This design comes from an exercise in tuning for small area on the open sky130 flow, not from production work. Where RTL was checked, it was by simulation tests only, not by an equivalence proof against the original. Some runs may be left out. An edit can pass the tests and still lose a function that they never use. For run 5, only the layout was checked, not whether the RTL still works.

## design/flow/run.sh

```bash
#!/bin/bash
# synth_recipe.tcl (not shown) runs the flow's synth.tcl, then flattens the netlist and writes it again
# the make line also repeats each setting of config.mk as NAME=value (left out here)
make -C /OpenROAD-flow-scripts/flow DESIGN_CONFIG=/design/flow/config.mk WORK_HOME=/design/flow/orfs CLKGATE_MAP_FILE= SYNTH_SCRIPT=/design/flow/synth_recipe.tcl finish
```

## design/flow/config.mk

```make
export PLATFORM = sky130hd
export DESIGN_NAME = parking_meter_top
export DESIGN_NICKNAME = parking_meter_top
export VERILOG_FILES = /design/flow/design.v
export SDC_FILE = /design/flow/constraint.sdc
export NUM_CORES = 4
export LEC_CHECK = 0
export CAP_MARGIN = 20
export CORE_MARGIN = 2
export CORE_UTILIZATION = 40
export SLEW_MARGIN = 20
```

## design/flow/constraint.sdc

```tcl
create_clock -name core_clock -period 10.0 [get_ports {clk}]
set_input_delay 2.0000 -clock core_clock [delete_from_list [all_inputs] [get_ports {clk}]]
set_output_delay 2.0000 -clock core_clock [all_outputs]
set_load 0.01 [all_outputs]
```

## design/flow/design.v

```verilog
`timescale 1ns / 1ps
module hexto7segment (
    input [3:0] x,
    output reg [6:0] r
);
always @(*) begin
    case (x)
        4'b0000: r = 7'b1000000;  
        4'b0001: r = 7'b1111001;  
        4'b0010: r = 7'b0100100;  
        4'b0011: r = 7'b0110000;  
        4'b0100: r = 7'b0011001;  
        4'b0101: r = 7'b0010010;  
        4'b0110: r = 7'b0000010;  
        4'b0111: r = 7'b1111000;  
        4'b1000: r = 7'b0000000;  
        4'b1001: r = 7'b0010000;  
        default: r = 7'b1111111;  
    endcase
end
endmodule
`timescale 1ns / 1ps
module clk_div_disp(
    input clk,
    input reset,
    output clk_en
);
    reg [3:0] COUNT;
    assign clk_en = (COUNT == 4'd7);
    always @(posedge clk) begin
        if (reset)
            COUNT <= 0;
        else
            COUNT <= COUNT + 1;
    end
endmodule
`timescale 1ns / 1ps
module time_mux_state_machine(
    input clk,
    input clk_en,
    input reset,
    input [6:0] in0,
    input [6:0] in1,
    input [6:0] in2,
    input [6:0] in3,
    output reg [3:0] an,
    output reg [6:0] sseg
);
    reg [1:0] state;
    always @(posedge clk) begin
        if (reset)
            state <= 2'b00;
        else if (clk_en)
            state <= state + 1'b1;
    end
    always @(*) begin
        case (state)
            2'b00: begin
                sseg = in0;
                an   = 4'b1110;  
            end
            2'b01: begin
                sseg = in1;
                an   = 4'b1101;  
            end
            2'b10: begin
                sseg = in2;
                an   = 4'b1011;  
            end
            2'b11: begin
                sseg = in3;
                an   = 4'b0111;  
            end
            default: begin
                sseg = 7'b1111111;
                an   = 4'b1111;
            end
        endcase
    end
endmodule
`timescale 1ns / 1ps
module time_multiplexing_main(
    input clk,
    input reset,
    input [15:0] sw,
    output [3:0] an,
    output [6:0] sseg
);
    wire [6:0] in0, in1, in2, in3;
    wire slow_clk_en;
    hexto7segment c1 (.x(sw[3:0]),   .r(in0));
    hexto7segment c2 (.x(sw[7:4]),   .r(in1));
    hexto7segment c3 (.x(sw[11:8]),  .r(in2));
    hexto7segment c4 (.x(sw[15:12]), .r(in3));
    clk_div_disp c5 (.clk(clk), .reset(reset), .clk_en(slow_clk_en));
    time_mux_state_machine c6(
        .clk(clk),
        .clk_en(slow_clk_en),
        .reset(reset),
        .in0(in0),
        .in1(in1),
        .in2(in2),
        .in3(in3),
        .an(an),
        .sseg(sseg)
    );
endmodule
`timescale 1ns / 1ps
module button_debouncer (
    input clk,                  
    input reset,
    input buttonU, buttonL, buttonR, buttonD, 
    input switch0, switch1,     
    output reg [3:0] step_option, 
    output reg [2:0] hold_option  
);
    reg buttonU_state, buttonL_state, buttonR_state, buttonD_state;
    reg switch0_state, switch1_state;
    parameter DEBOUNCE_LIMIT = 200;
    reg [$clog2(DEBOUNCE_LIMIT+1)-1:0] counterU, counterL, counterR, counterD, counterS0, counterS1;
    always @(posedge clk) begin
        if (reset) begin
            counterU <= 0; counterL <= 0; counterR <= 0; counterD <= 0;
            counterS0 <= 0; counterS1 <= 0;
            buttonU_state <= 0; buttonL_state <= 0; buttonR_state <= 0; buttonD_state <= 0;
            switch0_state <= 0; switch1_state <= 0;
        end else begin
        if (buttonU == buttonU_state)
            counterU <= 0;
        else if (counterU < DEBOUNCE_LIMIT)
            counterU <= counterU + 1;
        else begin
            counterU <= 0;
            buttonU_state <= buttonU;
        end
        if (buttonL == buttonL_state)
            counterL <= 0;
        else if (counterL < DEBOUNCE_LIMIT)
            counterL <= counterL + 1;
        else begin
            counterL <= 0;
            buttonL_state <= buttonL;
        end
        if (buttonR == buttonR_state)
            counterR <= 0;
        else if (counterR < DEBOUNCE_LIMIT)
            counterR <= counterR + 1;
        else begin
            counterR <= 0;
            buttonR_state <= buttonR;
        end
        if (buttonD == buttonD_state)
            counterD <= 0;
        else if (counterD < DEBOUNCE_LIMIT)
            counterD <= counterD + 1;
        else begin
            counterD <= 0;
            buttonD_state <= buttonD;
        end
        if (switch0 == switch0_state)
            counterS0 <= 0;
        else if (counterS0 < DEBOUNCE_LIMIT)
            counterS0 <= counterS0 + 1;
        else begin
            counterS0 <= 0;
            switch0_state <= switch0;
        end
        if (switch1 == switch1_state)
            counterS1 <= 0;
        else if (counterS1 < DEBOUNCE_LIMIT)
            counterS1 <= counterS1 + 1;
        else begin
            counterS1 <= 0;
            switch1_state <= switch1;
        end
        end
    end
    always @(*) begin
        step_option = 4'b0000;
        if (buttonU_state) step_option = 4'b0001; 
        if (buttonL_state) step_option = 4'b0010; 
        if (buttonR_state) step_option = 4'b0100; 
        if (buttonD_state) step_option = 4'b1000; 
    end
    always @(*) begin
        hold_option = 3'b000;
        if (switch0_state) hold_option = 3'b001; 
        if (switch1_state) hold_option = 3'b010; 
    end
endmodule
`timescale 1ns / 1ps
module counter_bcd(
    input [3:0] step_option,
    input [2:0] hold_option,
    input clk,
    input reset,
    output reg [15:0] bcd_value,
    output reg flash_slow,
    output reg flash_fast
);
    parameter TICK_CYCLES = 12800;
    parameter FAST_CYCLES = 6400;
    reg [$clog2(TICK_CYCLES)-1:0] clock_divisor;
    reg clk_out_enable;
    parameter MAX_COUNT = 9999;
    reg [13:0] count;
    reg [$clog2(FAST_CYCLES)-1:0] flash_fast_divisor;
    reg [3:0] step_option_prev;
    reg [3:0] step_pulse;
    always @(posedge clk) begin
        if (reset) begin
            clock_divisor <= 0;
            clk_out_enable <= 0;
            count <= 0;
            step_option_prev <= 0;
            step_pulse <= 0;
        end else begin
            if (clock_divisor == TICK_CYCLES - 1) begin
                clock_divisor <= 0;
                clk_out_enable <= 1;
            end else begin
                clock_divisor <= clock_divisor + 1;
                clk_out_enable <= 0;
            end
            if (clk_out_enable) begin
                step_pulse <= step_option & ~step_option_prev;
                step_option_prev <= step_option;
                if (hold_option == 3'b001)
                    count <= 10;
                else if (hold_option == 3'b010)
                    count <= 205;
                else if (step_pulse != 4'b0000) begin
                    case (step_pulse)
                        4'b0001: count <= (count + 10  > MAX_COUNT) ? MAX_COUNT : count + 10;
                        4'b0010: count <= (count + 180 > MAX_COUNT) ? MAX_COUNT : count + 180;
                        4'b0100: count <= (count + 200 > MAX_COUNT) ? MAX_COUNT : count + 200;
                        4'b1000: count <= (count + 550 > MAX_COUNT) ? MAX_COUNT : count + 550;
                        default: count <= count;
                    endcase
                end 
                else if (count > 0)
                    count <= count - 1;
            end
        end
    end
    always @(posedge clk) begin
        if (reset)
            flash_slow <= 0;
        else if (clk_out_enable) begin
            if (count < 200 && count != 0)
                flash_slow <= ~flash_slow;
            else
                flash_slow <= 0;
        end
    end
    always @(posedge clk) begin
        if (reset) begin
            flash_fast_divisor <= 0;
            flash_fast <= 0;
        end else begin
            if (flash_fast_divisor == FAST_CYCLES - 1) begin
                flash_fast_divisor <= 0;
                if (count == 0)
                    flash_fast <= ~flash_fast;
                else
                    flash_fast <= 0;
            end else begin
                flash_fast_divisor <= flash_fast_divisor + 1;
            end
        end
    end
    reg [29:0] conv_data;
    reg [2:0] conv_state;
    reg conv_rdy;
    reg [3:0] conv_sh_counter;
    reg [1:0] conv_add_counter;
    reg conv_start;
    localparam IDLE   = 3'b000;
    localparam SETUP  = 3'b001;
    localparam ADD    = 3'b010;
    localparam SHIFT  = 3'b011;
    localparam DONE   = 3'b100;
    always @(posedge clk) begin
        if (reset)
            conv_start <= 0;
        else if (clk_out_enable)
            conv_start <= 1;
        else if (conv_state == IDLE && conv_rdy)
            conv_start <= 0;
    end
    always @(posedge clk) begin
        if (reset) begin
            conv_state <= IDLE;
            conv_rdy <= 0;
            conv_sh_counter <= 0;
            conv_add_counter <= 0;
            conv_data <= 0;
        end else begin
            if (conv_start && conv_state == IDLE) begin
                conv_data <= {16'b0, count};
                conv_state <= SETUP;
                conv_rdy <= 0;
                conv_sh_counter <= 0;
                conv_add_counter <= 0;
            end else begin
                case(conv_state)
                    IDLE: conv_rdy <= 0;
                    SETUP: conv_state <= ADD;
                    ADD: begin
                        case(conv_add_counter)
                            2'b00: begin
                                if(conv_data[17:14] > 4)
                                    conv_data[29:14] <= conv_data[29:14] + 3;
                                conv_add_counter <= conv_add_counter + 1;
                            end
                            2'b01: begin
                                if(conv_data[21:18] > 4)
                                    conv_data[29:18] <= conv_data[29:18] + 3;
                                conv_add_counter <= conv_add_counter + 1;
                            end
                            2'b10: begin
                                if(conv_data[25:22] > 4)
                                    conv_data[29:22] <= conv_data[29:22] + 3;
                                conv_add_counter <= conv_add_counter + 1;
                            end
                            2'b11: begin
                                if(conv_data[29:26] > 4)
                                    conv_data[29:26] <= conv_data[29:26] + 3;
                                conv_add_counter <= 0;
                                conv_state <= SHIFT;
                            end
                        endcase
                    end
                    SHIFT: begin
                        conv_sh_counter <= conv_sh_counter + 1;
                        conv_data <= conv_data << 1;
                        if(conv_sh_counter == 13) begin
                            conv_sh_counter <= 0;
                            conv_state <= DONE;
                        end else begin
                            conv_state <= ADD;
                        end
                    end
                    DONE: begin
                        conv_rdy <= 1;
                        conv_state <= IDLE;
                    end
                    default: conv_state <= IDLE;
                endcase
            end
        end
    end
    always @(posedge clk) begin
        if (reset)
            bcd_value <= 0;
        else if (conv_rdy)
            bcd_value <= conv_data[29:14];
    end
endmodule
`timescale 1ns / 1ps
module parking_meter_top(
    input clk,
    input reset,
    input buttonU, buttonL, buttonR, buttonD,
    input switch0, switch1,
    output [3:0] an,
    output [6:0] sseg
);
    wire [3:0] step_option;
    wire [2:0] hold_option;
    wire [15:0] bcd_value;
    wire flash_slow, flash_fast;
    button_debouncer db(
        .clk(clk),
        .reset(reset),
        .buttonU(buttonU),
        .buttonL(buttonL),
        .buttonR(buttonR),
        .buttonD(buttonD),
        .switch0(switch0),
        .switch1(switch1),
        .step_option(step_option),
        .hold_option(hold_option)
    );
    counter_bcd counter(
        .step_option(step_option),
        .hold_option(hold_option),
        .clk(clk),
        .reset(reset),
        .bcd_value(bcd_value),
        .flash_slow(flash_slow),
        .flash_fast(flash_fast)
    );
    time_multiplexing_main display(
        .clk(clk),
        .reset(reset),
        .sw(flash_fast ? 16'hFFFF : (flash_slow ? 16'hFFFF : bcd_value)),
        .an(an),
        .sseg(sseg)
    );
endmodule
```

Fig. 1: run 1, zoomed window
Window x 104 to 154, y 104 to 154 um. Cells in gray, sequential cells in the stronger gray; small squares are vias.
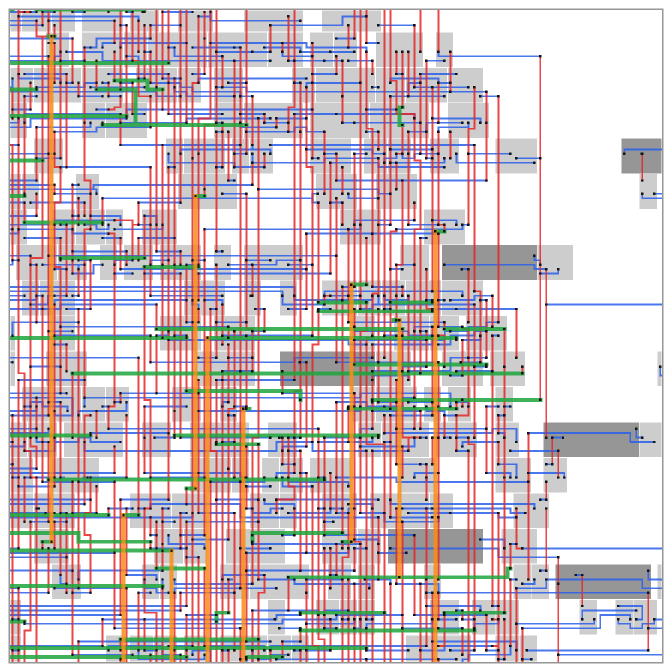
[orange] M4
[red] M2
[blue] M1
[green] M3
cells with their middle in the window: 176
sequential cells in the window: 5
most frequent: a21oi_1 (14), nand2_1 (14), ha_1 (14)
netlist names of flops here include: `counter.count` (4), `db.switch0_state` (1)

Fig. 2: run 1, cells by drive strength
Scale: 2 px per um.
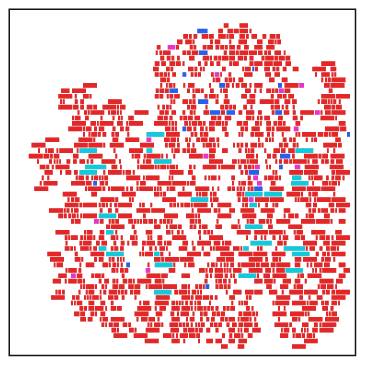
[magenta] x3 and x4 | cells: 16 | share: 1.1%
[blue] x2 | cells: 20 | share: 1.4%
[red] x1 and smaller | cells: 1384 | share: 96%
[cyan] x6 and larger | cells: 27 | share: 1.9%

Fig. 3: run 1, port wiring
Scale: 4 px per um.
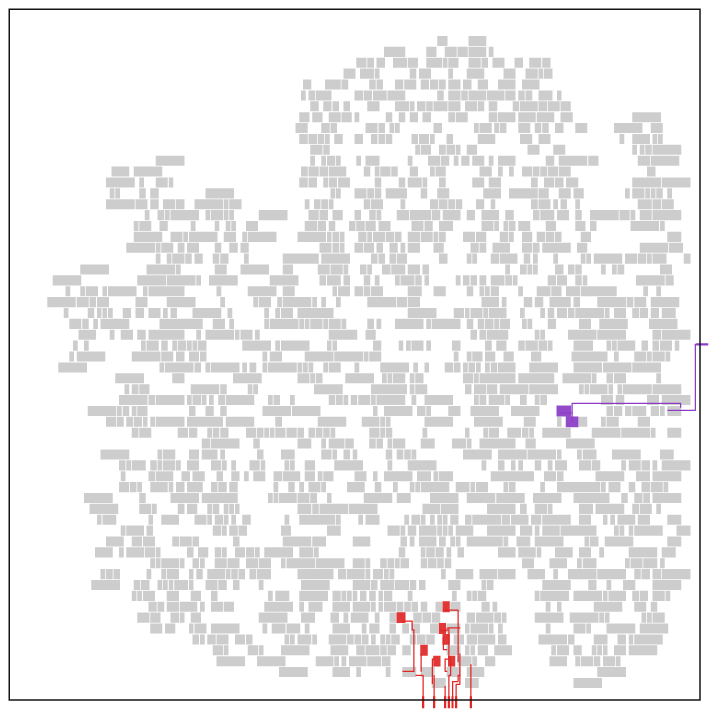
[purple] `buttonR` | bits: 1 | direction: input | edge: right | end cells: 2 | buffers: 1 | wire: 59.0 um
[red] `sseg` | bits: 7 | direction: output | edge: bottom | end cells: 7 | buffers: 7 | wire: 122 um

## run 1: worst max-delay path, delay by kind of cell (launching register included)
family	cells	cell delay, ns
AND/OR/NAND/NOR	4	0.70
flip-flops	1	0.40
buffers and inverters	2	0.63
AO/OA/AOI/OAI	5	0.81
adder cells (fa/ha/maj)	1	0.18
## run 1: registers in the layout (all words and copies together), names as in the netlist, 8 cells and up
register	flops
counter.bcd_value	16
db.counterS1	8
db.counterD	8
counter.flash_fast_divisor	13
db.counterU	8
counter.clock_divisor	14
db.counterS0	8
db.counterL	8
db.counterR	8
counter.conv_data	30
counter.count	14
## run 1: synthesized netlist by cell type (all sizes together) (9+ instances only)
master and instances:
nand2 125, o21ai 63, a211oi 21, xnor2 70, buf 19, o211ai 10, nor4 14, o22ai 16
nor3 30, clkbuf 75, mux2i 35, ha 73, nor2 227, a311oi 18, dfxtp 169, and3 25
nand4 11, and2 11, a21oi 89, nand3b 10, xor2 36, nand3 62, inv 62, or3 25
nor2b 10, a21o 9, a31oi 28, nand2b 16
==> qor.yml, run 1 <==
synth_top_family_by_area: "simple AND/OR/NAND/NOR gates"
dominant-cell-class: "multi-input gates"
core_sq_mm: 0.02786
hold_depth: 1
min_from: "db.counterD[0]$_SDFF_PP0_"
hp-class: "flop to flop"
reg2reg_slack_ns: 5.96
buffer_area_share_pct: 2.094
ff2ff_path_depth: 9
worst_pin_slew_ns: 1.063
clockBufferDepth: 2
diodes: 0
crit_required_ns: 8.00
io_pins: 19
grt_pass1_vias: 9290
mostFrequentLayoutCell: "nor2_1"
die_w_um: 172.3
synthTopCellsByArea: "dfxtp_1 30%, ha_1 8.1%, nor2_1 7.5%"
worstReg2RegStart: "counter.count[3]$_SDFFE_PP0P_"
via_per_inst: 5.636
gp_congestion: 0.8859
ys_async_sr_fraction_pct: 0
multi_input_area_sq_mm: 0.007332
routed-wl-met2_mm: 12.88
io_buffer_count: 18
grt-ovfl-total: 0
synth-seq-cells: 169
num_vias: 10290
syn2layout_area_growth_pct: 8.601
synthAdderAreaFrac_pct: 8.060
synth_fp_nets: 1562
fp.dieArea_sq_mm: 0.02969
n_fill_cell: 2775
max_slew_margin_pct: 29.14
yosys.area.top_type: "dfxtp_1"
postCtsSetupRepairBufs: 0
antenna_left: 0
crit_path_max_fanout: 10
drive_above_1_share_pct: 4.354
synthMuxAreaShare_pct: 3.092
ctsResizeCount: 0
critPathLaunchType: "flop"
grt-busiest-layer: "met2"
multi_input_area_share_pct: 59.58
criticalPathCategory: "flop to output port"
top_layer: "met4"
initial_core_util_pct: 40.68
hold_viol: 0
clk_pin_slew_worst_paths_ns: 0.07
crit_start: "counter.flash_fast$_SDFFE_PP0P_"
clkCellAreaFrac_pct: 5.043
antenna_found_initial: 0
finalSetupTns_ns: 0
crit_end: "sseg[4]"
clkbuf_count: 18
num-nonclk-inverters: 64
setup_slack_ns: 4.869
status: "finished clean"
hold_slack_ns: 0.4467
critPathCaptureType: "output port"
timing.max_cap.violations: 0
met3_length_mm: 1.597
dp_slack_ns: 5.380
avgRoutedWirePerCell_um: 15.77
use_met2_pct: 30.91
cts.hold.buffers_added: 0
synthSimpleGateAreaFrac_pct: 24.25
wl_mm: 28.78
worst_path_max_delay_cell: "clkdlybuf4s50_1"
fin_cells: 1825
use_met1_pct: 26.83
avgSynthCellArea_sq_um: 7.652
cp.arrival_ns: 3.13
cts_sinks: 169
synth-edff-count: 0
ctsHtreeMaxLevel: 4
ff_latch_area_sq_mm: 0.003383
root_buffer: "clkbuf_16"
slowest_delay_ns: 0.49
tap_cells: 378
grt_pass1_wl_mm: 47.07
finish.utilization_pct: 44.18
hold_end: "db.counterD[0]$_SDFF_PP0_"
slew_violations: 0
stdcell_area_sq_mm: 0.01231
skew_ns: 0.01072
r2r-end: "counter.count[9]$_SDFFE_PP0P_"
drt-met1-wl_mm: 13.73
synth_xor_area_share_pct: 8.193
dpl_cell_area_sq_mm: 0.01169
syn-cell-area_sq_mm: 0.01133
cts-buffers-inserted: 17
grt_usage_pct: 19.56
multi_input_cells: 1154
drt_iter0_drc: 1058
nNetsFinal: 1516
ys_types: 76
n_all_buffers: 29
drc: 0
layout_common_cells: "227 x nor2_1, 169 x dfxtp_1, 125 x nand2_1"
use_met3_pct: 3.204
yosys.area.top_type_share_pct: 29.86
dr.pass1.iters: 6
cts_tree: "yes"
grt_max_degree: 70
path_cells: "nor2_1 > nand2_1 > inv_1 > ha_1 > a21oi_1 > o21ai_0 > nand2_1 > a221oi_1 > a22oi_1 > nor2_1 > a21oi_1 > clkdlybuf4s50_1"
dpl.hpwl_mm: 20.13
yosysSeqAreaShare_pct: 29.86
ys.flop_type: "dfxtp_1"
final.period_utilization_pct: 51.31
synth-compound-area-share_pct: 21.06
syn_inst: 1481
fmax_ghz: 0.1949
setup_viol: 0
die_h_um: 172.3
post-route-min-period_ns: 5.131
rsz0062_at_grt: "no"
sh_seq_area_pct: 27.49
yosys_warnings: 5
n_sequential_cell: 169
num_rows: 61
dp_cells: 1794
clk_latency_ns: 0.43
Fig. 4: run 1, where the registers sit
Scale: 3 px per um. Other sequential cells in the stronger gray, the rest of the logic in the fainter gray.
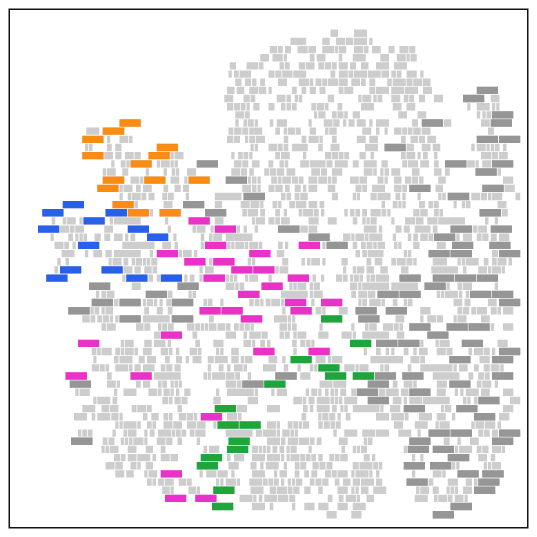

==> run 2: a larger rewrite; changed files in full <==
==> design/flow/design.v <==
`timescale 1ns / 1ps
module button_debouncer (
    input  clk,
    input  reset,
    input  in,
    output reg state
);
    localparam [7:0] POL = 8'b1010_1010;
    reg  [7:0] r;                        
    wire [7:0] c = r ^ POL;              
    wire diff = in ^ state;
    wire term = (c & 8'hF5) == 8'h00;
    wire run  = ~reset & diff & ~term;
    wire [7:0] nc = run ? {c[6:0], c[2] ^ c[7]} : 8'h04;
    always @(posedge clk) begin
        r <= nc ^ POL;
        if (reset)
            state <= 1'b0;
        else if (diff && term)
            state <= in;
    end
endmodule
`timescale 1ns / 1ps
module parking_meter_top(
    input clk,
    input reset,
    input buttonU, buttonL, buttonR, buttonD,
    input switch0, switch1,
    output [3:0] an,
    output [6:0] sseg
);
    wire dU, dL, dR, dD, dS0, dS1;
    button_debouncer db0 (.clk(clk), .reset(reset), .in(buttonU), .state(dU));
    button_debouncer db1 (.clk(clk), .reset(reset), .in(buttonL), .state(dL));
    button_debouncer db2 (.clk(clk), .reset(reset), .in(buttonR), .state(dR));
    button_debouncer db3 (.clk(clk), .reset(reset), .in(buttonD), .state(dD));
    button_debouncer db4 (.clk(clk), .reset(reset), .in(switch0), .state(dS0));
    button_debouncer db5 (.clk(clk), .reset(reset), .in(switch1), .state(dS1));
    reg [13:0] E;
    wire wrap     = (E == 14'd12799);
    wire tick     = (E == 14'd8);       
    wire fast_ev  = (E == 14'd7) || (E == 14'd6407);
    wire apply    = (E == 14'd82);      
    always @(posedge clk) begin
        if (reset)
            E <= 14'd8;
        else if (wrap)
            E <= 14'd0;
        else
            E <= E + 1'b1;
    end
    wire       nz  = dU | dL | dR | dD;
    wire [1:0] idx = dD ? 2'd3 : dR ? 2'd2 : dL ? 2'd1 : 2'd0;
    reg  [1:0] prev_idx;
    reg        prev_nz;
    reg        pend;
    reg  [2:0] op;    
    always @(posedge clk) begin
        if (reset)
            pend <= 1'b0;
        else if (tick)
            pend <= nz & (~prev_nz | (idx != prev_idx));
        if (tick) begin
            prev_nz  <= nz;
            prev_idx <= idx;
            if (dS1)        op <= 3'b010;
            else if (dS0)   op <= 3'b001;
            else if (pend)  op <= {1'b1, prev_idx};
            else            op <= 3'b000;
        end
    end
    reg [3:0] d0, d1, d2, d3;
    wire zero = ~|{d3, d2, d1, d0};
    wire b1 = (d0 == 0);
    wire b2 = b1 & (d1 == 0);
    wire b3 = b2 & (d2 == 0);
    wire [3:0] m0 = b1 ? 4'd9 : d0 - 1'b1;
    wire [3:0] m1 = b1 ? ((d1 == 0) ? 4'd9 : d1 - 1'b1) : d1;
    wire [3:0] m2 = b2 ? ((d2 == 0) ? 4'd9 : d2 - 1'b1) : d2;
    wire [3:0] m3 = b3 ? d3 - 1'b1 : d3;
    reg [3:0] at, ah;
    always @(*) begin
        case (op[1:0])
            2'd0: begin at = 4'd1; ah = 4'd0; end    
            2'd1: begin at = 4'd8; ah = 4'd1; end    
            2'd2: begin at = 4'd0; ah = 4'd2; end    
            default: begin at = 4'd5; ah = 4'd5; end  
        endcase
    end
    wire [4:0] st  = d1 + at;
    wire       c1  = st > 9;
    wire [3:0] s1  = c1 ? st - 5'd10 : st[3:0];
    wire [4:0] sh  = d2 + ah + c1;
    wire       c2  = sh > 9;
    wire [3:0] s2  = c2 ? sh - 5'd10 : sh[3:0];
    wire [4:0] sk  = d3 + c2;
    wire       c3  = sk > 9;
    wire [3:0] s3  = sk[3:0];
    always @(posedge clk) begin
        if (reset) begin
            {d3, d2, d1, d0} <= 16'h0000;
        end else if (apply) begin
            case (op)
                3'b000: if (!zero) {d3, d2, d1, d0} <= {m3, m2, m1, m0};
                3'b001: {d3, d2, d1, d0} <= 16'h0010;
                3'b010: {d3, d2, d1, d0} <= 16'h0205;
                3'b100, 3'b101, 3'b110, 3'b111:
                    {d3, d2, d1, d0} <= c3 ? 16'h9999 : {s3, s2, s1, d0};
                default: ;
            endcase
        end
    end
    reg flash_slow, flash_fast;
    always @(posedge clk) begin
        if (reset)
            flash_slow <= 1'b0;
        else if (tick)
            flash_slow <= (d3 == 0 && d2 < 2 && !zero) ? ~flash_slow : 1'b0;
        if (reset)
            flash_fast <= 1'b0;
        else if (fast_ev)
            flash_fast <= zero ? ~flash_fast : 1'b0;
    end
    wire [1:0] sel = E[5:4];
    reg  [3:0] dig;
    always @(*) begin
        case (sel)
            2'd0: dig = d0;
            2'd1: dig = d1;
            2'd2: dig = d2;
            default: dig = d3;
        endcase
    end
    reg [6:0] seg;
    always @(*) begin
        case (dig)
            4'd0: seg = 7'b1000000;
            4'd1: seg = 7'b1111001;
            4'd2: seg = 7'b0100100;
            4'd3: seg = 7'b0110000;
            4'd4: seg = 7'b0011001;
            4'd5: seg = 7'b0010010;
            4'd6: seg = 7'b0000010;
            4'd7: seg = 7'b1111000;
            4'd8: seg = 7'b0000000;
            4'd9: seg = 7'b0010000;
            default: seg = 7'b1111111;
        endcase
    end
    assign sseg = (flash_fast | flash_slow) ? 7'b1111111 : seg;
    assign an   = ~(4'b0001 << sel);
endmodule
Fig. 5: run 2, where the registers sit
Scale: 4 px per um. Other sequential cells in the stronger gray, the rest of the logic in the fainter gray.
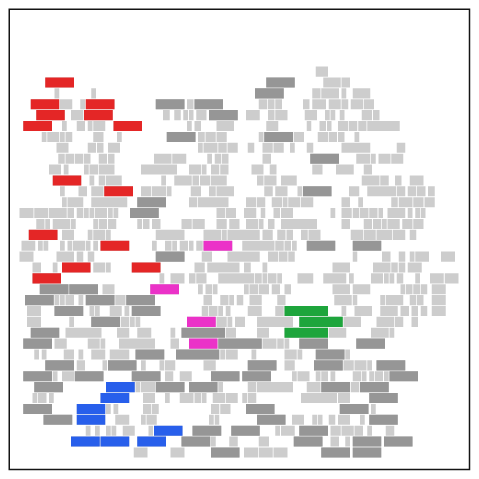
[blue] `db2.r` | flops: 8 | where: bottom left
[red] `E` | flops: 14
[green] `op` | flops: 3
[magenta] `d0` | flops: 4
not colored: 64
fraction of area in registers: 34.89%
Register Area: 0.001922 sq mm

Fig. 6: run 2, port wiring
Scale: 6 px per um.
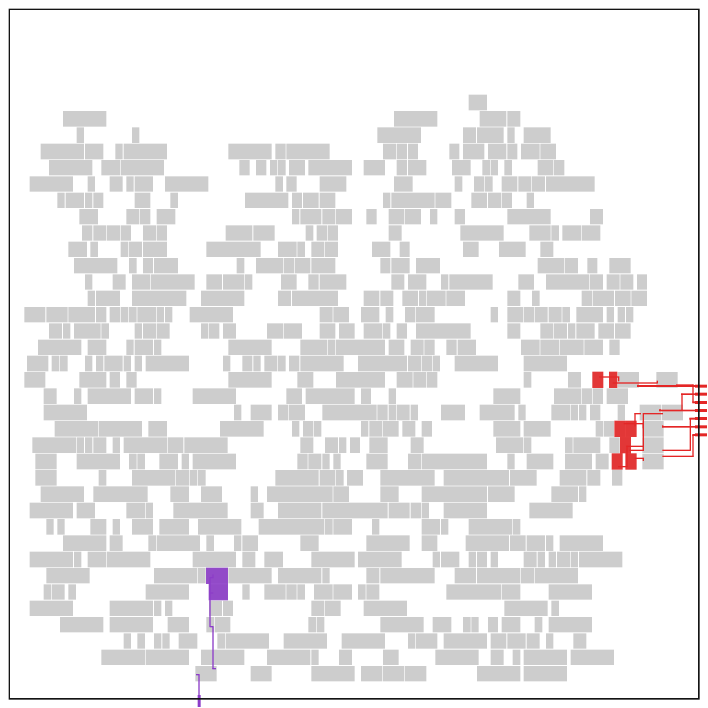
[purple] `buttonR` | bits: 1 | direction: input | edge: bottom | end cells: 2 | buffers: 1 | wire: 21.5 um
[red] `sseg` | bits: 7 | direction: output | edge: right | end cells: 7 | buffers: 7 | wire: 93.5 um
Port Buf Inserts: 18
I/O pin count: 19

Fig. 7: run 2, cells by drive strength
Scale: 3 px per um.
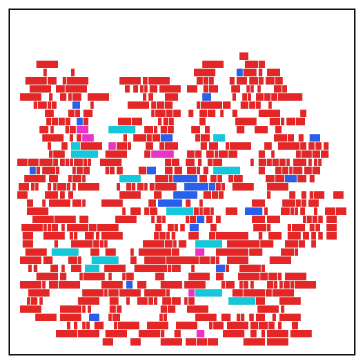
[red] x1 and smaller | cells: 529 | share: 93%
[magenta] x3 and x4 | cells: 7 | share: 1.2%
[blue] x2 | cells: 20 | share: 3.5%
[cyan] x6 and larger | cells: 13 | share: 2.3%
Layout area overhead: 12.38%
final setup margin: 3.353 ns

==> run 2 against run 1 <==
  * Critical path type is now flop to flop
  * Synthesized area decreased by 57%
  * Die area decreased by 56%
  * Flip-flop and latch count fell by 76
  * Clock skew up 0.0010 ns
  * Non-clock buffer count down 10
  * Still clean on timing, DRC and antenna
  * Worst setup slack lost 1.5 ns
  * Sequential share of layout area rose by 7.4 points
  * Via count fell by 61%
  * Worst hold slack worse by 0.084 ns
  * Utilization increased by 1.9 points
  * Largest cell class unchanged
==> qor.yml, run 2 <==
avgRoutedWirePerCell_um: 14.95
hold_depth: 1
clk_pin_slew_worst_paths_ns: 0.07
yosys.area.top_type: "dfxtp_1"
use_met1_pct: 23.17
die_w_um: 114.7
mostFrequentLayoutCell: "dfxtp_1"
rsz0062_at_grt: "no"
synth-compound-area-share_pct: 14.76
synth_xor_area_share_pct: 6.178
syn-cell-area_sq_mm: 0.004901
cts-buffers-inserted: 9
worst_path_max_delay_cell: "o31ai_1"
grt_pass1_wl_mm: 18.18
synthTopCellsByArea: "dfxtp_1 36%, ha_1 6.6%, nand2_1 4.7%"
largest-register: "E"
worstReg2RegStart: "op[1]$_SDFFCE_PP1N_"
synth_fp_nets: 585
crit_buf_inv: 3
drive_above_1_share_pct: 7.030
yosys.area.top_type_share_pct: 35.54
hold_viol: 0
ff2ff_path_depth: 28
root_buffer: "clkbuf_16"
nNetsFinal: 600
largest_reg_flops: 14
setup_viol: 0
synth-seq-cells: 93
finalSetupTns_ns: 0
wl_mm: 10.70
synthMuxAreaShare_pct: 4.315
reg2reg_slack_ns: 3.35
grt_max_degree: 37
grt-busiest-layer: "met2"
fin_cells: 716
r2r-end: "d0[1]$_SDFFE_PP0P_"
clk_latency_ns: 0.34
antenna_found_initial: 0
criticalPathCategory: "flop to flop"
critPathCaptureType: "flop"
ys.flop_type: "dfxtp_1"
min_from: "db5.r[1]$_DFF_P_"
crit_path_max_fanout: 6
diodes: 0
yosys_warnings: 2
met3_length_um: 542
crit_required_ns: 10.27
initial_core_util_pct: 40.97
final.period_utilization_pct: 66.47
critPathLaunchType: "flop"
layout_common_cells: "87 x dfxtp_1, 62 x nand2_1, 55 x nor2_1"
grt-ovfl-total: 0
cts_tree: "yes"
grt_pass1_vias: 3774
ys_types: 64
num_vias: 3962
dp_slack_ns: 3.450
status: "finished clean"
synth-edff-count: 6
stdcell_area_sq_mm: 0.005508
slowest_delay_ns: 0.77
synthTopCellsByCount: "87 x dfxtp_1, 62 x nand2_1, 55 x nor2_1"
gp_congestion: 0.8828
clockBufferDepth: 2
synthAdderAreaFrac_pct: 7.455
drt-met1-wl_mm: 5.186
avgSynthCellArea_sq_um: 8.927
ctsResizeCount: 0
dpl_cell_area_sq_mm: 0.005223
fmax_ghz: 0.1504
hold_slack_ns: 0.3627
syn_inst: 549
timing.max_cap.violations: 0
dp_cells: 700
grt_usage_pct: 17.23
yosysSeqAreaShare_pct: 39.21
use_met2_pct: 27.61
num_rows: 40
finish.utilization_pct: 46.05
hp-class: "flop to flop"
top_layer: "met4"
use_met3_pct: 3.441
worst_pin_slew_ns: 0.9600
slew_violations: 0
antenna_left: 0
hold_end: "db5.r[2]$_SDFF_PN1_"
routed-wl-met2_mm: 4.807
yosysMostFrequentCell: "dfxtp_1"
cts.hold.buffers_added: 0
max_slew_margin_pct: 35.30
dpl.hpwl_mm: 7.881
ys_async_sr_fraction_pct: 0
synth_top_family_by_area: "simple AND/OR/NAND/NOR gates"
fp.dieArea_sq_mm: 0.01315
postCtsSetupRepairBufs: 0
synthSimpleGateAreaFrac_pct: 25.07
crit_start: "op[1]$_SDFFCE_PP1N_"
cts_sinks: 93
drc: 0
worst_path_most_repeated_cell: "ha_1"
dr.pass1.iters: 5
drt_iter0_drc: 337
via_per_inst: 5.534
cp_top_family: "adder cells"
post-route-min-period_ns: 6.647
ctsHtreeMaxLevel: 3
die_h_um: 114.7
skew_ns: 0.01172
cp.arrival_ns: 6.92
core_sq_mm: 0.01196
-- run 2: changes by cell type after synthesis, moves of 58 or more --
| cell | before | now |
|---|---|---|
| xnor2_1 | 70 | 12 |
| nand2_1 | 125 | 62 |
| nor2_1 | 227 | 55 |
| dfxtp_1 | 169 | 87 |
| clkbuf_1 | 75 | 12 |
| a21oi_1 | 89 | 18 |
-- run 2: worst max path at each step --
| stage | end | slack [ns] | cells after the start |
|---|---|---|---|
| after global routing | d0[1]$_SDFFE_PP0P_ | 2.80 | 28 |
| final | d0[1]$_SDFFE_PP0P_ | 3.35 | 28 |
| after global placement | d0[1]$_SDFFE_PP0P_ | 3.79 | 28 |
| after CTS | d0[1]$_SDFFE_PP0P_ | 3.42 | 28 |
| after floorplan | d0[1]$_SDFFE_PP0P_ | 4.28 | 28 |
| after detailed placement | d0[1]$_SDFFE_PP0P_ | 3.45 | 28 |
-- run 2: area by class of cell --
type	instances	area [sq um]
repair buffers	19	187.7
inverters	24	90.09
multi-input cells	417	2839
clock inverters	5	42.54
fillers	1137	6454
clock buffers	11	242.7
well taps	147	183.9
flip-flops and latches	93	1922
Fig. 8: run 2, cell placement
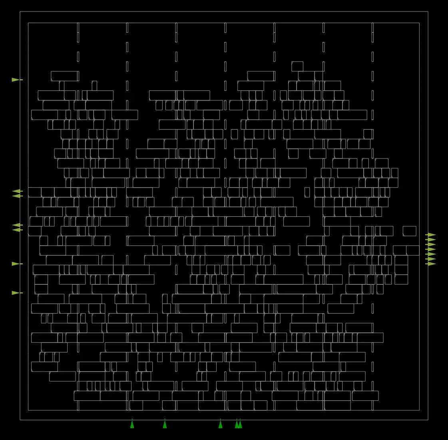

--- run 3 (changed files replaced; the others as in run 2) ---
==> design/flow/design.v <==
`timescale 1ns / 1ps
module button_debouncer (
    input  clk,
    input  reset,
    input  in,
    output reg state
);
    localparam [7:0] POL = 8'b1010_1010;
    reg  [7:0] r;                        
    wire [7:0] c = r ^ POL;              
    wire diff = in ^ state;
    wire term = (c & 8'hF5) == 8'h00;
    wire run  = ~reset & diff & ~term;
    wire [7:0] nc = run ? {c[6:0], c[2] ^ c[7]} : 8'h04;
    always @(posedge clk) begin
        r <= nc ^ POL;
        if (reset)
            state <= 1'b0;
        else if (diff && term)
            state <= in;
    end
endmodule
`timescale 1ns / 1ps
module parking_meter_top(
    input clk,
    input reset,
    input buttonU, buttonL, buttonR, buttonD,
    input switch0, switch1,
    output [3:0] an,
    output [6:0] sseg
);
    wire dU, dL, dR, dD, dS0, dS1;
    button_debouncer db0 (.clk(clk), .reset(reset), .in(buttonU), .state(dU));
    button_debouncer db1 (.clk(clk), .reset(reset), .in(buttonL), .state(dL));
    button_debouncer db2 (.clk(clk), .reset(reset), .in(buttonR), .state(dR));
    button_debouncer db3 (.clk(clk), .reset(reset), .in(buttonD), .state(dD));
    button_debouncer db4 (.clk(clk), .reset(reset), .in(switch0), .state(dS0));
    button_debouncer db5 (.clk(clk), .reset(reset), .in(switch1), .state(dS1));
    reg [13:0] E;
    wire wrap    = (E == 14'd12799);
    wire tick    = (E == 14'd8);
    wire fast_ev = (E == 14'd7) || (E == 14'd6407);
    wire go      = (E == 14'd82);
    wire stop    = (E == 14'd143);
    wire rot     = (E[3:0] == 4'd15);
    wire [1:0] sel = E[5:4];
    always @(posedge clk) begin
        if (reset)
            E <= 14'd8;
        else if (wrap)
            E <= 14'd0;
        else
            E <= E + 1'b1;
    end
    reg [15:0] R;
    wire [3:0] r0 = R[3:0], r1 = R[7:4], r2 = R[11:8], r3 = R[15:12];
    wire zero = ~|R;
    wire       nz  = dU | dL | dR | dD;
    wire [1:0] idx = dD ? 2'd3 : dR ? 2'd2 : dL ? 2'd1 : 2'd0;
    reg  [1:0] prev_idx;
    reg        prev_nz;
    reg        pend;
    localparam M_ZERO = 3'd0, M_9999 = 3'd1, M_0010 = 3'd2, M_0180 = 3'd3,
               M_0200 = 3'd4, M_0550 = 3'd5, M_0205 = 3'd6;
    reg  [3:0] op;
    reg        carry;
    reg        active;
    wire n9_3 = r3[3] & r3[0];
    wire n9_2 = r2[3] & r2[0];
    wire n9_1 = r1[3] & r1[0];
    reg  sat;
    always @(*) begin
        case (prev_idx)
            2'd0: sat = n9_3 & n9_2 & n9_1;                                    
            2'd1: sat = n9_3 & (n9_2 | (r2[3] & (r1[3] | r1[2] | r1[1])));     
            2'd2: sat = n9_3 & r2[3];                                          
            default: sat = n9_3 & (r2[3] | (r2[2] & (r2[1] | r2[0])) |
                                   (r2 == 4'd4 & (r1[3] | (r1[2] & (r1[1] | r1[0])))));  
        endcase
    end
    reg [3:0] op_next;
    always @(*) begin
        if (dS1)        op_next = {1'b1, M_0205};
        else if (dS0)   op_next = {1'b1, M_0010};
        else if (pend)  op_next = sat ? {1'b1, M_9999} : {1'b0, 3'd2 + {1'b0, prev_idx}};
        else if (zero)  op_next = {1'b0, M_ZERO};
        else            op_next = {1'b0, M_9999};
    end
    always @(posedge clk) begin
        if (reset)
            pend <= 1'b0;
        else if (tick)
            pend <= nz & (~prev_nz | (idx != prev_idx));
        if (tick) begin
            prev_nz  <= nz;
            prev_idx <= idx;
            op       <= op_next;
        end
    end
    reg [3:0] a;
    always @(*) begin
        case (op[2:0])
            M_9999: a = 4'd9;
            M_0010: a = (sel == 2'd1) ? 4'd1 : 4'd0;
            M_0180: a = (sel == 2'd1) ? 4'd8 : (sel == 2'd2) ? 4'd1 : 4'd0;
            M_0200: a = (sel == 2'd2) ? 4'd2 : 4'd0;
            M_0550: a = (sel == 2'd1 || sel == 2'd2) ? 4'd5 : 4'd0;
            M_0205: a = (sel == 2'd0) ? 4'd5 : (sel == 2'd2) ? 4'd2 : 4'd0;
            default: a = 4'd0;
        endcase
    end
    wire [3:0] x    = op[3] ? 4'd0 : r0;
    wire       cin  = carry & (sel != 2'd0);
    wire [4:0] sum  = x + a + cin;
    wire       cout = (sum > 5'd9);
    wire [3:0] sumd = cout ? sum[3:0] + 4'd6 : sum[3:0];
    wire [3:0] dig  = active ? sumd : r0;
    always @(posedge clk) begin
        if (reset) begin
            R <= 16'h0000;
        end else if (rot) begin
            R <= {dig, R[15:4]};
        end
        if (reset)
            active <= 1'b0;
        else if (go)
            active <= 1'b1;
        else if (stop)
            active <= 1'b0;
        if (tick)
            carry <= ~dS1 & ~dS0 & ~pend & (r0 != 4'd0);
        else if (rot & active)
            carry <= cout;
    end
    reg flash_slow, flash_fast;
    always @(posedge clk) begin
        if (reset)
            flash_slow <= 1'b0;
        else if (tick)
            flash_slow <= (r3 == 0 && r2 < 2 && !zero) ? ~flash_slow : 1'b0;
        if (reset)
            flash_fast <= 1'b0;
        else if (fast_ev)
            flash_fast <= zero ? ~flash_fast : 1'b0;
    end
    reg [6:0] seg;
    always @(*) begin
        case (dig)
            4'd0: seg = 7'b1000000;
            4'd1: seg = 7'b1111001;
            4'd2: seg = 7'b0100100;
            4'd3: seg = 7'b0110000;
            4'd4: seg = 7'b0011001;
            4'd5: seg = 7'b0010010;
            4'd6: seg = 7'b0000010;
            4'd7: seg = 7'b1111000;
            4'd8: seg = 7'b0000000;
            4'd9: seg = 7'b0010000;
            default: seg = 7'b1111111;
        endcase
    end
    assign sseg = (flash_fast | flash_slow) ? 7'b1111111 : seg;
    assign an   = ~(4'b0001 << sel);
endmodule
Fig. 9: run 3, cell placement
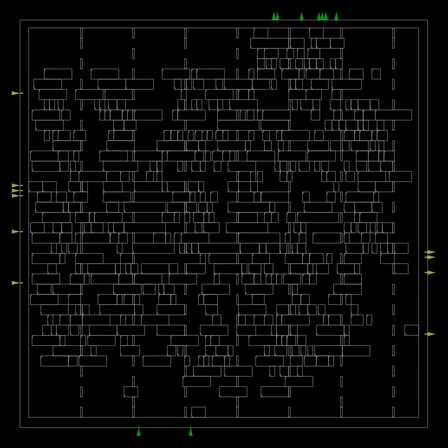
final cell count without fillers: 640
Finished Core Util: 45.72%
fillcell total: 1047
Seq cells: 96
n_taps: 140

Fig. 10: run 3, where the registers sit
Scale: 6 px per um. Other sequential cells in the stronger gray, the rest of the logic in the fainter gray.
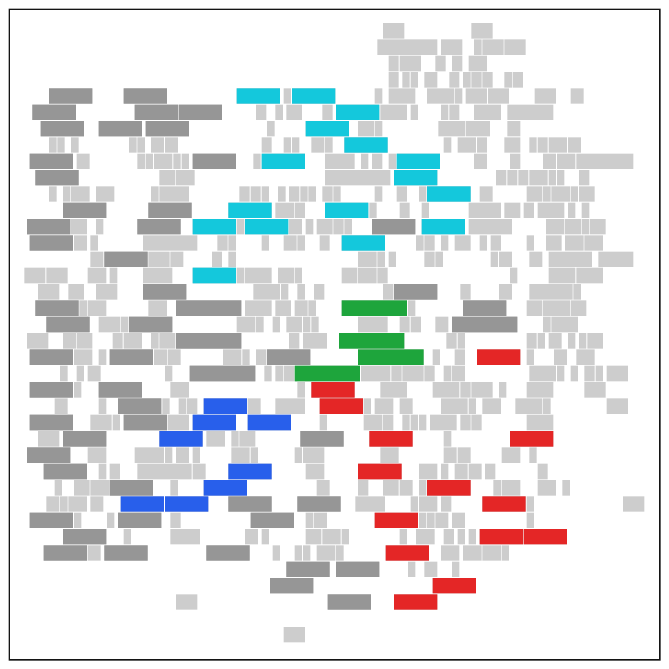
[red] `E` | flops: 14
[blue] `db2.r` | flops: 8
[cyan] `R` | flops: 16 | where: top middle
[green] `op` | flops: 4 | where: middle
not colored: 54

Fig. 11: run 3, cells by drive strength
Scale: 3 px per um.
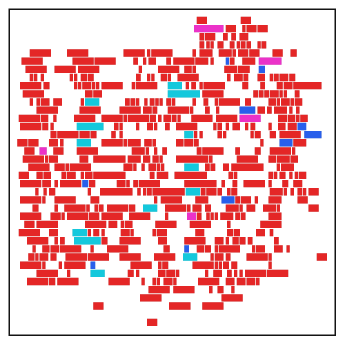
[cyan] x6 and larger | cells: 13 | share: 2.6%
[blue] x2 | cells: 10 | share: 2.0%
[red] x1 and smaller | cells: 472 | share: 94%
[magenta] x3 and x4 | cells: 5 | share: 1.0%
number of non-clock buffers: 19
design area: 0.004891 sq mm
final setup margin: 2.950 ns
Layout area overhead: 12.65%

==> run 3 against run 2 <==
  * Clock skew down 0.0066 ns
  * Cell count down 11%
  * Sequential share of layout area grew 6.0 points
  * Non-clock buffer count is the same
  * Critical endpoint is now sseg[3]
==> qor.yml, run 3 <==
status: "finished clean"
yosysSeqAreaShare_pct: 46.11
largest_reg_flops: 16
hold_depth: 1
num_vias: 3197
mostFrequentLayoutCell: "dfxtp_1"
criticalPathCategory: "flop to output port"
synth-seq-cells: 96
postCtsSetupRepairBufs: 0
grt-ovfl-total: 0
yosys_warnings: 2
crit_buf_inv: 5
ctsHtreeMaxLevel: 3
cts-buffers-inserted: 9
fmax_ghz: 0.1419
largest-register: "R"
num_rows: 38
hold_viol: 0
yosys.area.top_type: "dfxtp_1"
use_met1_pct: 19.00
ys_types: 55
setup_viol: 0
syn_inst: 477
finalSetupTns_ns: 0
drt-met1-wl_mm: 3.967
rsz0062_at_grt: "no"
io_buffer_count: 18
initial_core_util_pct: 40.58
crit_cells: 19
avgSynthCellArea_sq_um: 9.102
drive_above_1_share_pct: 5.600
syn-cell-area_sq_mm: 0.004342
wl_mm: 7.936
final.period_utilization_pct: 70.50
clk_pin_slew_worst_paths_ns: 0.09
gp_congestion: 0.8233
cts.hold.buffers_added: 0
grt_pass1_wl_mm: 13.98
die_h_um: 108.2
grt_usage_pct: 14.76
dp_slack_ns: 3.366
diodes: 0
crit_end: "sseg[3]"
synthTopCellsByCount: "88 x dfxtp_1, 75 x nand2_1, 51 x nor2_1"
clk_latency_ns: 0.36
timing.max_cap.violations: 0
grt_max_degree: 40
dp_cells: 624
synth_xor_area_share_pct: 6.225
avgRoutedWirePerCell_um: 12.40
root_buffer: "clkbuf_8"
yosys.area.top_type_share_pct: 40.58
synthAdderAreaFrac_pct: 6.398
worstReg2RegStart: "E[5]$_SDFF_PP0_"
crit_required_ns: 8.00
use_met3_pct: 2.712
met3_length_um: 194
antenna_found_initial: 0
cts_tree: "yes"
worst_pin_slew_ns: 0.7455
dr.pass1.iters: 4
routed-wl-met2_mm: 3.658
crit_start: "E[5]$_SDFF_PP0_"
slew_violations: 0
core_sq_mm: 0.01070
worst_path_max_delay_cell: "fa_1"
critPathLaunchType: "flop"
synth-edff-count: 8
cp.arrival_ns: 5.05
synth_fp_nets: 506
cts_sinks: 96
reg2reg_slack_ns: 6.14
dpl.hpwl_mm: 5.863
slowest_delay_ns: 0.61
reg.largest.list: "R x16, E x14"
use_met2_pct: 24.57
max_slew_margin_pct: 50.30
synthTopCellsByArea: "dfxtp_1 41%, nand2_1 6.5%, edfxtp_1 5.5%"
top_layer: "met4"
crit_path_max_fanout: 8
ctsResizeCount: 0
synth-compound-area-share_pct: 11.93
path_cells: "inv_1 > ha_1 > nand3b_1 > o21ai_0 > and2_1 > nor2_1 > fa_1 > inv_1 > fa_1 > inv_1 > ha_1 > a22o_1 > or4_1 > nand3_1 > inv_2 > ha_1 > a2111oi_4 > a21oi_1 > clkdlybuf4s50_1"
r2r-end: "R[13]$_SDFFE_PP0P_"
ff2ff_path_depth: 16
hold_slack_ns: 0.3695
grt_pass1_vias: 3136
antenna_left: 0
drt_iter0_drc: 195
io_pins: 19
die_w_um: 108.2
drc: 0
layout_common_cells: "88 x dfxtp_1, 75 x nand2_1, 51 x nor2_1"
synthSimpleGateAreaFrac_pct: 23.78
skew_ns: 0.005092
yosysMostFrequentCell: "dfxtp_1"
dpl_cell_area_sq_mm: 0.004659
critPathCaptureType: "output port"
min_from: "db1.r[1]$_DFF_P_"
cp_top_family: "adder cells"
synth_top_family_by_area: "simple AND/OR/NAND/NOR gates"
ys_async_sr_fraction_pct: 0
nNetsFinal: 524
fp.dieArea_sq_mm: 0.01170
post-route-min-period_ns: 7.050
ys.flop_type: "dfxtp_1"
clockBufferDepth: 2
via_per_inst: 4.995
hp-class: "flop to flop"
grt-busiest-layer: "met2"
synthMuxAreaShare_pct: 2.450
run 3: worst min path at each step:
| stage | endpoint | slack (ns) |
|---|---|---|
| 2_1_floorplan | db0.r[2]$_SDFF_PN1_ | 0.34 |
| 3_5_place_dp | db2.r[2]$_SDFF_PN1_ | 0.35 |
| 4_1_cts | db1.r[2]$_SDFF_PN1_ | 0.38 |
| 6_report | db1.r[2]$_SDFF_PN1_ | 0.37 |
| 3_3_place_gp | db3.r[2]$_SDFF_PN1_ | 0.35 |
| 5_1_grt | db4.r[2]$_SDFF_PN1_ | 0.40 |
run 3: cell type report:
class | count | area, sq um
Clock buffer | 11 | 173.9
Clock inverter | 5 | 57.56
Fill cell | 1047 | 5807
Inverter | 24 | 90.09
Multi-Input combinational cell | 345 | 2205
Sequential cell | 96 | 2002
Tap cell | 140 | 175.2
Timing Repair Buffer | 19 | 187.7
Fig. 12: run 3, zoomed window
Window x 56 to 106, y 56 to 106 um. Cells in gray, sequential cells in the stronger gray; small squares are vias.
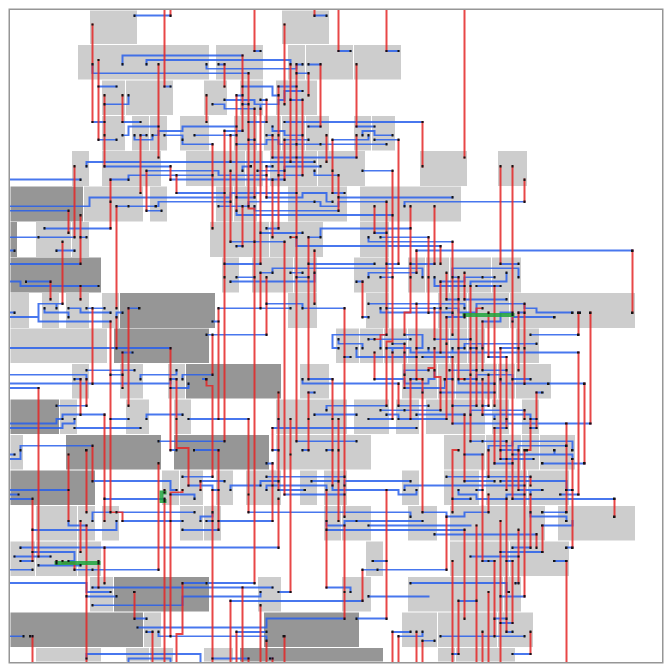

--- run 4 (changed files replaced; the others as in run 3) ---
removed: design/flow/run.sh
==> design/flow/design.v <==
`timescale 1ns / 1ps
module hexto7segment (
    input  [3:0] x,
    output reg [6:0] r
);
    always @(*) begin
        case (x)
            4'd0:  r = 7'b1000000;
            4'd1:  r = 7'b1111001;
            4'd2:  r = 7'b0100100;
            4'd3:  r = 7'b0110000;
            4'd4:  r = 7'b0011001;
            4'd5:  r = 7'b0010010;
            4'd6:  r = 7'b0000010;
            4'd7:  r = 7'b1111000;
            4'd8:  r = 7'b0000000;
            4'd9:  r = 7'b0010000;
            4'd10: r = 7'b0100100;
            4'd11: r = 7'b0110000;
            4'd12: r = 7'b0011001;
            4'd13: r = 7'b0010010;
            4'd14: r = 7'b0000010;
            default: r = 7'b1111000;
        endcase
    end
endmodule
`timescale 1ns / 1ps
module button_debouncer (
    input  clk,
    input  reset,
    input  in,
    output reg state
);
    localparam [7:0] POL = 8'b1010_1010;
    reg  [7:0] r;                        
    wire [7:0] c = r ^ POL;              
    wire diff = in ^ state;
    wire term = (c & 8'hF5) == 8'h00;
    wire run  = ~reset & diff & ~term;
    wire [7:0] nc = run ? {c[6:0], c[2] ^ c[7]} : 8'h04;
    always @(posedge clk) begin
        r <= nc ^ POL;
        if (reset)
            state <= 1'b0;
        else if (diff && term)
            state <= in;
    end
endmodule
`timescale 1ns / 1ps
module parking_meter_top(
    input clk,
    input reset,
    input buttonU, buttonL, buttonR, buttonD,
    input switch0, switch1,
    output [3:0] an,
    output [6:0] sseg
);
    wire dU, dL, dR, dD, dS0, dS1;
    button_debouncer db0 (.clk(clk), .reset(reset), .in(buttonU), .state(dU));
    button_debouncer db1 (.clk(clk), .reset(reset), .in(buttonL), .state(dL));
    button_debouncer db2 (.clk(clk), .reset(reset), .in(buttonR), .state(dR));
    button_debouncer db3 (.clk(clk), .reset(reset), .in(buttonD), .state(dD));
    button_debouncer db4 (.clk(clk), .reset(reset), .in(switch0), .state(dS0));
    button_debouncer db5 (.clk(clk), .reset(reset), .in(switch1), .state(dS1));
    reg [8:0] A;
    reg [4:0] B;
    wire b24 = B[4] & B[3];                     
    wire b23 = B[4] & B[2] & B[1] & B[0];       
    wire tick    = (A == 9'd8) & b24;                        
    wire fast_ev = (A[7:0] == 8'd7) & b23;                   
    wire go      = (A == 9'd82) & b23;                       
    wire stop    = (A[5:0] == 6'd15);
    wire rot     = (A[3:0] == 4'd15);
    wire [1:0] sel = A[5:4];
    always @(posedge clk) begin
        if (reset) begin
            A <= 9'd8;
            B <= 5'd24;
        end else begin
            A <= A + 1'b1;
            B <= b24 ? 5'd0 : B + 1'b1;
        end
    end
    reg [15:0] R;
    wire [3:0] r0 = R[3:0], r1 = R[7:4], r2 = R[11:8], r3 = R[15:12];
    wire zero = ~|R;
    wire       nz  = dU | dL | dR | dD;
    wire [1:0] idx = dD ? 2'd3 : dR ? 2'd2 : dL ? 2'd1 : 2'd0;
    reg  [1:0] prev_idx;
    reg        prev_nz;
    reg        pend;
    localparam M_ZERO = 3'd0, M_9999 = 3'd1, M_0010 = 3'd2, M_0180 = 3'd3,
               M_0200 = 3'd4, M_0550 = 3'd5, M_0205 = 3'd6;
    reg  [3:0] op;
    reg        carry;
    reg        active;
    wire n9_3 = r3[3] & r3[0];
    wire n9_2 = r2[3] & r2[0];
    wire n9_1 = r1[3] & r1[0];
    reg  sat;
    always @(*) begin
        case (prev_idx)
            2'd0: sat = n9_3 & n9_2 & n9_1;                                    
            2'd1: sat = n9_3 & (n9_2 | (r2[3] & (r1[3] | r1[2] | r1[1])));     
            2'd2: sat = n9_3 & r2[3];                                          
            default: sat = n9_3 & (r2[3] | (r2[2] & (r2[1] | r2[0])) |
                                   (r2 == 4'd4 & (r1[3] | (r1[2] & (r1[1] | r1[0])))));  
        endcase
    end
    reg [3:0] op_next;
    always @(*) begin
        if (dS1)        op_next = {1'b1, M_0205};
        else if (dS0)   op_next = {1'b1, M_0010};
        else if (pend)  op_next = sat ? {1'b1, M_9999} : {1'b0, 3'd2 + {1'b0, prev_idx}};
        else if (zero)  op_next = {1'b0, M_ZERO};
        else            op_next = {1'b0, M_9999};
    end
    always @(posedge clk) begin
        if (reset)
            pend <= 1'b0;
        else if (tick)
            pend <= nz & (~prev_nz | (idx != prev_idx));
        if (tick) begin
            prev_nz  <= nz;
            prev_idx <= idx;
            op       <= op_next;
        end
    end
    wire       cout;
    wire [3:0] sumd;
    digit_alu alu (.op(op), .sel(sel), .x_in(r0), .carry(carry), .cout(cout), .sumd(sumd));
    wire [3:0] dig  = active ? sumd : r0;
    always @(posedge clk) begin
        if (reset) begin
            R <= 16'h0000;
        end else if (rot) begin
            R <= {dig, R[15:4]};
        end
        if (reset)
            active <= 1'b0;
        else if (go)
            active <= 1'b1;
        else if (stop)
            active <= 1'b0;
        if (tick)
            carry <= ~dS1 & ~dS0 & ~pend & (r0 != 4'd0);
        else if (rot & active)
            carry <= cout;
    end
    reg flash_slow, flash_fast;
    always @(posedge clk) begin
        if (reset)
            flash_slow <= 1'b0;
        else if (tick)
            flash_slow <= (r3 == 0 && r2 < 2 && !zero) ? ~flash_slow : 1'b0;
        if (reset)
            flash_fast <= 1'b0;
        else if (fast_ev)
            flash_fast <= zero ? ~flash_fast : 1'b0;
    end
    wire [6:0] seg;
    hexto7segment dec (.x(dig), .r(seg));
    assign sseg = (flash_fast | flash_slow) ? 7'b1111111 : seg;
    assign an   = ~(4'b0001 << sel);
endmodule
module digit_alu (
    input  [3:0] op,
    input  [1:0] sel,
    input  [3:0] x_in,
    input        carry,
    output       cout,
    output [3:0] sumd
);
    localparam M_ZERO = 3'd0, M_9999 = 3'd1, M_0010 = 3'd2, M_0180 = 3'd3,
               M_0200 = 3'd4, M_0550 = 3'd5, M_0205 = 3'd6;
    reg [3:0] a;
    always @(*) begin
        case (op[2:0])
            M_9999: a = 4'd9;
            M_0010: a = (sel == 2'd1) ? 4'd1 : 4'd0;
            M_0180: a = (sel == 2'd1) ? 4'd8 : (sel == 2'd2) ? 4'd1 : 4'd0;
            M_0200: a = (sel == 2'd2) ? 4'd2 : 4'd0;
            M_0550: a = (sel == 2'd1 || sel == 2'd2) ? 4'd5 : 4'd0;
            M_0205: a = (sel == 2'd0) ? 4'd5 : (sel == 2'd2) ? 4'd2 : 4'd0;
            default: a = 4'd0;
        endcase
    end
    wire [3:0] x    = op[3] ? 4'd0 : x_in;
    wire       cin  = carry & (sel != 2'd0);
    wire c1 = (x[0] & a[0]) | (cin & (x[0] ^ a[0]));
    wire s0 = x[0] ^ a[0] ^ cin;
    wire c2 = (x[1] & a[1]) | (c1 & (x[1] ^ a[1]));
    wire s1 = x[1] ^ a[1] ^ c1;
    wire c3 = (x[2] & a[2]) | (c2 & (x[2] ^ a[2]));
    wire s2 = x[2] ^ a[2] ^ c2;
    wire s4 = (x[3] & a[3]) | (c3 & (x[3] ^ a[3]));
    wire s3 = x[3] ^ a[3] ^ c3;
    assign cout = s4 | (s3 & (s2 | s1));
    assign sumd = cout ? {s3 ^ (s2 | s1), ~(s2 ^ s1), ~s1, s0} : {s3, s2, s1, s0};
endmodule
==> design/flow/flow/run.sh <==
#!/bin/bash
# Layout: the standard flow (standard synthesis unchanged), with two changes:
#  - port buffers are the smallest buffer, sky130_fd_sc_hd__buf_1;
#  - clock tree synthesis uses clkbuf_8 and inserts no dummy loads.
# The output of each run goes to a log file here; ORFS keeps per-step logs in orfs/logs/.
set -euo pipefail
export BUFFER_PORTS_ARGS="-buffer_cell sky130_fd_sc_hd__buf_1"
export CTS_ARGS="-sink_clustering_enable -repair_clock_nets -dont_use_dummy_load -sink_clustering_size 30 -buf_list sky130_fd_sc_hd__clkbuf_8"
bash standard.sh synth > synth.log 2>&1
bash standard.sh > layout.log 2>&1
==> design/flow/standard.sh <==
#!/bin/bash
# synth_recipe.tcl (not shown) runs the flow's synth.tcl, then flattens the netlist and writes it again
# the make line also repeats each setting of config.mk as NAME=value (left out here)
make -C /OpenROAD-flow-scripts/flow DESIGN_CONFIG=/design/flow/config.mk WORK_HOME=/design/flow/orfs CLKGATE_MAP_FILE= SYNTH_SCRIPT=/design/flow/synth_recipe.tcl "${@:-finish}"
==> design/flow/config.mk <==
export PLATFORM = sky130hd
export DESIGN_NAME = parking_meter_top
export DESIGN_NICKNAME = parking_meter_top
export VERILOG_FILES = /design/flow/design.v
export SDC_FILE = /design/flow/constraint.sdc
export NUM_CORES = 4
export LEC_CHECK = 0
export CAP_MARGIN = 20
export CORE_MARGIN = 2
export CORE_UTILIZATION = 60
export SLEW_MARGIN = 20
Fig. 13: run 4, zoomed window
Window x 36 to 86, y 36 to 86 um. Cells in gray, sequential cells in the stronger gray; small squares are vias.
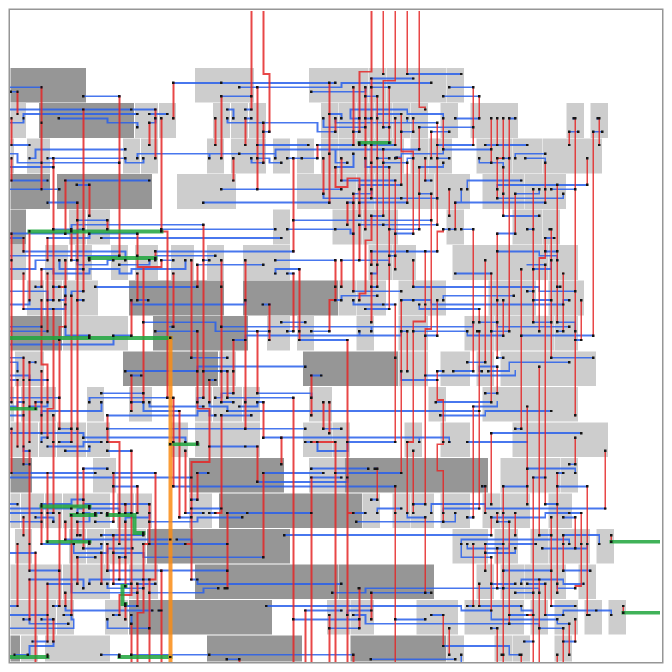
[orange] M4
[blue] M1
[green] M3
[red] M2
most frequent: nand2_1 (33), a21oi_1 (14), inv_1 (14)
sequential cells in the window: 18
netlist names of flops here include: `R` (8), `op` (4), `A` (2)
cells with their middle in the window: 172

Fig. 14: run 4, where the registers sit
Scale: 6 px per um. Other sequential cells in the stronger gray, the rest of the logic in the fainter gray.
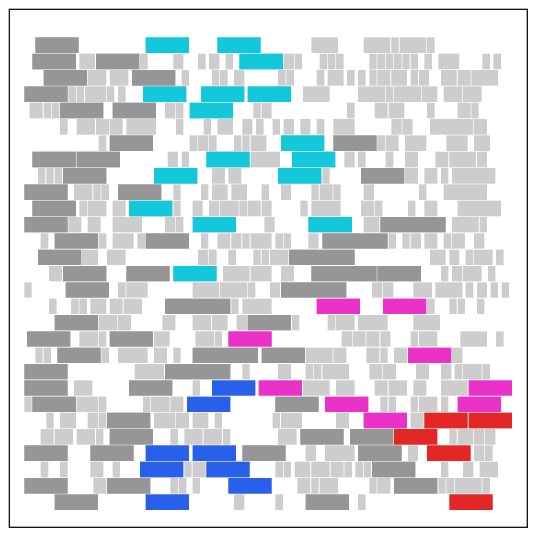
[blue] `db2.r` | flops: 8 | where: bottom middle
[cyan] `R` | flops: 16
[red] `B` | flops: 5 | where: bottom right
[magenta] `A` | flops: 9
not colored: 58
Register Area: 0.002002 sq mm
Finished Core Util: 66.94%
fraction of area in registers: 46.57%

==> run 4 against run 3 <==
  * Worst hold slack worse by 0.027 ns
  * Count of clock-buffer cells in the layout is 2 lower
  * Critical endpoint is now sseg[5]
  * Non-clock buffer count is 1 lower
  * Still clean on timing, DRC and antenna
  * Critical path depth is 3 higher
  * Final area is 12% lower
  * Routed wire length is 13% lower
  * Synthesized area is 6.8% lower
  * Cell count is 17% lower
  * Die area is 37% lower
  * Maximum frequency is 2.7% higher
==> qor.yml, run 4 <==
crit_path_max_fanout: 6
wl_mm: 6.925
antenna_found_initial: 0
via_per_inst: 5.401
grt_max_degree: 47
crit_start: "A[5]$_SDFF_PP0_"
cp.arrival_ns: 4.86
hold_end: "db4.r[2]$_SDFF_PN1_"
synthMuxAreaShare_pct: 1.485
grt-ovfl-total: 0
ff2ff_path_depth: 20
hp-class: "flop to flop"
critPathLaunchType: "flop"
synthSimpleGateAreaFrac_pct: 24.56
syn_inst: 439
core_sq_mm: 0.006422
cts.hold.buffers_added: 0
path_cells: "inv_1 > ha_1 > nand3b_1 > o21ai_0 > and2_1 > nor2_1 > fa_1 > fa_1 > inv_1 > fa_1 > inv_1 > fa_1 > inv_1 > ha_1 > nor2b_1 > xnor2_1 > a21o_1 > inv_2 > ha_1 > nor4_1 > a31oi_1 > buf_1"
synth-edff-count: 8
ys_async_sr_fraction_pct: 0
antenna_left: 0
cp_top_family: "adder cells"
die_h_um: 86.11
hold_viol: 0
avgRoutedWirePerCell_um: 12.97
postCtsSetupRepairBufs: 0
fin_cells: 534
post-route-min-period_ns: 6.865
worstReg2RegStart: "A[5]$_SDFF_PP0_"
min_from: "db4.r[1]$_DFF_P_"
crit_cells: 22
ctsHtreeMaxLevel: 3
synth-compound-area-share_pct: 8.320
synth_top_family_by_area: "simple AND/OR/NAND/NOR gates"
r2r-end: "R[13]$_SDFFE_PP0P_"
syn-cell-area_sq_mm: 0.004045
die_w_um: 86.11
yosys.area.top_type: "dfxtp_1"
drive_above_1_share_pct: 2.845
fp.dieArea_sq_mm: 0.007415
yosysMostFrequentCell: "dfxtp_1"
clk_latency_ns: 0.35
critPathCaptureType: "output port"
dpl.hpwl_mm: 5.001
largest_reg_flops: 16
drc: 0
skew_ns: 0.02278
crit_end: "sseg[5]"
timing.max_cap.violations: 0
worst_pin_slew_ns: 0.8949
cts_tree: "yes"
yosys_warnings: 4
num_vias: 2884
root_buffer: "clkbuf_8"
n_fill_cell: 539
reg.largest.list: "R x16, A x9"
fmax_ghz: 0.1457
synth_fp_nets: 471
dp_cells: 525
dr.pass1.iters: 4
slowest_delay_ns: 0.52
finalSetupTns_ns: 0
syn2layout_area_growth_pct: 6.279
setup_slack_ns: 3.135
synthTopCellsByArea: "dfxtp_1 44%, nand2_1 7.7%, ha_1 6.2%"
largest-register: "R"
initial_core_util_pct: 62.98
hold_slack_ns: 0.3420
crit_required_ns: 8.00
gp_congestion: 0.7906
clockBufferDepth: 2
rsz0062_at_grt: "no"
hold_depth: 1
dp_slack_ns: 3.524
clk_pin_slew_worst_paths_ns: 0.09
nNetsFinal: 491
drt_iter0_drc: 170
grt_pass1_wl_mm: 12.53
grt_usage_pct: 21.08
ys_types: 45
io_buffer_count: 18
stdcell_area_sq_mm: 0.004299
slew_violations: 0
avgSynthCellArea_sq_um: 9.214
status: "finished clean"
mostFrequentLayoutCell: "dfxtp_1"
final.period_utilization_pct: 68.65
ctsResizeCount: 0
worst_path_max_delay_cell: "fa_1"
crit_buf_inv: 6
dpl_cell_area_sq_mm: 0.004175
num_rows: 29
synthTopCellsByCount: "88 x dfxtp_1, 83 x nand2_1, 38 x nor2_1"
yosys.area.top_type_share_pct: 43.55
cts_sinks: 96
ys.flop_type: "dfxtp_1"
layout_common_cells: "88 x dfxtp_1, 83 x nand2_1, 38 x nor2_1"
diodes: 0
max_slew_margin_pct: 40.34
criticalPathCategory: "flop to output port"
yosysSeqAreaShare_pct: 49.49
synthAdderAreaFrac_pct: 8.166
synth-seq-cells: 96
io_pins: 19
cts-buffers-inserted: 9
setup_viol: 0
synth_xor_area_share_pct: 4.980
reg2reg_slack_ns: 5.90
grt_pass1_vias: 2829
Fig. 15: run 4, cells by drive strength
Scale: 4 px per um.
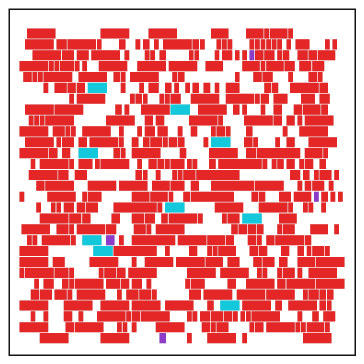
[red] x1 and smaller | cells: 444 | share: 97%
[cyan] x6 and larger | cells: 9 | share: 2.0%
[purple] x2 | cells: 4 | share: 0.88%

==> run 4: cell types whose count changed after synthesis, sizes merged, moves of 3 or more <==
| cell | previous run | this run |
|---|---|---|
| a211oi | 6 | 0 |
| o211ai | 0 | 5 |
| a21oi | 30 | 24 |
| xor2 | 18 | 13 |
| nand2b | 7 | 11 |
| a31oi | 6 | 3 |
| o21ai | 11 | 8 |
| nor2 | 51 | 38 |
| nand2 | 76 | 83 |
| nor3 | 12 | 3 |
==> run 4: cell type report <==
class                           count  area (sq um)  area share, %
Sequential cell                    96          2002          46.57
Clock buffer                        9         123.9          2.881
Inverter                           23         86.33          2.008
Timing Repair Buffer               18         68.82          1.601
Multi-Input combinational cell    311          1922          44.70
Tap cell                           77         96.34          2.241
==> run 4: layer usage <==
metal / GRT usage (%) / routed length, um / share of wire [%]
met5: 0 / 0 / 0
met4: 6.926 / 89 / 1.3
met3: 5.101 / 202 / 2.9
met2: 34.32 / 3140 / 45
met1: 27.61 / 3494 / 50
Fig. 16: run 4, port wiring
Scale: 8 px per um.
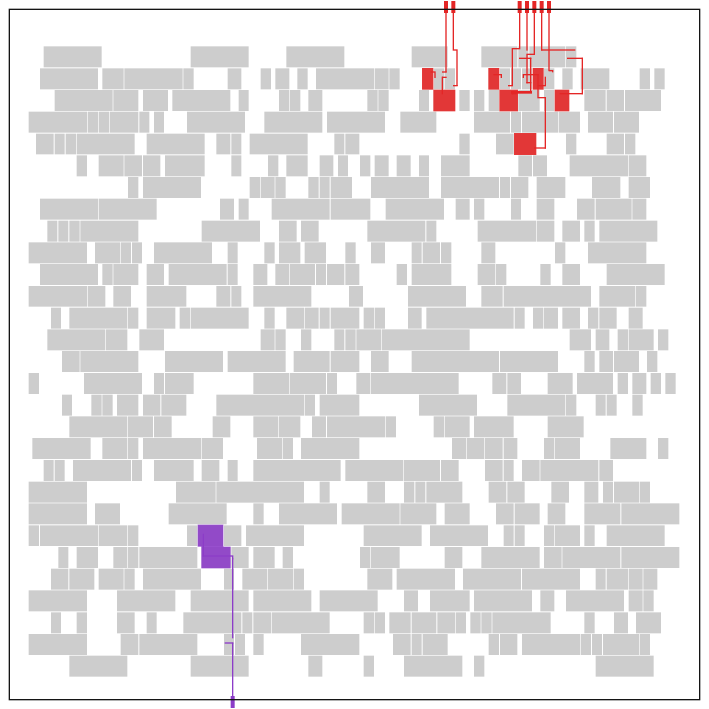

==> run 5: changes to the inputs <==
--- a/design/flow/design.v
+++ b/design/flow/design.v
@@ -128,8 +128,9 @@
     end
     wire       cout;
     wire [3:0] sumd;
-    digit_alu alu (.op(op), .sel(sel), .x_in(r0), .carry(carry), .cout(cout), .sumd(sumd));
-    wire [3:0] dig  = active ? sumd : r0;
+    wire [3:0] dig;
+    digit_alu alu (.op(op & {4{active}}), .sel(sel), .x_in(r0), .carry(carry & active),
+                   .cout(cout), .sumd(dig));
     always @(posedge clk) begin
         if (reset) begin
             R <= 16'h0000;
==> design/flow/flow/run.sh (replaced) <==
#!/bin/bash
# Layout: the standard flow (standard synthesis unchanged), with two changes:
#  - port buffers are the smallest buffer, sky130_fd_sc_hd__buf_1;
#  - clock tree synthesis uses clkbuf_8 and inserts no dummy loads.
# The output of each run goes to a log file here; ORFS keeps per-step logs in orfs/logs/.
set -euo pipefail
export BUFFER_PORTS_ARGS="-buffer_cell sky130_fd_sc_hd__buf_1"
export CTS_ARGS="-sink_clustering_enable -repair_clock_nets -dont_use_dummy_load -sink_clustering_size 60 -sink_clustering_max_diameter 300 -buf_list sky130_fd_sc_hd__clkbuf_16"
bash standard.sh synth > synth.log 2>&1
bash standard.sh > layout.log 2>&1
Fig. 17: run 5, port wiring
Scale: 8 px per um.
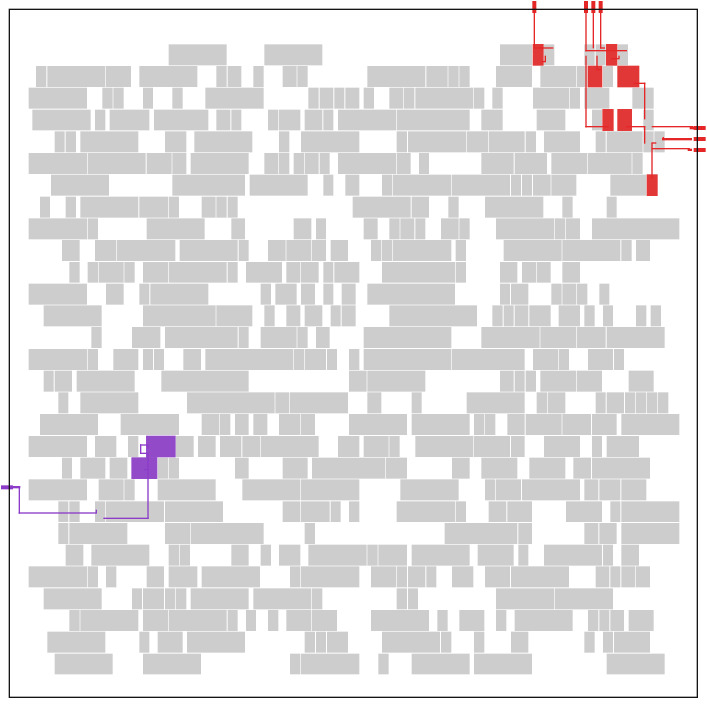
[red] `sseg` | bits: 7 | direction: output | edge: 4 top, 3 right | end cells: 7 | buffers: 7 | wire: 71.4 um
[purple] `buttonR` | bits: 1 | direction: input | edge: left | end cells: 2 | buffers: 1 | wire: 31.3 um

Fig. 18: run 5, cell placement
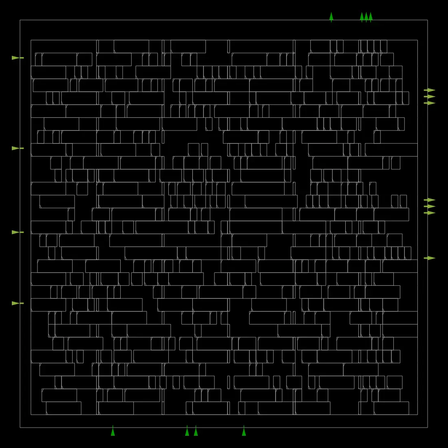
Core ar.: 0.006422 sq mm
fillcell total: 527

==> run 5 against run 4 <==
  * Cell count shrank 1.9%
  * Clock skew decreased by 0.012 ns
  * Sequential share of layout area fell by 0.68 points
  * Worst hold slack improved by 0.024 ns
  * Register-to-register slack worse by 0.07 ns
  * Synthesized area shrank 0.68%
  * First-iteration DRC count decreased by 21%
  * Critical path type unchanged
==> qor.yml, run 5 <==
synthTopCellsByCount: "89 x nand2_1, 88 x dfxtp_1, 38 x nor2_1"
dpl_cell_area_sq_mm: 0.004138
critPathCaptureType: "output port"
grt_pass1_wl_mm: 12.01
clkbuf_count: 9
synth_fp_nets: 463
synthTopCellsByArea: "dfxtp_1 44%, nand2_1 8.3%, ha_1 6.2%"
io_pins: 19
yosysSeqAreaShare_pct: 49.83
fin_cells: 524
max_slew_margin_pct: 45.01
dp_slack_ns: 3.407
cts-buffers-inserted: 9
syn-cell-area_sq_mm: 0.004018
clockBufferDepth: 2
syn2layout_area_growth_pct: 8.595
slew_violations: 0
finalSetupTns_ns: 0
die_w_um: 85.83
crit_required_ns: 8.00
use_met2_pct: 33.31
crit_path_max_fanout: 6
timing.max_cap.violations: 0
cts.hold.buffers_added: 0
dpl.hpwl_mm: 4.966
path_cells: "inv_1 > ha_1 > nand3b_1 > a21oi_1 > a21oi_1 > fa_1 > fa_1 > inv_1 > fa_1 > inv_1 > fa_1 > inv_1 > ha_1 > nor2b_1 > xnor2_1 > inv_1 > ha_1 > a21boi_0 > o31ai_1 > buf_1"
grt-ovfl-total: 0
antenna_found_initial: 0
wl_mm: 6.951
layout_common_cells: "89 x nand2_1, 88 x dfxtp_1, 38 x nor2_1"
n_sequential_cell: 96
num_rows: 29
grt_pass1_vias: 2657
yosys.area.top_type: "dfxtp_1"
status: "finished clean"
largest-register: "R"
synthAdderAreaFrac_pct: 8.222
ys_async_sr_fraction_pct: 0
clkCellAreaFrac_pct: 5.162
num-nonclk-inverters: 22
routed-wl-met2_mm: 3.204
dr.pass1.iters: 19
drive_above_1_share_pct: 4.922
rsz0062_at_grt: "no"
use_met3_pct: 4.716
cts_sinks: 96
stdcell_area_sq_mm: 0.004363
fmax_ghz: 0.1439
worst_pin_slew_ns: 0.8249
syn_inst: 431
tap_cells: 77
fp.dieArea_sq_mm: 0.007367
ctsResizeCount: 0
criticalPathCategory: "flop to output port"
root_buffer: "clkbuf_16"
nNetsFinal: 481
gp_congestion: 0.8236
drt-met1-wl_mm: 3.456
critPathLaunchType: "flop"
via_per_inst: 5.380
clk_pin_slew_worst_paths_ns: 0.06
die_h_um: 85.83
diodes: 0
slowest_delay_ns: 0.47
drc: 0
avgSynthCellArea_sq_um: 9.322
finish.utilization_pct: 67.93
worst_path_max_delay_cell: "fa_1"
crit_buf_inv: 6
dominant-cell-class: "registers"
cp.arrival_ns: 4.95
largest_reg_flops: 16
grt_max_degree: 39
synthMuxAreaShare_pct: 3.208
top_layer: "met4"
synth_xor_area_share_pct: 4.142
dp_cells: 515
multi_input_area_sq_mm: 0.001882
synthSimpleGateAreaFrac_pct: 23.95
final.period_utilization_pct: 69.51
cts_tree: "yes"
met3_length_um: 200
hold_slack_ns: 0.3659
ctsHtreeMaxLevel: 3
multi_input_cells: 301
synth-compound-area-share_pct: 7.319
drt_iter0_drc: 134
clk_latency_ns: 0.33
antenna_left: 0
synth-seq-cells: 96
ys_types: 50
Fig. 19: run 5, where the registers sit
Scale: 6 px per um. Other sequential cells in the stronger gray, the rest of the logic in the fainter gray.
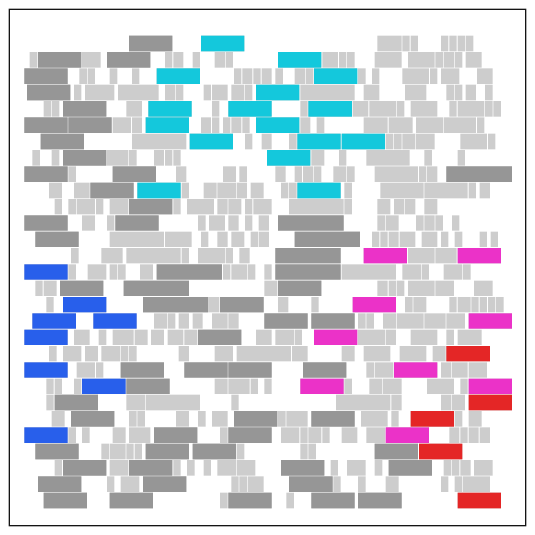
[red] `B` | flops: 5 | where: bottom right
[magenta] `A` | flops: 9
[blue] `db2.r` | flops: 8
[cyan] `R` | flops: 16 | where: top middle
not colored: 58
fraction of area in registers: 45.88%

-- run 5: cell types whose count changed after synthesis, sizes merged, moves of 4 or more --
cell	before	now
xnor2	10	6
and3	6	2
mux2	0	4
nand2	83	89
nand2b	11	1
-- run 5: final timing paths --
path                    start                  end  slack [ns]  cells past startpoint
max           A[4]$_SDFF_PP0_              sseg[6]        3.05                     20
min          db3.r[1]$_DFF_P_  db3.r[2]$_SDFF_PN1_        0.37                      1
max reg2reg   A[4]$_SDFF_PP0_   R[14]$_SDFFE_PP0P_        5.83                     16
min reg2reg  db3.r[1]$_DFF_P_  db3.r[2]$_SDFF_PN1_        0.37                      1
-- run 5: logic make-up (layout without fill, tap and decap cells) --
family	after synthesis	after routing
XOR/XNOR	19	19
buffers and inverters	34	50
flip-flops	96	96
AO/OA/AOI/OAI	49	49
multiplexers	12	12
AND/OR/NAND/NOR	197	197
adder cells (fa/ha/maj)	24	24
Fig. 20: run 5, zoomed window
Window x 36 to 86, y 36 to 86 um. Cells in gray, sequential cells in the stronger gray; small squares are vias.
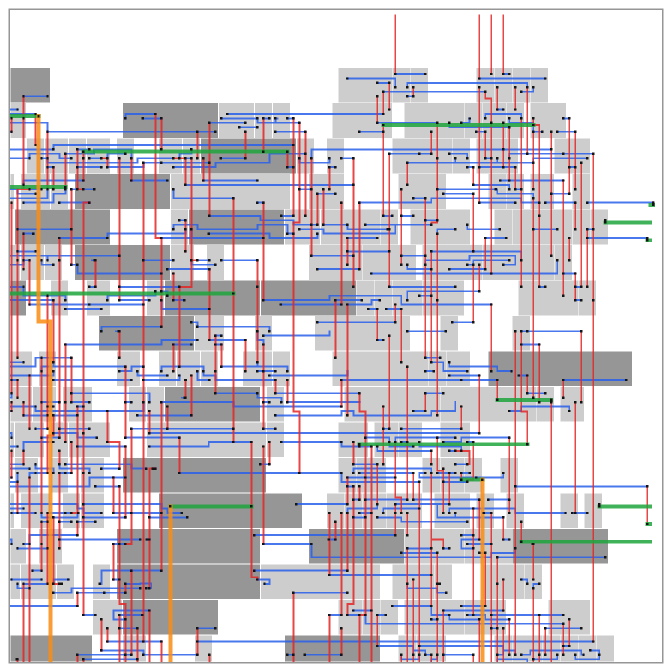

==> run 6: changes to the inputs <==
--- a/design/flow/design.v
+++ b/design/flow/design.v
@@ -128,9 +128,8 @@
     end
     wire       cout;
     wire [3:0] sumd;
-    wire [3:0] dig;
-    digit_alu alu (.op(op & {4{active}}), .sel(sel), .x_in(r0), .carry(carry & active),
-                   .cout(cout), .sumd(dig));
+    digit_alu alu (.op(op), .sel(sel), .x_in(r0), .carry(carry), .cout(cout), .sumd(sumd));
+    wire [3:0] dig  = active ? sumd : r0;
     always @(posedge clk) begin
         if (reset) begin
             R <= 16'h0000;
==> design/flow/run.sh (new file) <==
#!/bin/bash
# synth_recipe.tcl (not shown) runs the flow's synth.tcl, then flattens the netlist and writes it again
# the make line also repeats each setting of config.mk as NAME=value (left out here)
make -C /OpenROAD-flow-scripts/flow DESIGN_CONFIG=/design/flow/config.mk WORK_HOME=/design/flow/orfs CLKGATE_MAP_FILE= SYNTH_SCRIPT=/design/flow/synth_recipe.tcl finish
--- a/design/flow/config.mk
+++ b/design/flow/config.mk
@@ -8,4 +8,6 @@
 export CAP_MARGIN = 20
 export CORE_MARGIN = 2
 export CORE_UTILIZATION = 60
+export CTS_BUF_LIST = sky130_fd_sc_hd__clkbuf_8
+export CTS_CLUSTER_SIZE = 30
 export SLEW_MARGIN = 20
removed: design/flow/flow/run.sh
removed: design/flow/standard.sh
Fig. 21: run 6, zoomed window
Window x 36 to 86, y 36 to 86 um. Cells in gray, sequential cells in the stronger gray; small squares are vias.
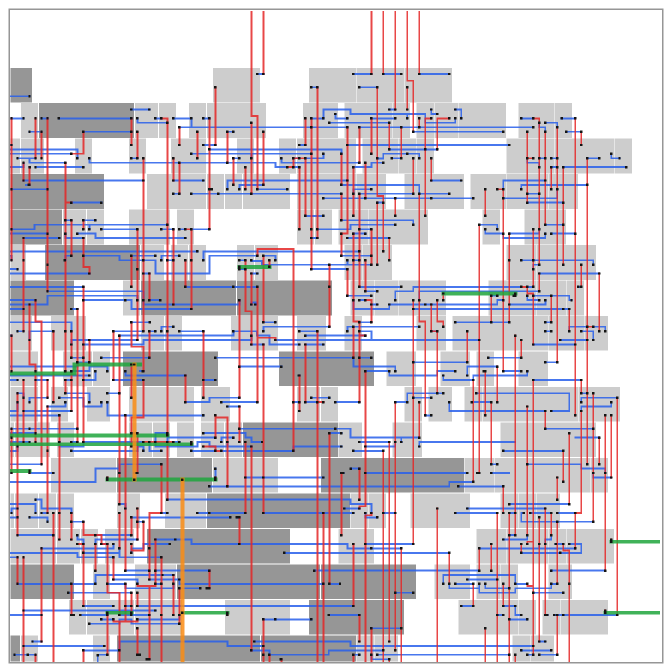
[green] M3
[red] M2
[blue] M1
[orange] M4
cells with their middle in the window: 172
sequential cells in the window: 19
netlist names of flops here include: `R` (9), `op` (4), `A` (2)
most frequent: nand2_1 (34), dfxtp_1 (14), a21oi_1 (13)

Fig. 22: run 6, where the registers sit
Scale: 6 px per um. Other sequential cells in the stronger gray, the rest of the logic in the fainter gray.
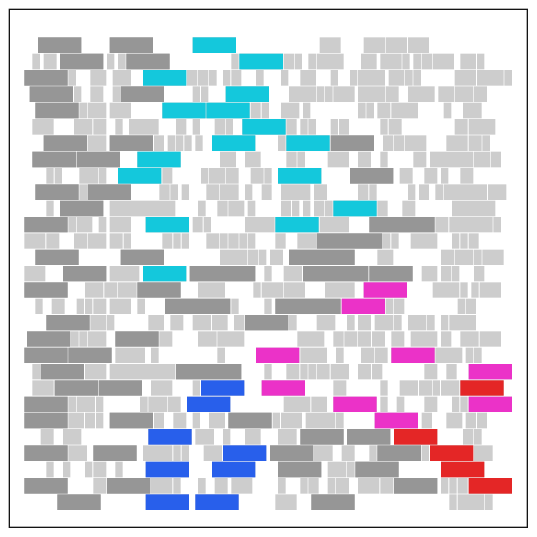
[blue] `db2.r` | flops: 8 | where: bottom middle
[cyan] `R` | flops: 16
[magenta] `A` | flops: 9
[red] `B` | flops: 5 | where: bottom right
fraction of area in registers: 44.38%

==> run 6 against run 5 <==
  * Via count rose by 2.8%
  * Register-to-register slack better by 0.13 ns
  * Still clean
  * Highest routed layer unchanged
  * First-iteration DRC count grew 22%
  * Largest cell class unchanged
==> qor.yml, run 6 <==
syn_inst: 439
ys_async_sr_fraction_pct: 0
multi_input_cells: 311
multi_input_area_share_pct: 42.61
use_met3_pct: 3.176
clockBufferDepth: 2
worstReg2RegStart: "A[4]$_SDFF_PP0_"
met3_length_um: 148
hold_depth: 1
num-nonclk-inverters: 23
crit_end: "sseg[3]"
synth_top_family_by_area: "simple AND/OR/NAND/NOR gates"
mostFrequentLayoutCell: "dfxtp_1"
reg2reg_slack_ns: 5.96
die_h_um: 86.11
clkbuf_count: 9
ctsResizeCount: 0
hold_slack_ns: 0.3686
n_sequential_cell: 96
clkCellAreaFrac_pct: 4.799
gp_congestion: 0.8119
max_slew_margin_pct: 51.68
timing.max_cap.violations: 0
synth_xor_area_share_pct: 4.980
yosysSeqAreaShare_pct: 49.49
critPathLaunchType: "flop"
criticalPathCategory: "flop to output port"
io_pins: 19
n_all_buffers: 19
finalSetupTns_ns: 0
cts_tree: "yes"
num_rows: 29
dp_cells: 526
synth-compound-area-share_pct: 8.320
yosys.area.top_type: "dfxtp_1"
top_layer: "met4"
ff2ff_path_depth: 20
n_fill_cell: 499
hp-class: "flop to flop"
synthSimpleGateAreaFrac_pct: 24.56
nNetsFinal: 492
clk_pin_slew_worst_paths_ns: 0.09
ctsHtreeMaxLevel: 3
cts_sinks: 96
final.period_utilization_pct: 71.43
postCtsSetupRepairBufs: 0
post-route-min-period_ns: 7.143
synth-edff-count: 8
multi_input_area_sq_mm: 0.001922
status: "finished clean"
dr.pass1.iters: 4
synthAdderAreaFrac_pct: 8.166
avgSynthCellArea_sq_um: 9.214
setup_viol: 0
syn-cell-area_sq_mm: 0.004045
drt-met1-wl_mm: 3.531
dpl.hpwl_mm: 5.056
avgRoutedWirePerCell_um: 12.91
synthTopCellsByCount: "88 x dfxtp_1, 83 x nand2_1, 38 x nor2_1"
wl_mm: 6.996
cp.arrival_ns: 5.14
root_buffer: "clkbuf_8"
antenna_left: 0
grt_max_degree: 47
dpl_cell_area_sq_mm: 0.004294
hold_end: "db3.r[2]$_SDFF_PN1_"
use_met1_pct: 28.40
drive_above_1_share_pct: 4.086
yosys.area.top_type_share_pct: 43.55
largest-register: "R"
grt-busiest-layer: "met2"
antenna_found_initial: 0
routed-wl-met2_mm: 3.197
grt_pass1_vias: 2779
finish.utilization_pct: 70.23
cts-buffers-inserted: 9
rsz0062_at_grt: "no"
core_sq_mm: 0.006422
yosys_warnings: 4
drc: 0
dominant-cell-class: "registers"
drt_iter0_drc: 163
skew_ns: 0.01256
layout_common_cells: "88 x dfxtp_1, 83 x nand2_1, 38 x nor2_1"
ys_types: 45
r2r-end: "R[13]$_SDFFE_PP0P_"
slew_violations: 0
yosysMostFrequentCell: "dfxtp_1"
tap_cells: 77
via_per_inst: 5.345
cts.hold.buffers_added: 0
grt-ovfl-total: 0
io_buffer_count: 18
synthMuxAreaShare_pct: 1.485
largest_reg_flops: 16
crit_path_max_fanout: 5
stdcell_area_sq_mm: 0.004511
ys.flop_type: "dfxtp_1"
reg.largest.list: "R x16, A x9"
dp_slack_ns: 3.258
synth-seq-cells: 96
crit_required_ns: 8.00
grt_pass1_wl_mm: 12.48
die_w_um: 86.11
initial_core_util_pct: 62.98
min_from: "db3.r[1]$_DFF_P_"
fin_cells: 542
use_met2_pct: 33.83
worst_pin_slew_ns: 0.7248
synth_fp_nets: 471
crit_start: "A[4]$_SDFF_PP0_"
critPathCaptureType: "output port"
hold_viol: 0
synthTopCellsByArea: "dfxtp_1 44%, nand2_1 7.7%, ha_1 6.2%"
buffer_area_share_pct: 4.161
clk_latency_ns: 0.35
fmax_ghz: 0.1400
grt_usage_pct: 20.94
fp.dieArea_sq_mm: 0.007415
diodes: 0
num_vias: 2897
ff_latch_area_sq_mm: 0.002002
Fig. 23: run 6, cells by drive strength
Scale: 4 px per um.
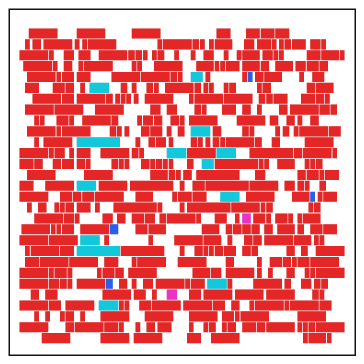
[red] x1 and smaller | cells: 446 | share: 96%
[magenta] x3 and x4 | cells: 2 | share: 0.43%
[cyan] x6 and larger | cells: 13 | share: 2.8%
[blue] x2 | cells: 4 | share: 0.86%
Layout area overhead: 11.51%
final setup margin: 2.857 ns

run 6: cell count changes in the layout (fill, tap and decap cells not counted), sizes merged, moves of 5 or more:
cell	change
clkdlybuf4s50	+18
nand2b	+10
inv	+5
nand2	-6
buf	-18
run 6: worst max-delay path: stages (launching register included):
cell and delay [ns]:
dfxtp_1 0.43, inv_1 0.12, ha_1 0.29, nand3b_1 0.06
o21ai_0 0.06, and2_1 0.19, nor2_1 0.08, fa_1 0.41
fa_1 0.37, inv_1 0.08, fa_1 0.16, inv_1 0.05
fa_1 0.51, inv_1 0.05, ha_1 0.22, nor2b_1 0.23
xnor2_1 0.15, a21o_1 0.23, inv_2 0.08, ha_1 0.29
o211ai_1 0.17, clkdlybuf4s50_1 0.56
Fig. 24: run 6, port wiring
Scale: 8 px per um.
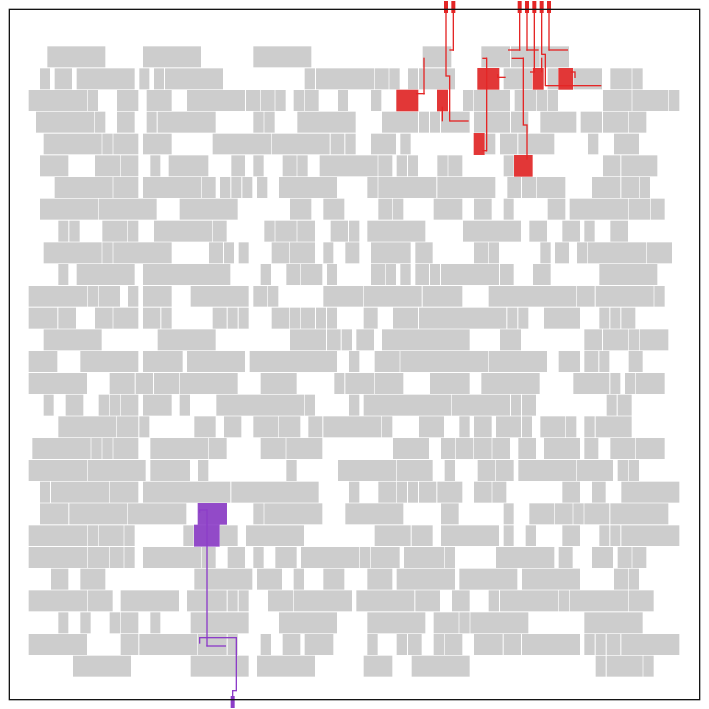

==> run 7: changes to the inputs <==
--- a/design/flow/design.v
+++ b/design/flow/design.v
@@ -64,21 +64,22 @@
     button_debouncer db5 (.clk(clk), .reset(reset), .in(switch1), .state(dS1));
     reg [8:0] A;
     reg [4:0] B;
-    wire b24 = B[4] & B[3];                     
-    wire b23 = B[4] & B[2] & B[1] & B[0];       
-    wire tick    = (A == 9'd8) & b24;                        
-    wire fast_ev = (A[7:0] == 8'd7) & b23;                   
-    wire go      = (A == 9'd82) & b23;                       
+    wire bz  = ~B[0] &  B[1] & ~B[2] & ~B[3];    
+    wire bm1 =  B[0] & ~B[1] & ~B[3] & ~B[4];    
+    wire bfb = B[4] ? ~B[2] : (B[2] | (B[0] & B[3]));
+    wire tick    = (A == 9'd8) & bz;                         
+    wire fast_ev = (A[7:0] == 8'd7) & bm1;                   
+    wire go      = (A == 9'd82) & bm1;                       
     wire stop    = (A[5:0] == 6'd15);
     wire rot     = (A[3:0] == 4'd15);
     wire [1:0] sel = A[5:4];
     always @(posedge clk) begin
         if (reset) begin
             A <= 9'd8;
-            B <= 5'd24;
+            B <= 5'b00010;
         end else begin
             A <= A + 1'b1;
-            B <= b24 ? 5'd0 : B + 1'b1;
+            B <= {B[3:0], bfb};
         end
     end
     reg [15:0] R;
@@ -128,8 +129,9 @@
     end
     wire       cout;
     wire [3:0] sumd;
-    digit_alu alu (.op(op), .sel(sel), .x_in(r0), .carry(carry), .cout(cout), .sumd(sumd));
-    wire [3:0] dig  = active ? sumd : r0;
+    wire [3:0] dig;
+    digit_alu alu (.op(op & {4{active}}), .sel(sel), .x_in(r0), .carry(carry & active),
+                   .cout(cout), .sumd(dig));
     always @(posedge clk) begin
         if (reset) begin
             R <= 16'h0000;
==> design/flow/flow/run.sh (new file) <==
#!/bin/bash
# Layout: the standard flow (standard synthesis unchanged), with two changes:
#  - port buffers are the smallest buffer, sky130_fd_sc_hd__buf_1;
#  - clock tree synthesis uses clkbuf_8 and inserts no dummy loads.
# The output of each run goes to a log file here; ORFS keeps per-step logs in orfs/logs/.
set -euo pipefail
export BUFFER_PORTS_ARGS="-buffer_cell sky130_fd_sc_hd__buf_1"
export CTS_ARGS="-sink_clustering_enable -repair_clock_nets -dont_use_dummy_load -sink_clustering_size 30 -buf_list sky130_fd_sc_hd__clkbuf_8"
bash standard.sh synth > synth.log 2>&1
bash standard.sh > layout.log 2>&1
==> design/flow/standard.sh (new file) <==
#!/bin/bash
# synth_recipe.tcl (not shown) runs the flow's synth.tcl, then flattens the netlist and writes it again
# the make line also repeats each setting of config.mk as NAME=value (left out here)
make -C /OpenROAD-flow-scripts/flow DESIGN_CONFIG=/design/flow/config.mk WORK_HOME=/design/flow/orfs CLKGATE_MAP_FILE= SYNTH_SCRIPT=/design/flow/synth_recipe.tcl "${@:-finish}"
--- a/design/flow/config.mk
+++ b/design/flow/config.mk
@@ -8,6 +8,4 @@
 export CAP_MARGIN = 20
 export CORE_MARGIN = 2
 export CORE_UTILIZATION = 60
-export CTS_BUF_LIST = sky130_fd_sc_hd__clkbuf_8
-export CTS_CLUSTER_SIZE = 30
 export SLEW_MARGIN = 20
removed: design/flow/run.sh
Fig. 25: run 7, port wiring
Scale: 8 px per um.
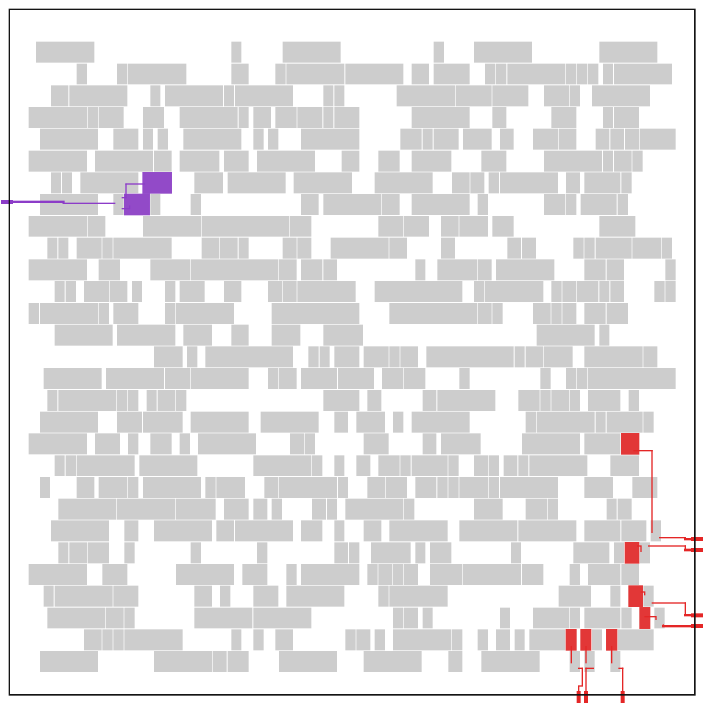
[purple] `buttonR` | bits: 1 | direction: input | edge: left | end cells: 2 | buffers: 1 | wire: 18.5 um
[red] `sseg` | bits: 7 | direction: output | edge: 4 right, 3 bottom | end cells: 7 | buffers: 7 | wire: 53.1 um

Fig. 26: run 7, cell placement
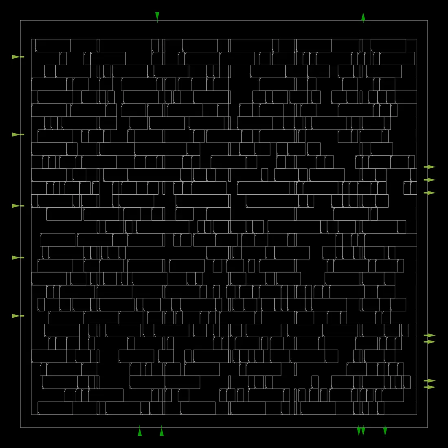
Finished Core Util: 66.48%
fraction of area in registers: 47.16%

Fig. 27: run 7, cells by drive strength
Scale: 4 px per um.
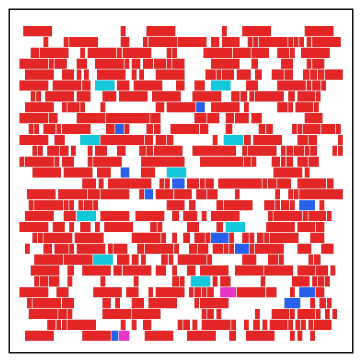
[blue] x2 | cells: 11 | share: 2.5%
[magenta] x3 and x4 | cells: 2 | share: 0.46%
[red] x1 and smaller | cells: 416 | share: 95%
[cyan] x6 and larger | cells: 9 | share: 2.1%
design area: 0.004245 sq mm
Layout area overhead: 6.464%
final setup margin: 3.049 ns

==> run 7 against run 6 <==
  * Via count is 2.6% lower
  * Non-clock buffer count stayed put
  * Global-route usage about the same
  * Final area fell by 5.9%
  * Routed wire length decreased by 1.2%
  * Flip-flop and latch count unchanged
  * Synthesized cell count is 4.3% lower
  * Synthesized area fell by 1.4%
  * Cell count fell by 5.0%
  * Critical path type unchanged
  * Largest cell class unchanged
  * Highest routed layer unchanged
==> qor.yml, run 7 <==
min_from: "db5.r[1]$_DFF_P_"
slew_violations: 0
clk_pin_slew_worst_paths_ns: 0.08
largest-register: "R"
synthMuxAreaShare_pct: 3.357
crit_required_ns: 8.00
gp_congestion: 0.8510
num_vias: 2823
fin_cells: 515
crit_buf_inv: 6
finalSetupTns_ns: 0
cts.hold.buffers_added: 0
grt_pass1_vias: 2786
antenna_found_initial: 0
io_pins: 19
die_w_um: 85.52
via_per_inst: 5.482
crit_path_max_fanout: 7
hp-class: "flop to flop"
synthSimpleGateAreaFrac_pct: 24.32
mostFrequentLayoutCell: "dfxtp_1"
n_fill_cell: 530
avgRoutedWirePerCell_um: 13.42
synth_fp_nets: 451
yosys_warnings: 4
worst_path_max_delay_cell: "dfxtp_1"
critPathLaunchType: "flop"
avgSynthCellArea_sq_um: 9.494
core_sq_mm: 0.006386
cp_top_family: "adder cells"
io_buffer_count: 18
hold_depth: 1
nNetsFinal: 471
synthAdderAreaFrac_pct: 7.970
cts_sinks: 96
cp.arrival_ns: 4.95
antenna_left: 0
cts-buffers-inserted: 9
fp.dieArea_sq_mm: 0.007314
dr.pass1.iters: 4
hold_slack_ns: 0.3685
synth-seq-cells: 96
slowest_delay_ns: 0.43
final.period_utilization_pct: 69.51
ff2ff_path_depth: 18
synthTopCellsByCount: "88 x dfxtp_1, 85 x nand2_1, 28 x nor2_1"
dpl_cell_area_sq_mm: 0.004121
timing.max_cap.violations: 0
drc: 0
worstReg2RegStart: "A[5]$_SDFF_PP0_"
clk_latency_ns: 0.35
ff_latch_area_sq_mm: 0.002002
grt_usage_pct: 20.92
ctsResizeCount: 0
reg.largest.list: "R x16, A x9"
status: "finished clean"
grt_max_degree: 44
drive_above_1_share_pct: 5.023
worst_path_most_repeated_cell: "inv_1"
skew_ns: 0.01716
initial_core_util_pct: 62.44
grt_pass1_wl_mm: 12.35
worst_pin_slew_ns: 0.7843
ctsHtreeMaxLevel: 3
grt-ovfl-total: 0
postCtsSetupRepairBufs: 0
clockBufferDepth: 2
dpl.hpwl_mm: 4.916
die_h_um: 85.52
yosysMostFrequentCell: "dfxtp_1"
setup_viol: 0
max_slew_margin_pct: 47.71
ys_types: 48
yosysSeqAreaShare_pct: 50.20
run 7: cell count changes after synthesis, sizes merged, moves of 3 or more:
cell and change:
a211oi +4, xnor2 -4, mux2i +4, inv -4, and3 -4, nand2b -11
o211ai -4, mux2 +3, nand3b +3, nor3 +4, nor2 -10, a21oi -4
run 7: worst paths after layout:
| check | end | slack [ns] |
|---|---|---|
| setup / recovery | sseg[5] | 3.05 |
| setup reg to reg | R[13]$_SDFFE_PP0P_ | 5.88 |
| hold / removal | db5.r[2]$_SDFF_PN1_ | 0.37 |
| hold reg to reg | db5.r[2]$_SDFF_PN1_ | 0.37 |
run 7: area by class of cell:
type	instances	area share (%)
multi-input cells	294	44.09
repair buffers	19	1.798
well taps	77	2.269
clock buffers	9	2.918
inverters	20	1.768
flip-flops and latches	96	47.16
run 7: cell families after synthesis:
family | after synthesis
muxes | 13
AOI/OAI and AO/OA | 47
adders and majority gates | 23
xor gates and xnor gates | 18
DFF | 96
buffers and inverters | 30
and+or+nand+nor | 193
run 7: per-layer routing:
metal  global-route usage (%)  vias to the layer above  wire, um
met4                    8.514                        0        92
met3                    3.850                        9       186
met5                        0                        -         0
li1                         -                     1454         -
met1                    28.10                     1327      3470
met2                    33.59                       33      3159
Fig. 28: run 7, where the registers sit
Scale: 6 px per um. Other sequential cells in the stronger gray, the rest of the logic in the fainter gray.
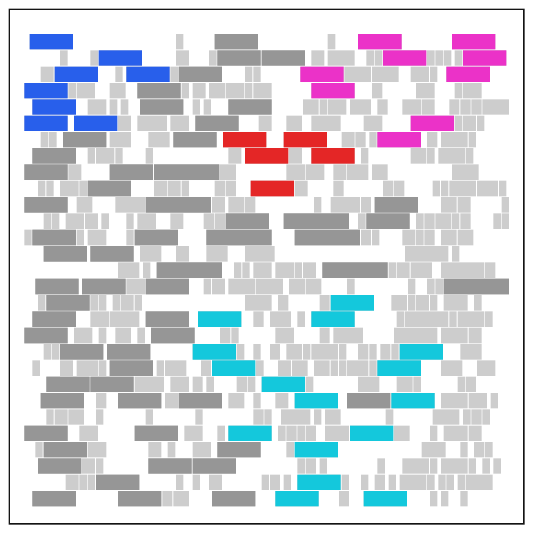

==> run 8: changes to the inputs <==
--- a/design/flow/design.v
+++ b/design/flow/design.v
@@ -1,28 +1,15 @@
 `timescale 1ns / 1ps
 module hexto7segment (
     input  [3:0] x,
-    output reg [6:0] r
+    output [6:0] r
 );
-    always @(*) begin
-        case (x)
-            4'd0:  r = 7'b1000000;
-            4'd1:  r = 7'b1111001;
-            4'd2:  r = 7'b0100100;
-            4'd3:  r = 7'b0110000;
-            4'd4:  r = 7'b0011001;
-            4'd5:  r = 7'b0010010;
-            4'd6:  r = 7'b0000010;
-            4'd7:  r = 7'b1111000;
-            4'd8:  r = 7'b0000000;
-            4'd9:  r = 7'b0010000;
-            4'd10: r = 7'b0100100;
-            4'd11: r = 7'b0110000;
-            4'd12: r = 7'b0011001;
-            4'd13: r = 7'b0010010;
-            4'd14: r = 7'b0000010;
-            default: r = 7'b1111000;
-        endcase
-    end
+    assign r[0] = (~x[0] & ~x[1] & x[2]) | (x[0] & ~x[1] & ~x[2] & ~x[3]);
+    assign r[1] = (~x[0] & x[1] & x[2]) | (x[0] & ~x[1] & x[2]);
+    assign r[2] = ~x[0] & x[1] & ~x[2];
+    assign r[3] = (~x[0] & ~x[1] & x[2]) | (x[0] & ~x[1] & ~x[2] & ~x[3]) | (x[0] & x[1] & x[2]);
+    assign r[4] = x[0] | (~x[1] & x[2]);
+    assign r[5] = (x[0] & x[1]) | (x[0] & ~x[2] & ~x[3]) | (x[1] & ~x[2]);
+    assign r[6] = (x[0] & x[1] & x[2]) | (~x[1] & ~x[2] & ~x[3]);
 endmodule
 `timescale 1ns / 1ps
 module button_debouncer (
Fig. 29: run 8, where the registers sit
Scale: 6 px per um. Other sequential cells in the stronger gray, the rest of the logic in the fainter gray.
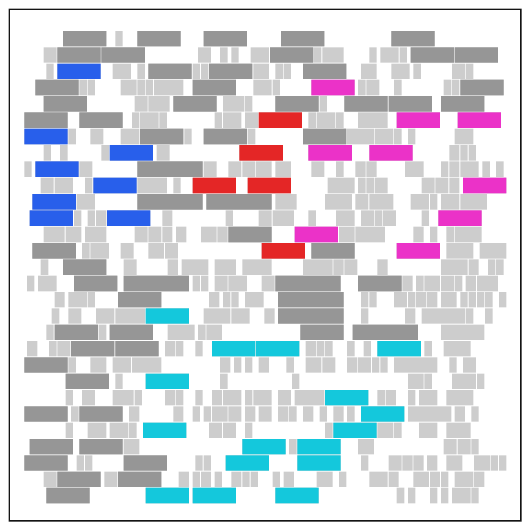
[cyan] `R` | flops: 16 | where: bottom middle
[red] `B` | flops: 5
[magenta] `A` | flops: 9 | where: top right
[blue] `db2.r` | flops: 8
not colored: 58

Fig. 30: run 8, cells by drive strength
Scale: 4 px per um.
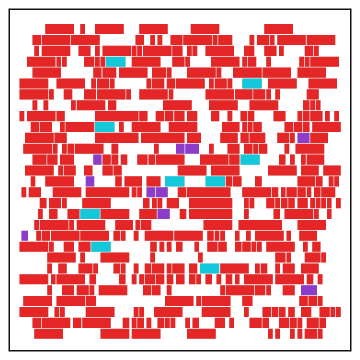
[cyan] x6 and larger | cells: 9 | share: 2.1%
[purple] x2 | cells: 10 | share: 2.3%
[red] x1 and smaller | cells: 415 | share: 96%
number of non-clock buffers: 18
Layout area overhead: 5.688%

Fig. 31: run 8, port wiring
Scale: 8 px per um.
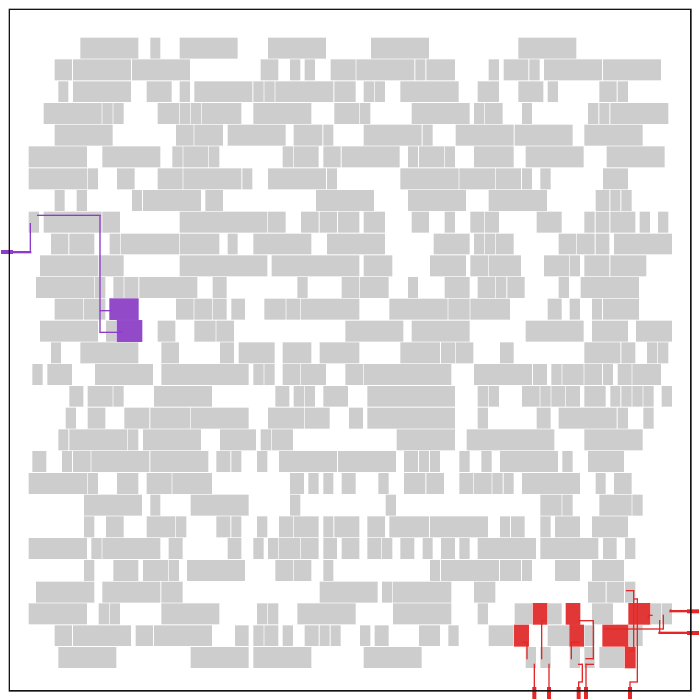
[red] `sseg` | bits: 7 | direction: output | edge: 5 bottom, 2 right | end cells: 7 | buffers: 7 | wire: 69.9 um
[purple] `buttonR` | bits: 1 | direction: input | edge: left | end cells: 2 | buffers: 1 | wire: 32.2 um

==> run 8 against run 7 <==
  * Highest routed layer unchanged
  * First-iteration DRC count is 44% lower
  * Worst setup slack better by 0.077 ns
  * Non-clock buffer count is 1 lower
  * Largest cell class unchanged
  * Cell count is 0.78% lower
==> qor.yml, run 8 <==
status: "finished clean"
diodes: 0
stdcell_area_sq_mm: 0.004161
dpl.hpwl_mm: 4.881
fin_cells: 511
slew_violations: 0
avgSynthCellArea_sq_um: 9.375
crit_required_ns: 8.00
dpl_cell_area_sq_mm: 0.004038
critPathLaunchType: "flop"
crit_buf_inv: 5
grt_usage_pct: 19.86
synthMuxAreaShare_pct: 2.065
fmax_ghz: 0.1455
setup_viol: 0
met3_length_um: 245
ys_async_sr_fraction_pct: 0
use_met3_pct: 4.377
die_w_um: 85.01
root_buffer: "clkbuf_8"
grt_max_degree: 46
wl_mm: 6.788
drive_above_1_share_pct: 4.378
worst_path_max_delay_cell: "fa_1"
drt_iter0_drc: 104
synthTopCellsByArea: "dfxtp_1 45%, nand2_1 7.6%, edfxtp_1 6.1%"
ys_types: 44
reg.largest.list: "R x16, A x9"
die_h_um: 85.01
hold_depth: 1
ff_latch_area_sq_mm: 0.002002
nNetsFinal: 461
num_vias: 2812
fp.dieArea_sq_mm: 0.007227
synthTopCellsByCount: "88 x dfxtp_1, 80 x nand2_1, 30 x nor2_1"
via_per_inst: 5.503
n_fill_cell: 537
grt-busiest-layer: "met2"
clk_pin_slew_worst_paths_ns: 0.09
synth-seq-cells: 96
grt_pass1_wl_mm: 11.55
largest_reg_flops: 16
mostFrequentLayoutCell: "dfxtp_1"
yosys.area.top_type: "dfxtp_1"
clk_latency_ns: 0.35
cts-buffers-inserted: 9
yosysSeqAreaShare_pct: 50.84
synth-compound-area-share_pct: 8.294
yosys.area.top_type_share_pct: 44.74
rsz0062_at_grt: "no"
postCtsSetupRepairBufs: 0
cp_top_family: "adder cells"
finish.utilization_pct: 65.54
finalSetupTns_ns: 0
ctsHtreeMaxLevel: 3
crit_path_max_fanout: 8
ctsResizeCount: 0
crit_cells: 18
top_layer: "met4"
slowest_delay_ns: 0.52
cp.arrival_ns: 4.87
antenna_found_initial: 0
routed-wl-met2_mm: 3.055
clockBufferDepth: 2
syn_inst: 420
dr.pass1.iters: 4
cts_sinks: 96
layout_common_cells: "88 x dfxtp_1, 80 x nand2_1, 30 x nor2_1"
worst_pin_slew_ns: 0.8980
avgRoutedWirePerCell_um: 13.28
skew_ns: 0.02677
ys.flop_type: "dfxtp_1"
io_buffer_count: 18
final.period_utilization_pct: 68.74
yosys_warnings: 3
setup_slack_ns: 3.126
syn-cell-area_sq_mm: 0.003938
hp-class: "flop to flop"
synthAdderAreaFrac_pct: 6.165
max_slew_margin_pct: 40.13
gp_congestion: 0.7780
io_pins: 19
multi_input_area_sq_mm: 0.001803
synth-edff-count: 8
antenna_left: 0
grt-ovfl-total: 0
synth_fp_nets: 445
drt-met1-wl_mm: 3.402
cts.hold.buffers_added: 0
grt_pass1_vias: 2568
dp_cells: 502
critPathCaptureType: "output port"
path_cells: "inv_1 > ha_1 > nand3b_1 > a21oi_1 > nor2_1 > fa_1 > fa_1 > inv_1 > fa_1 > inv_1 > fa_1 > inv_1 > ha_1 > nor2b_1 > mux2_2 > o21a_1 > o21ai_0 > buf_1"
use_met1_pct: 27.39
core_sq_mm: 0.006350
synth_xor_area_share_pct: 4.671
use_met2_pct: 31.04
## run 8: changes by cell type after synthesis, sizes merged, moves of 3 or more
| cell | before | now |
|---|---|---|
| ha | 19 | 13 |
| mux2i | 10 | 7 |
| nand2 | 85 | 80 |
| nand2b | 0 | 3 |
| nand3 | 9 | 6 |
| nor4 | 3 | 6 |
| o211ai | 1 | 4 |
| o21ai | 8 | 13 |
| or4 | 5 | 1 |
| xnor2 | 6 | 9 |
## run 8: path summary, 6_finish.rpt
kind | from | to | slack, ns
max | A[4]$_SDFF_PP0_ | sseg[6] | 3.13
min reg2reg | db3.r[1]$_DFF_P_ | db3.r[2]$_SDFF_PN1_ | 0.37
min | db3.r[1]$_DFF_P_ | db3.r[2]$_SDFF_PN1_ | 0.37
max reg2reg | A[4]$_SDFF_PP0_ | R[14]$_SDFFE_PP0P_ | 5.61
## run 8: cell type report
cell class | instances | share of cell area, %
tap | 77 | 2.315
clock buffer | 9 | 2.977
multi-input combinational | 293 | 43.33
timing repair buffer | 18 | 1.654
inverter | 18 | 1.624
sequential | 96 | 48.11
Fig. 32: run 8, zoomed window
Window x 35 to 85, y 35 to 85 um. Cells in gray, sequential cells in the stronger gray; small squares are vias.
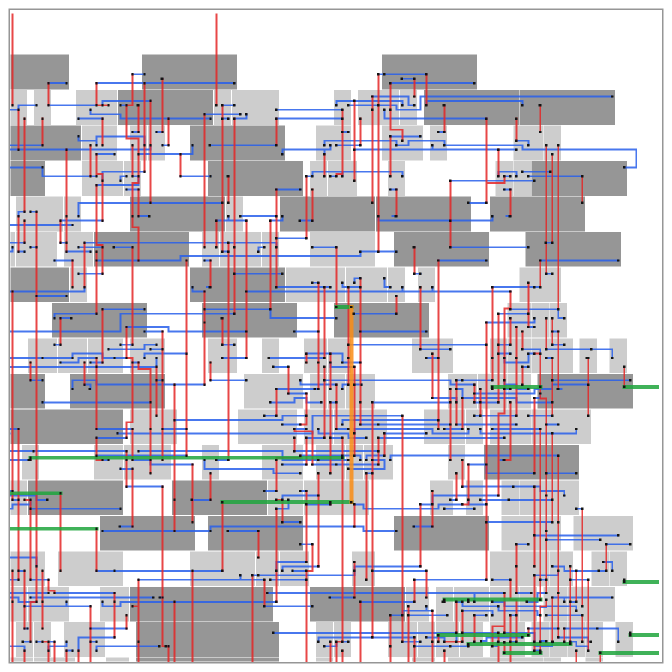

==> run 9: changes to the inputs <==
--- a/design/flow/design.v
+++ b/design/flow/design.v
@@ -57,8 +57,7 @@
     wire tick    = (A == 9'd8) & bz;                         
     wire fast_ev = (A[7:0] == 8'd7) & bm1;                   
     wire go      = (A == 9'd82) & bm1;                       
-    wire stop    = (A[5:0] == 6'd15);
-    wire rot     = (A[3:0] == 4'd15);
+    wire stop    = (A[2:0] == 3'd5);                         
     wire [1:0] sel = A[5:4];
     always @(posedge clk) begin
         if (reset) begin
@@ -70,7 +69,8 @@
         end
     end
     reg [15:0] R;
-    wire [3:0] r0 = R[3:0], r1 = R[7:4], r2 = R[11:8], r3 = R[15:12];
+    wire [1:0] p = A[1:0] - 2'd1;
+    wire [3:0] r0 = R[7:4], r1 = R[11:8], r2 = R[15:12], r3 = R[3:0];    
     wire zero = ~|R;
     wire       nz  = dU | dL | dR | dD;
     wire [1:0] idx = dD ? 2'd3 : dR ? 2'd2 : dL ? 2'd1 : 2'd0;
@@ -115,15 +115,15 @@
         end
     end
     wire       cout;
-    wire [3:0] sumd;
-    wire [3:0] dig;
-    digit_alu alu (.op(op & {4{active}}), .sel(sel), .x_in(r0), .carry(carry & active),
-                   .cout(cout), .sumd(dig));
+    wire [3:0] alu_out;
+    wire       upd = go | active;
+    digit_alu alu (.op(op & {4{upd}}), .sel(p), .x_in(R[3:0]), .carry(carry & upd),
+                   .cout(cout), .sumd(alu_out));
     always @(posedge clk) begin
         if (reset) begin
             R <= 16'h0000;
-        end else if (rot) begin
-            R <= {dig, R[15:4]};
+        end else begin
+            R <= {alu_out, R[15:4]};
         end
         if (reset)
             active <= 1'b0;
@@ -133,7 +133,7 @@
             active <= 1'b0;
         if (tick)
             carry <= ~dS1 & ~dS0 & ~pend & (r0 != 4'd0);
-        else if (rot & active)
+        else if (upd)
             carry <= cout;
     end
     reg flash_slow, flash_fast;
@@ -148,6 +148,16 @@
             flash_fast <= zero ? ~flash_fast : 1'b0;
     end
     wire [6:0] seg;
+    wire [1:0] j = sel - p;
+    reg  [3:0] dig;
+    always @(*) begin
+        case (j)
+            2'd0: dig = R[3:0];
+            2'd1: dig = R[7:4];
+            2'd2: dig = R[11:8];
+            default: dig = R[15:12];
+        endcase
+    end
     hexto7segment dec (.x(dig), .r(seg));
     assign sseg = (flash_fast | flash_slow) ? 7'b1111111 : seg;
     assign an   = ~(4'b0001 << sel);
Fig. 33: run 9, zoomed window
Window x 35 to 85, y 35 to 85 um. Cells in gray, sequential cells in the stronger gray; small squares are vias.
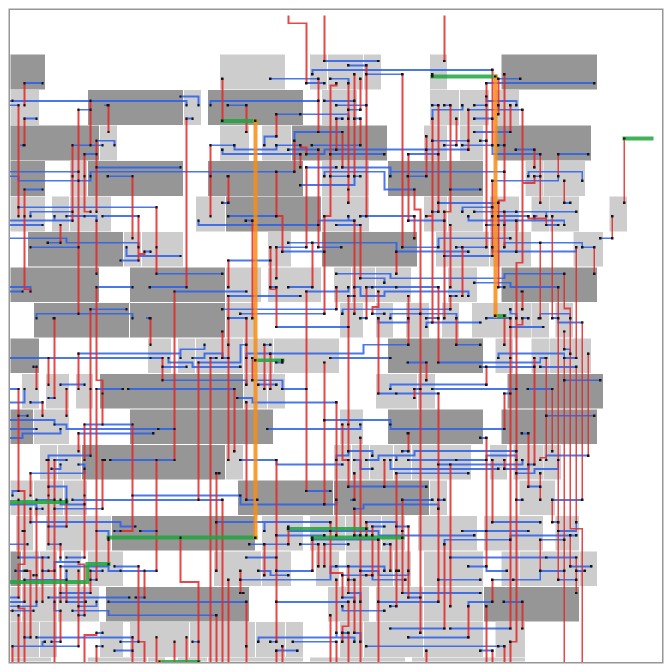
[orange] M4
[red] M2
[green] M3
[blue] M1
cells with their middle in the window: 151
sequential cells in the window: 29
netlist names of flops here include: `A` (9), `db0.r` (6), `B` (5)
most frequent: dfxtp_1 (24), nand2_1 (16), nor2_1 (12)

Fig. 34: run 9, port wiring
Scale: 8 px per um.
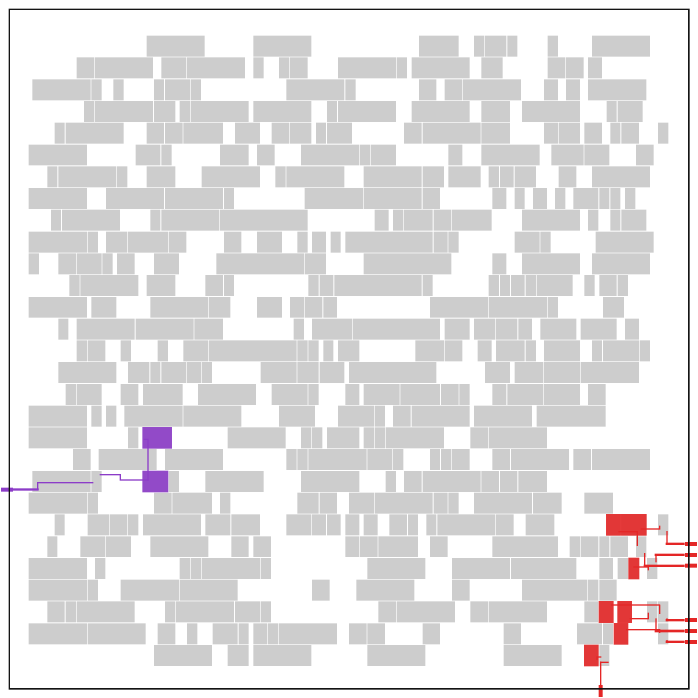
[red] `sseg` | bits: 7 | direction: output | edge: 6 right, 1 bottom | end cells: 7 | buffers: 7 | wire: 51.6 um
[purple] `buttonR` | bits: 1 | direction: input | edge: left | end cells: 2 | buffers: 1 | wire: 23.0 um

Fig. 35: run 9, cells by drive strength
Scale: 4 px per um.
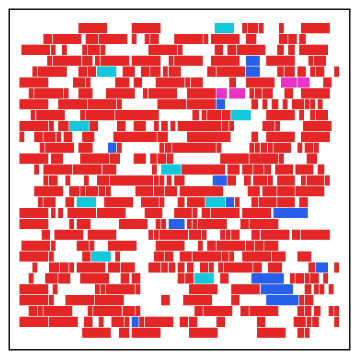
[red] x1 and smaller | cells: 384 | share: 94%
[blue] x2 | cells: 13 | share: 3.2%
[cyan] x6 and larger | cells: 9 | share: 2.2%
[magenta] x3 and x4 | cells: 4 | share: 0.98%

==> run 9 against run 8 <==
  * Still clean
  * Synthesized cell count decreased by 7.4%
  * Worst hold slack got worse by 0.00098 ns
  * Count of clock-buffer cells in the layout unchanged
  * Synthesized area decreased by 0.60%
  * Utilization rose by 0.61 points
  * Maximum frequency grew 39%
  * Sequential share of layout area decreased by 0.17 points
  * Worst setup slack better by 1.9 ns
  * Via count shrank 6.2%
  * Critical path type unchanged
  * Critical endpoint is now sseg[3]
  * Highest routed layer unchanged
==> qor.yml, run 9 <==
status: "finished clean"
use_met1_pct: 26.77
n_fill_cell: 515
clkbuf_count: 9
crit_buf_inv: 2
syn-cell-area_sq_mm: 0.003914
path_cells: "inv_1 > ha_1 > xnor3_2 > mux4_2 > or3_1 > and3_1 > o21ai_2 > buf_1"
critPathCaptureType: "output port"
hold_depth: 1
grt-busiest-layer: "met2"
run 9: changes by cell type after synthesis, moves of 5 or more:
cell      delta
a21oi_1     -11
nand2_1     -30
nor2b_1     +11
nand2b_1     +5
nor2_1       +5
run 9: logic make-up after synthesis:
kind of cell    synth area share, %
xor+xnor                      5.083
buf+inv                       2.302
flops                         51.15
simple gates                  24.49
compound gates                5.947
fa+ha+maj                     6.202
mux                           4.827

==> gallery <==
Cell placement.
Plate I
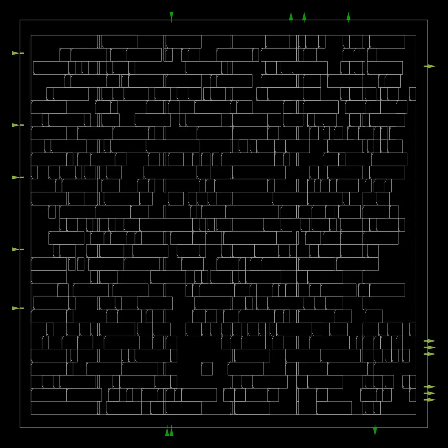
Plate II
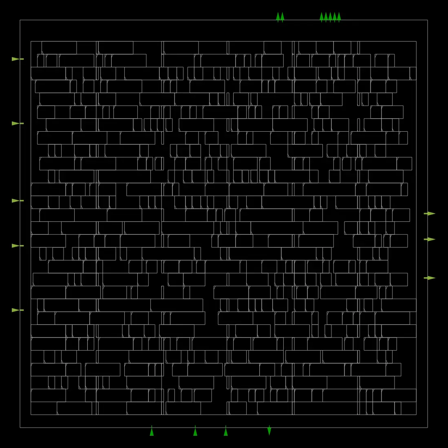
Plate III
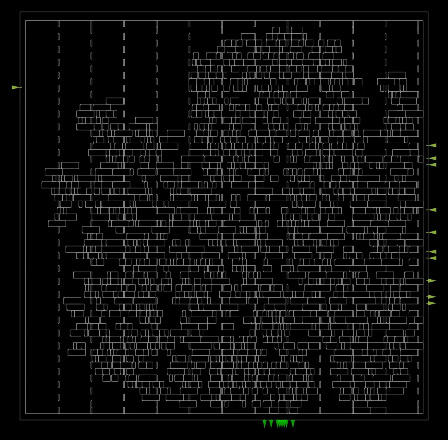
Plate IV
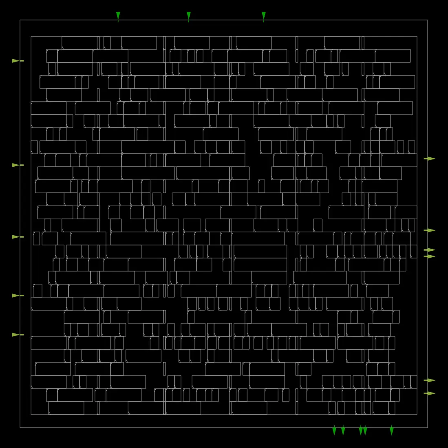
Run 1 is Plate III.
Run 6 is Plate II.
Run 9 is Plate I.
Run 8 is Plate IV.

-- port drivers added, routing unchanged --
How much do the figures lean on ideal ports? The routed layouts below were timed once more, with nothing changed but the port constraints.
Step 1, drivers: a clkbuf_16 drives clk and a buf_2 each remaining input, both assumed.
Step 2 adds t to the input delays and takes it off the output delays; t is the mean of the earliest and latest rising clock arrival at the registers after step 1. Input paths then give back, and output paths get back, about the clock's delay inside the block.
Slacks: ideal / step 1 / step 2; pairs: ideal / step 1.
run | shift t [ns] | setup WS [ns] | worst setup path at the end | clock arrival spread, ns | cell pins on the clock port's net
run 1 | 0.475 | 4.869 / 4.820 / 5.295 | register to output | 0.011 / 0.012 | 1
run 2 | 0.375 | 3.353 / 3.353 / 3.353 | register to register | 0.011 / 0.012 | 1
run 3 | 0.389 | 2.950 / 2.916 / 3.304 | register to output | 0.007 / 0.007 | 1
run 4 | 0.370 | 3.135 / 3.105 / 3.476 | register to output | 0.023 / 0.023 | 1
run 5 | 0.364 | 3.049 / 3.011 / 3.375 | register to output | 0.012 / 0.012 | 1
run 6 | 0.374 | 2.857 / 2.828 / 3.202 | register to output | 0.013 / 0.013 | 1
run 7 | 0.371 | 3.049 / 3.020 / 3.391 | register to output | 0.025 / 0.025 | 1
run 8 | 0.365 | 3.126 / 3.096 / 3.461 | register to output | 0.027 / 0.027 | 1
run 9 | 0.377 | 5.041 / 5.012 / 5.388 | register to output | 0.023 / 0.023 | 1
After both steps setup and hold are still met in every run listed.
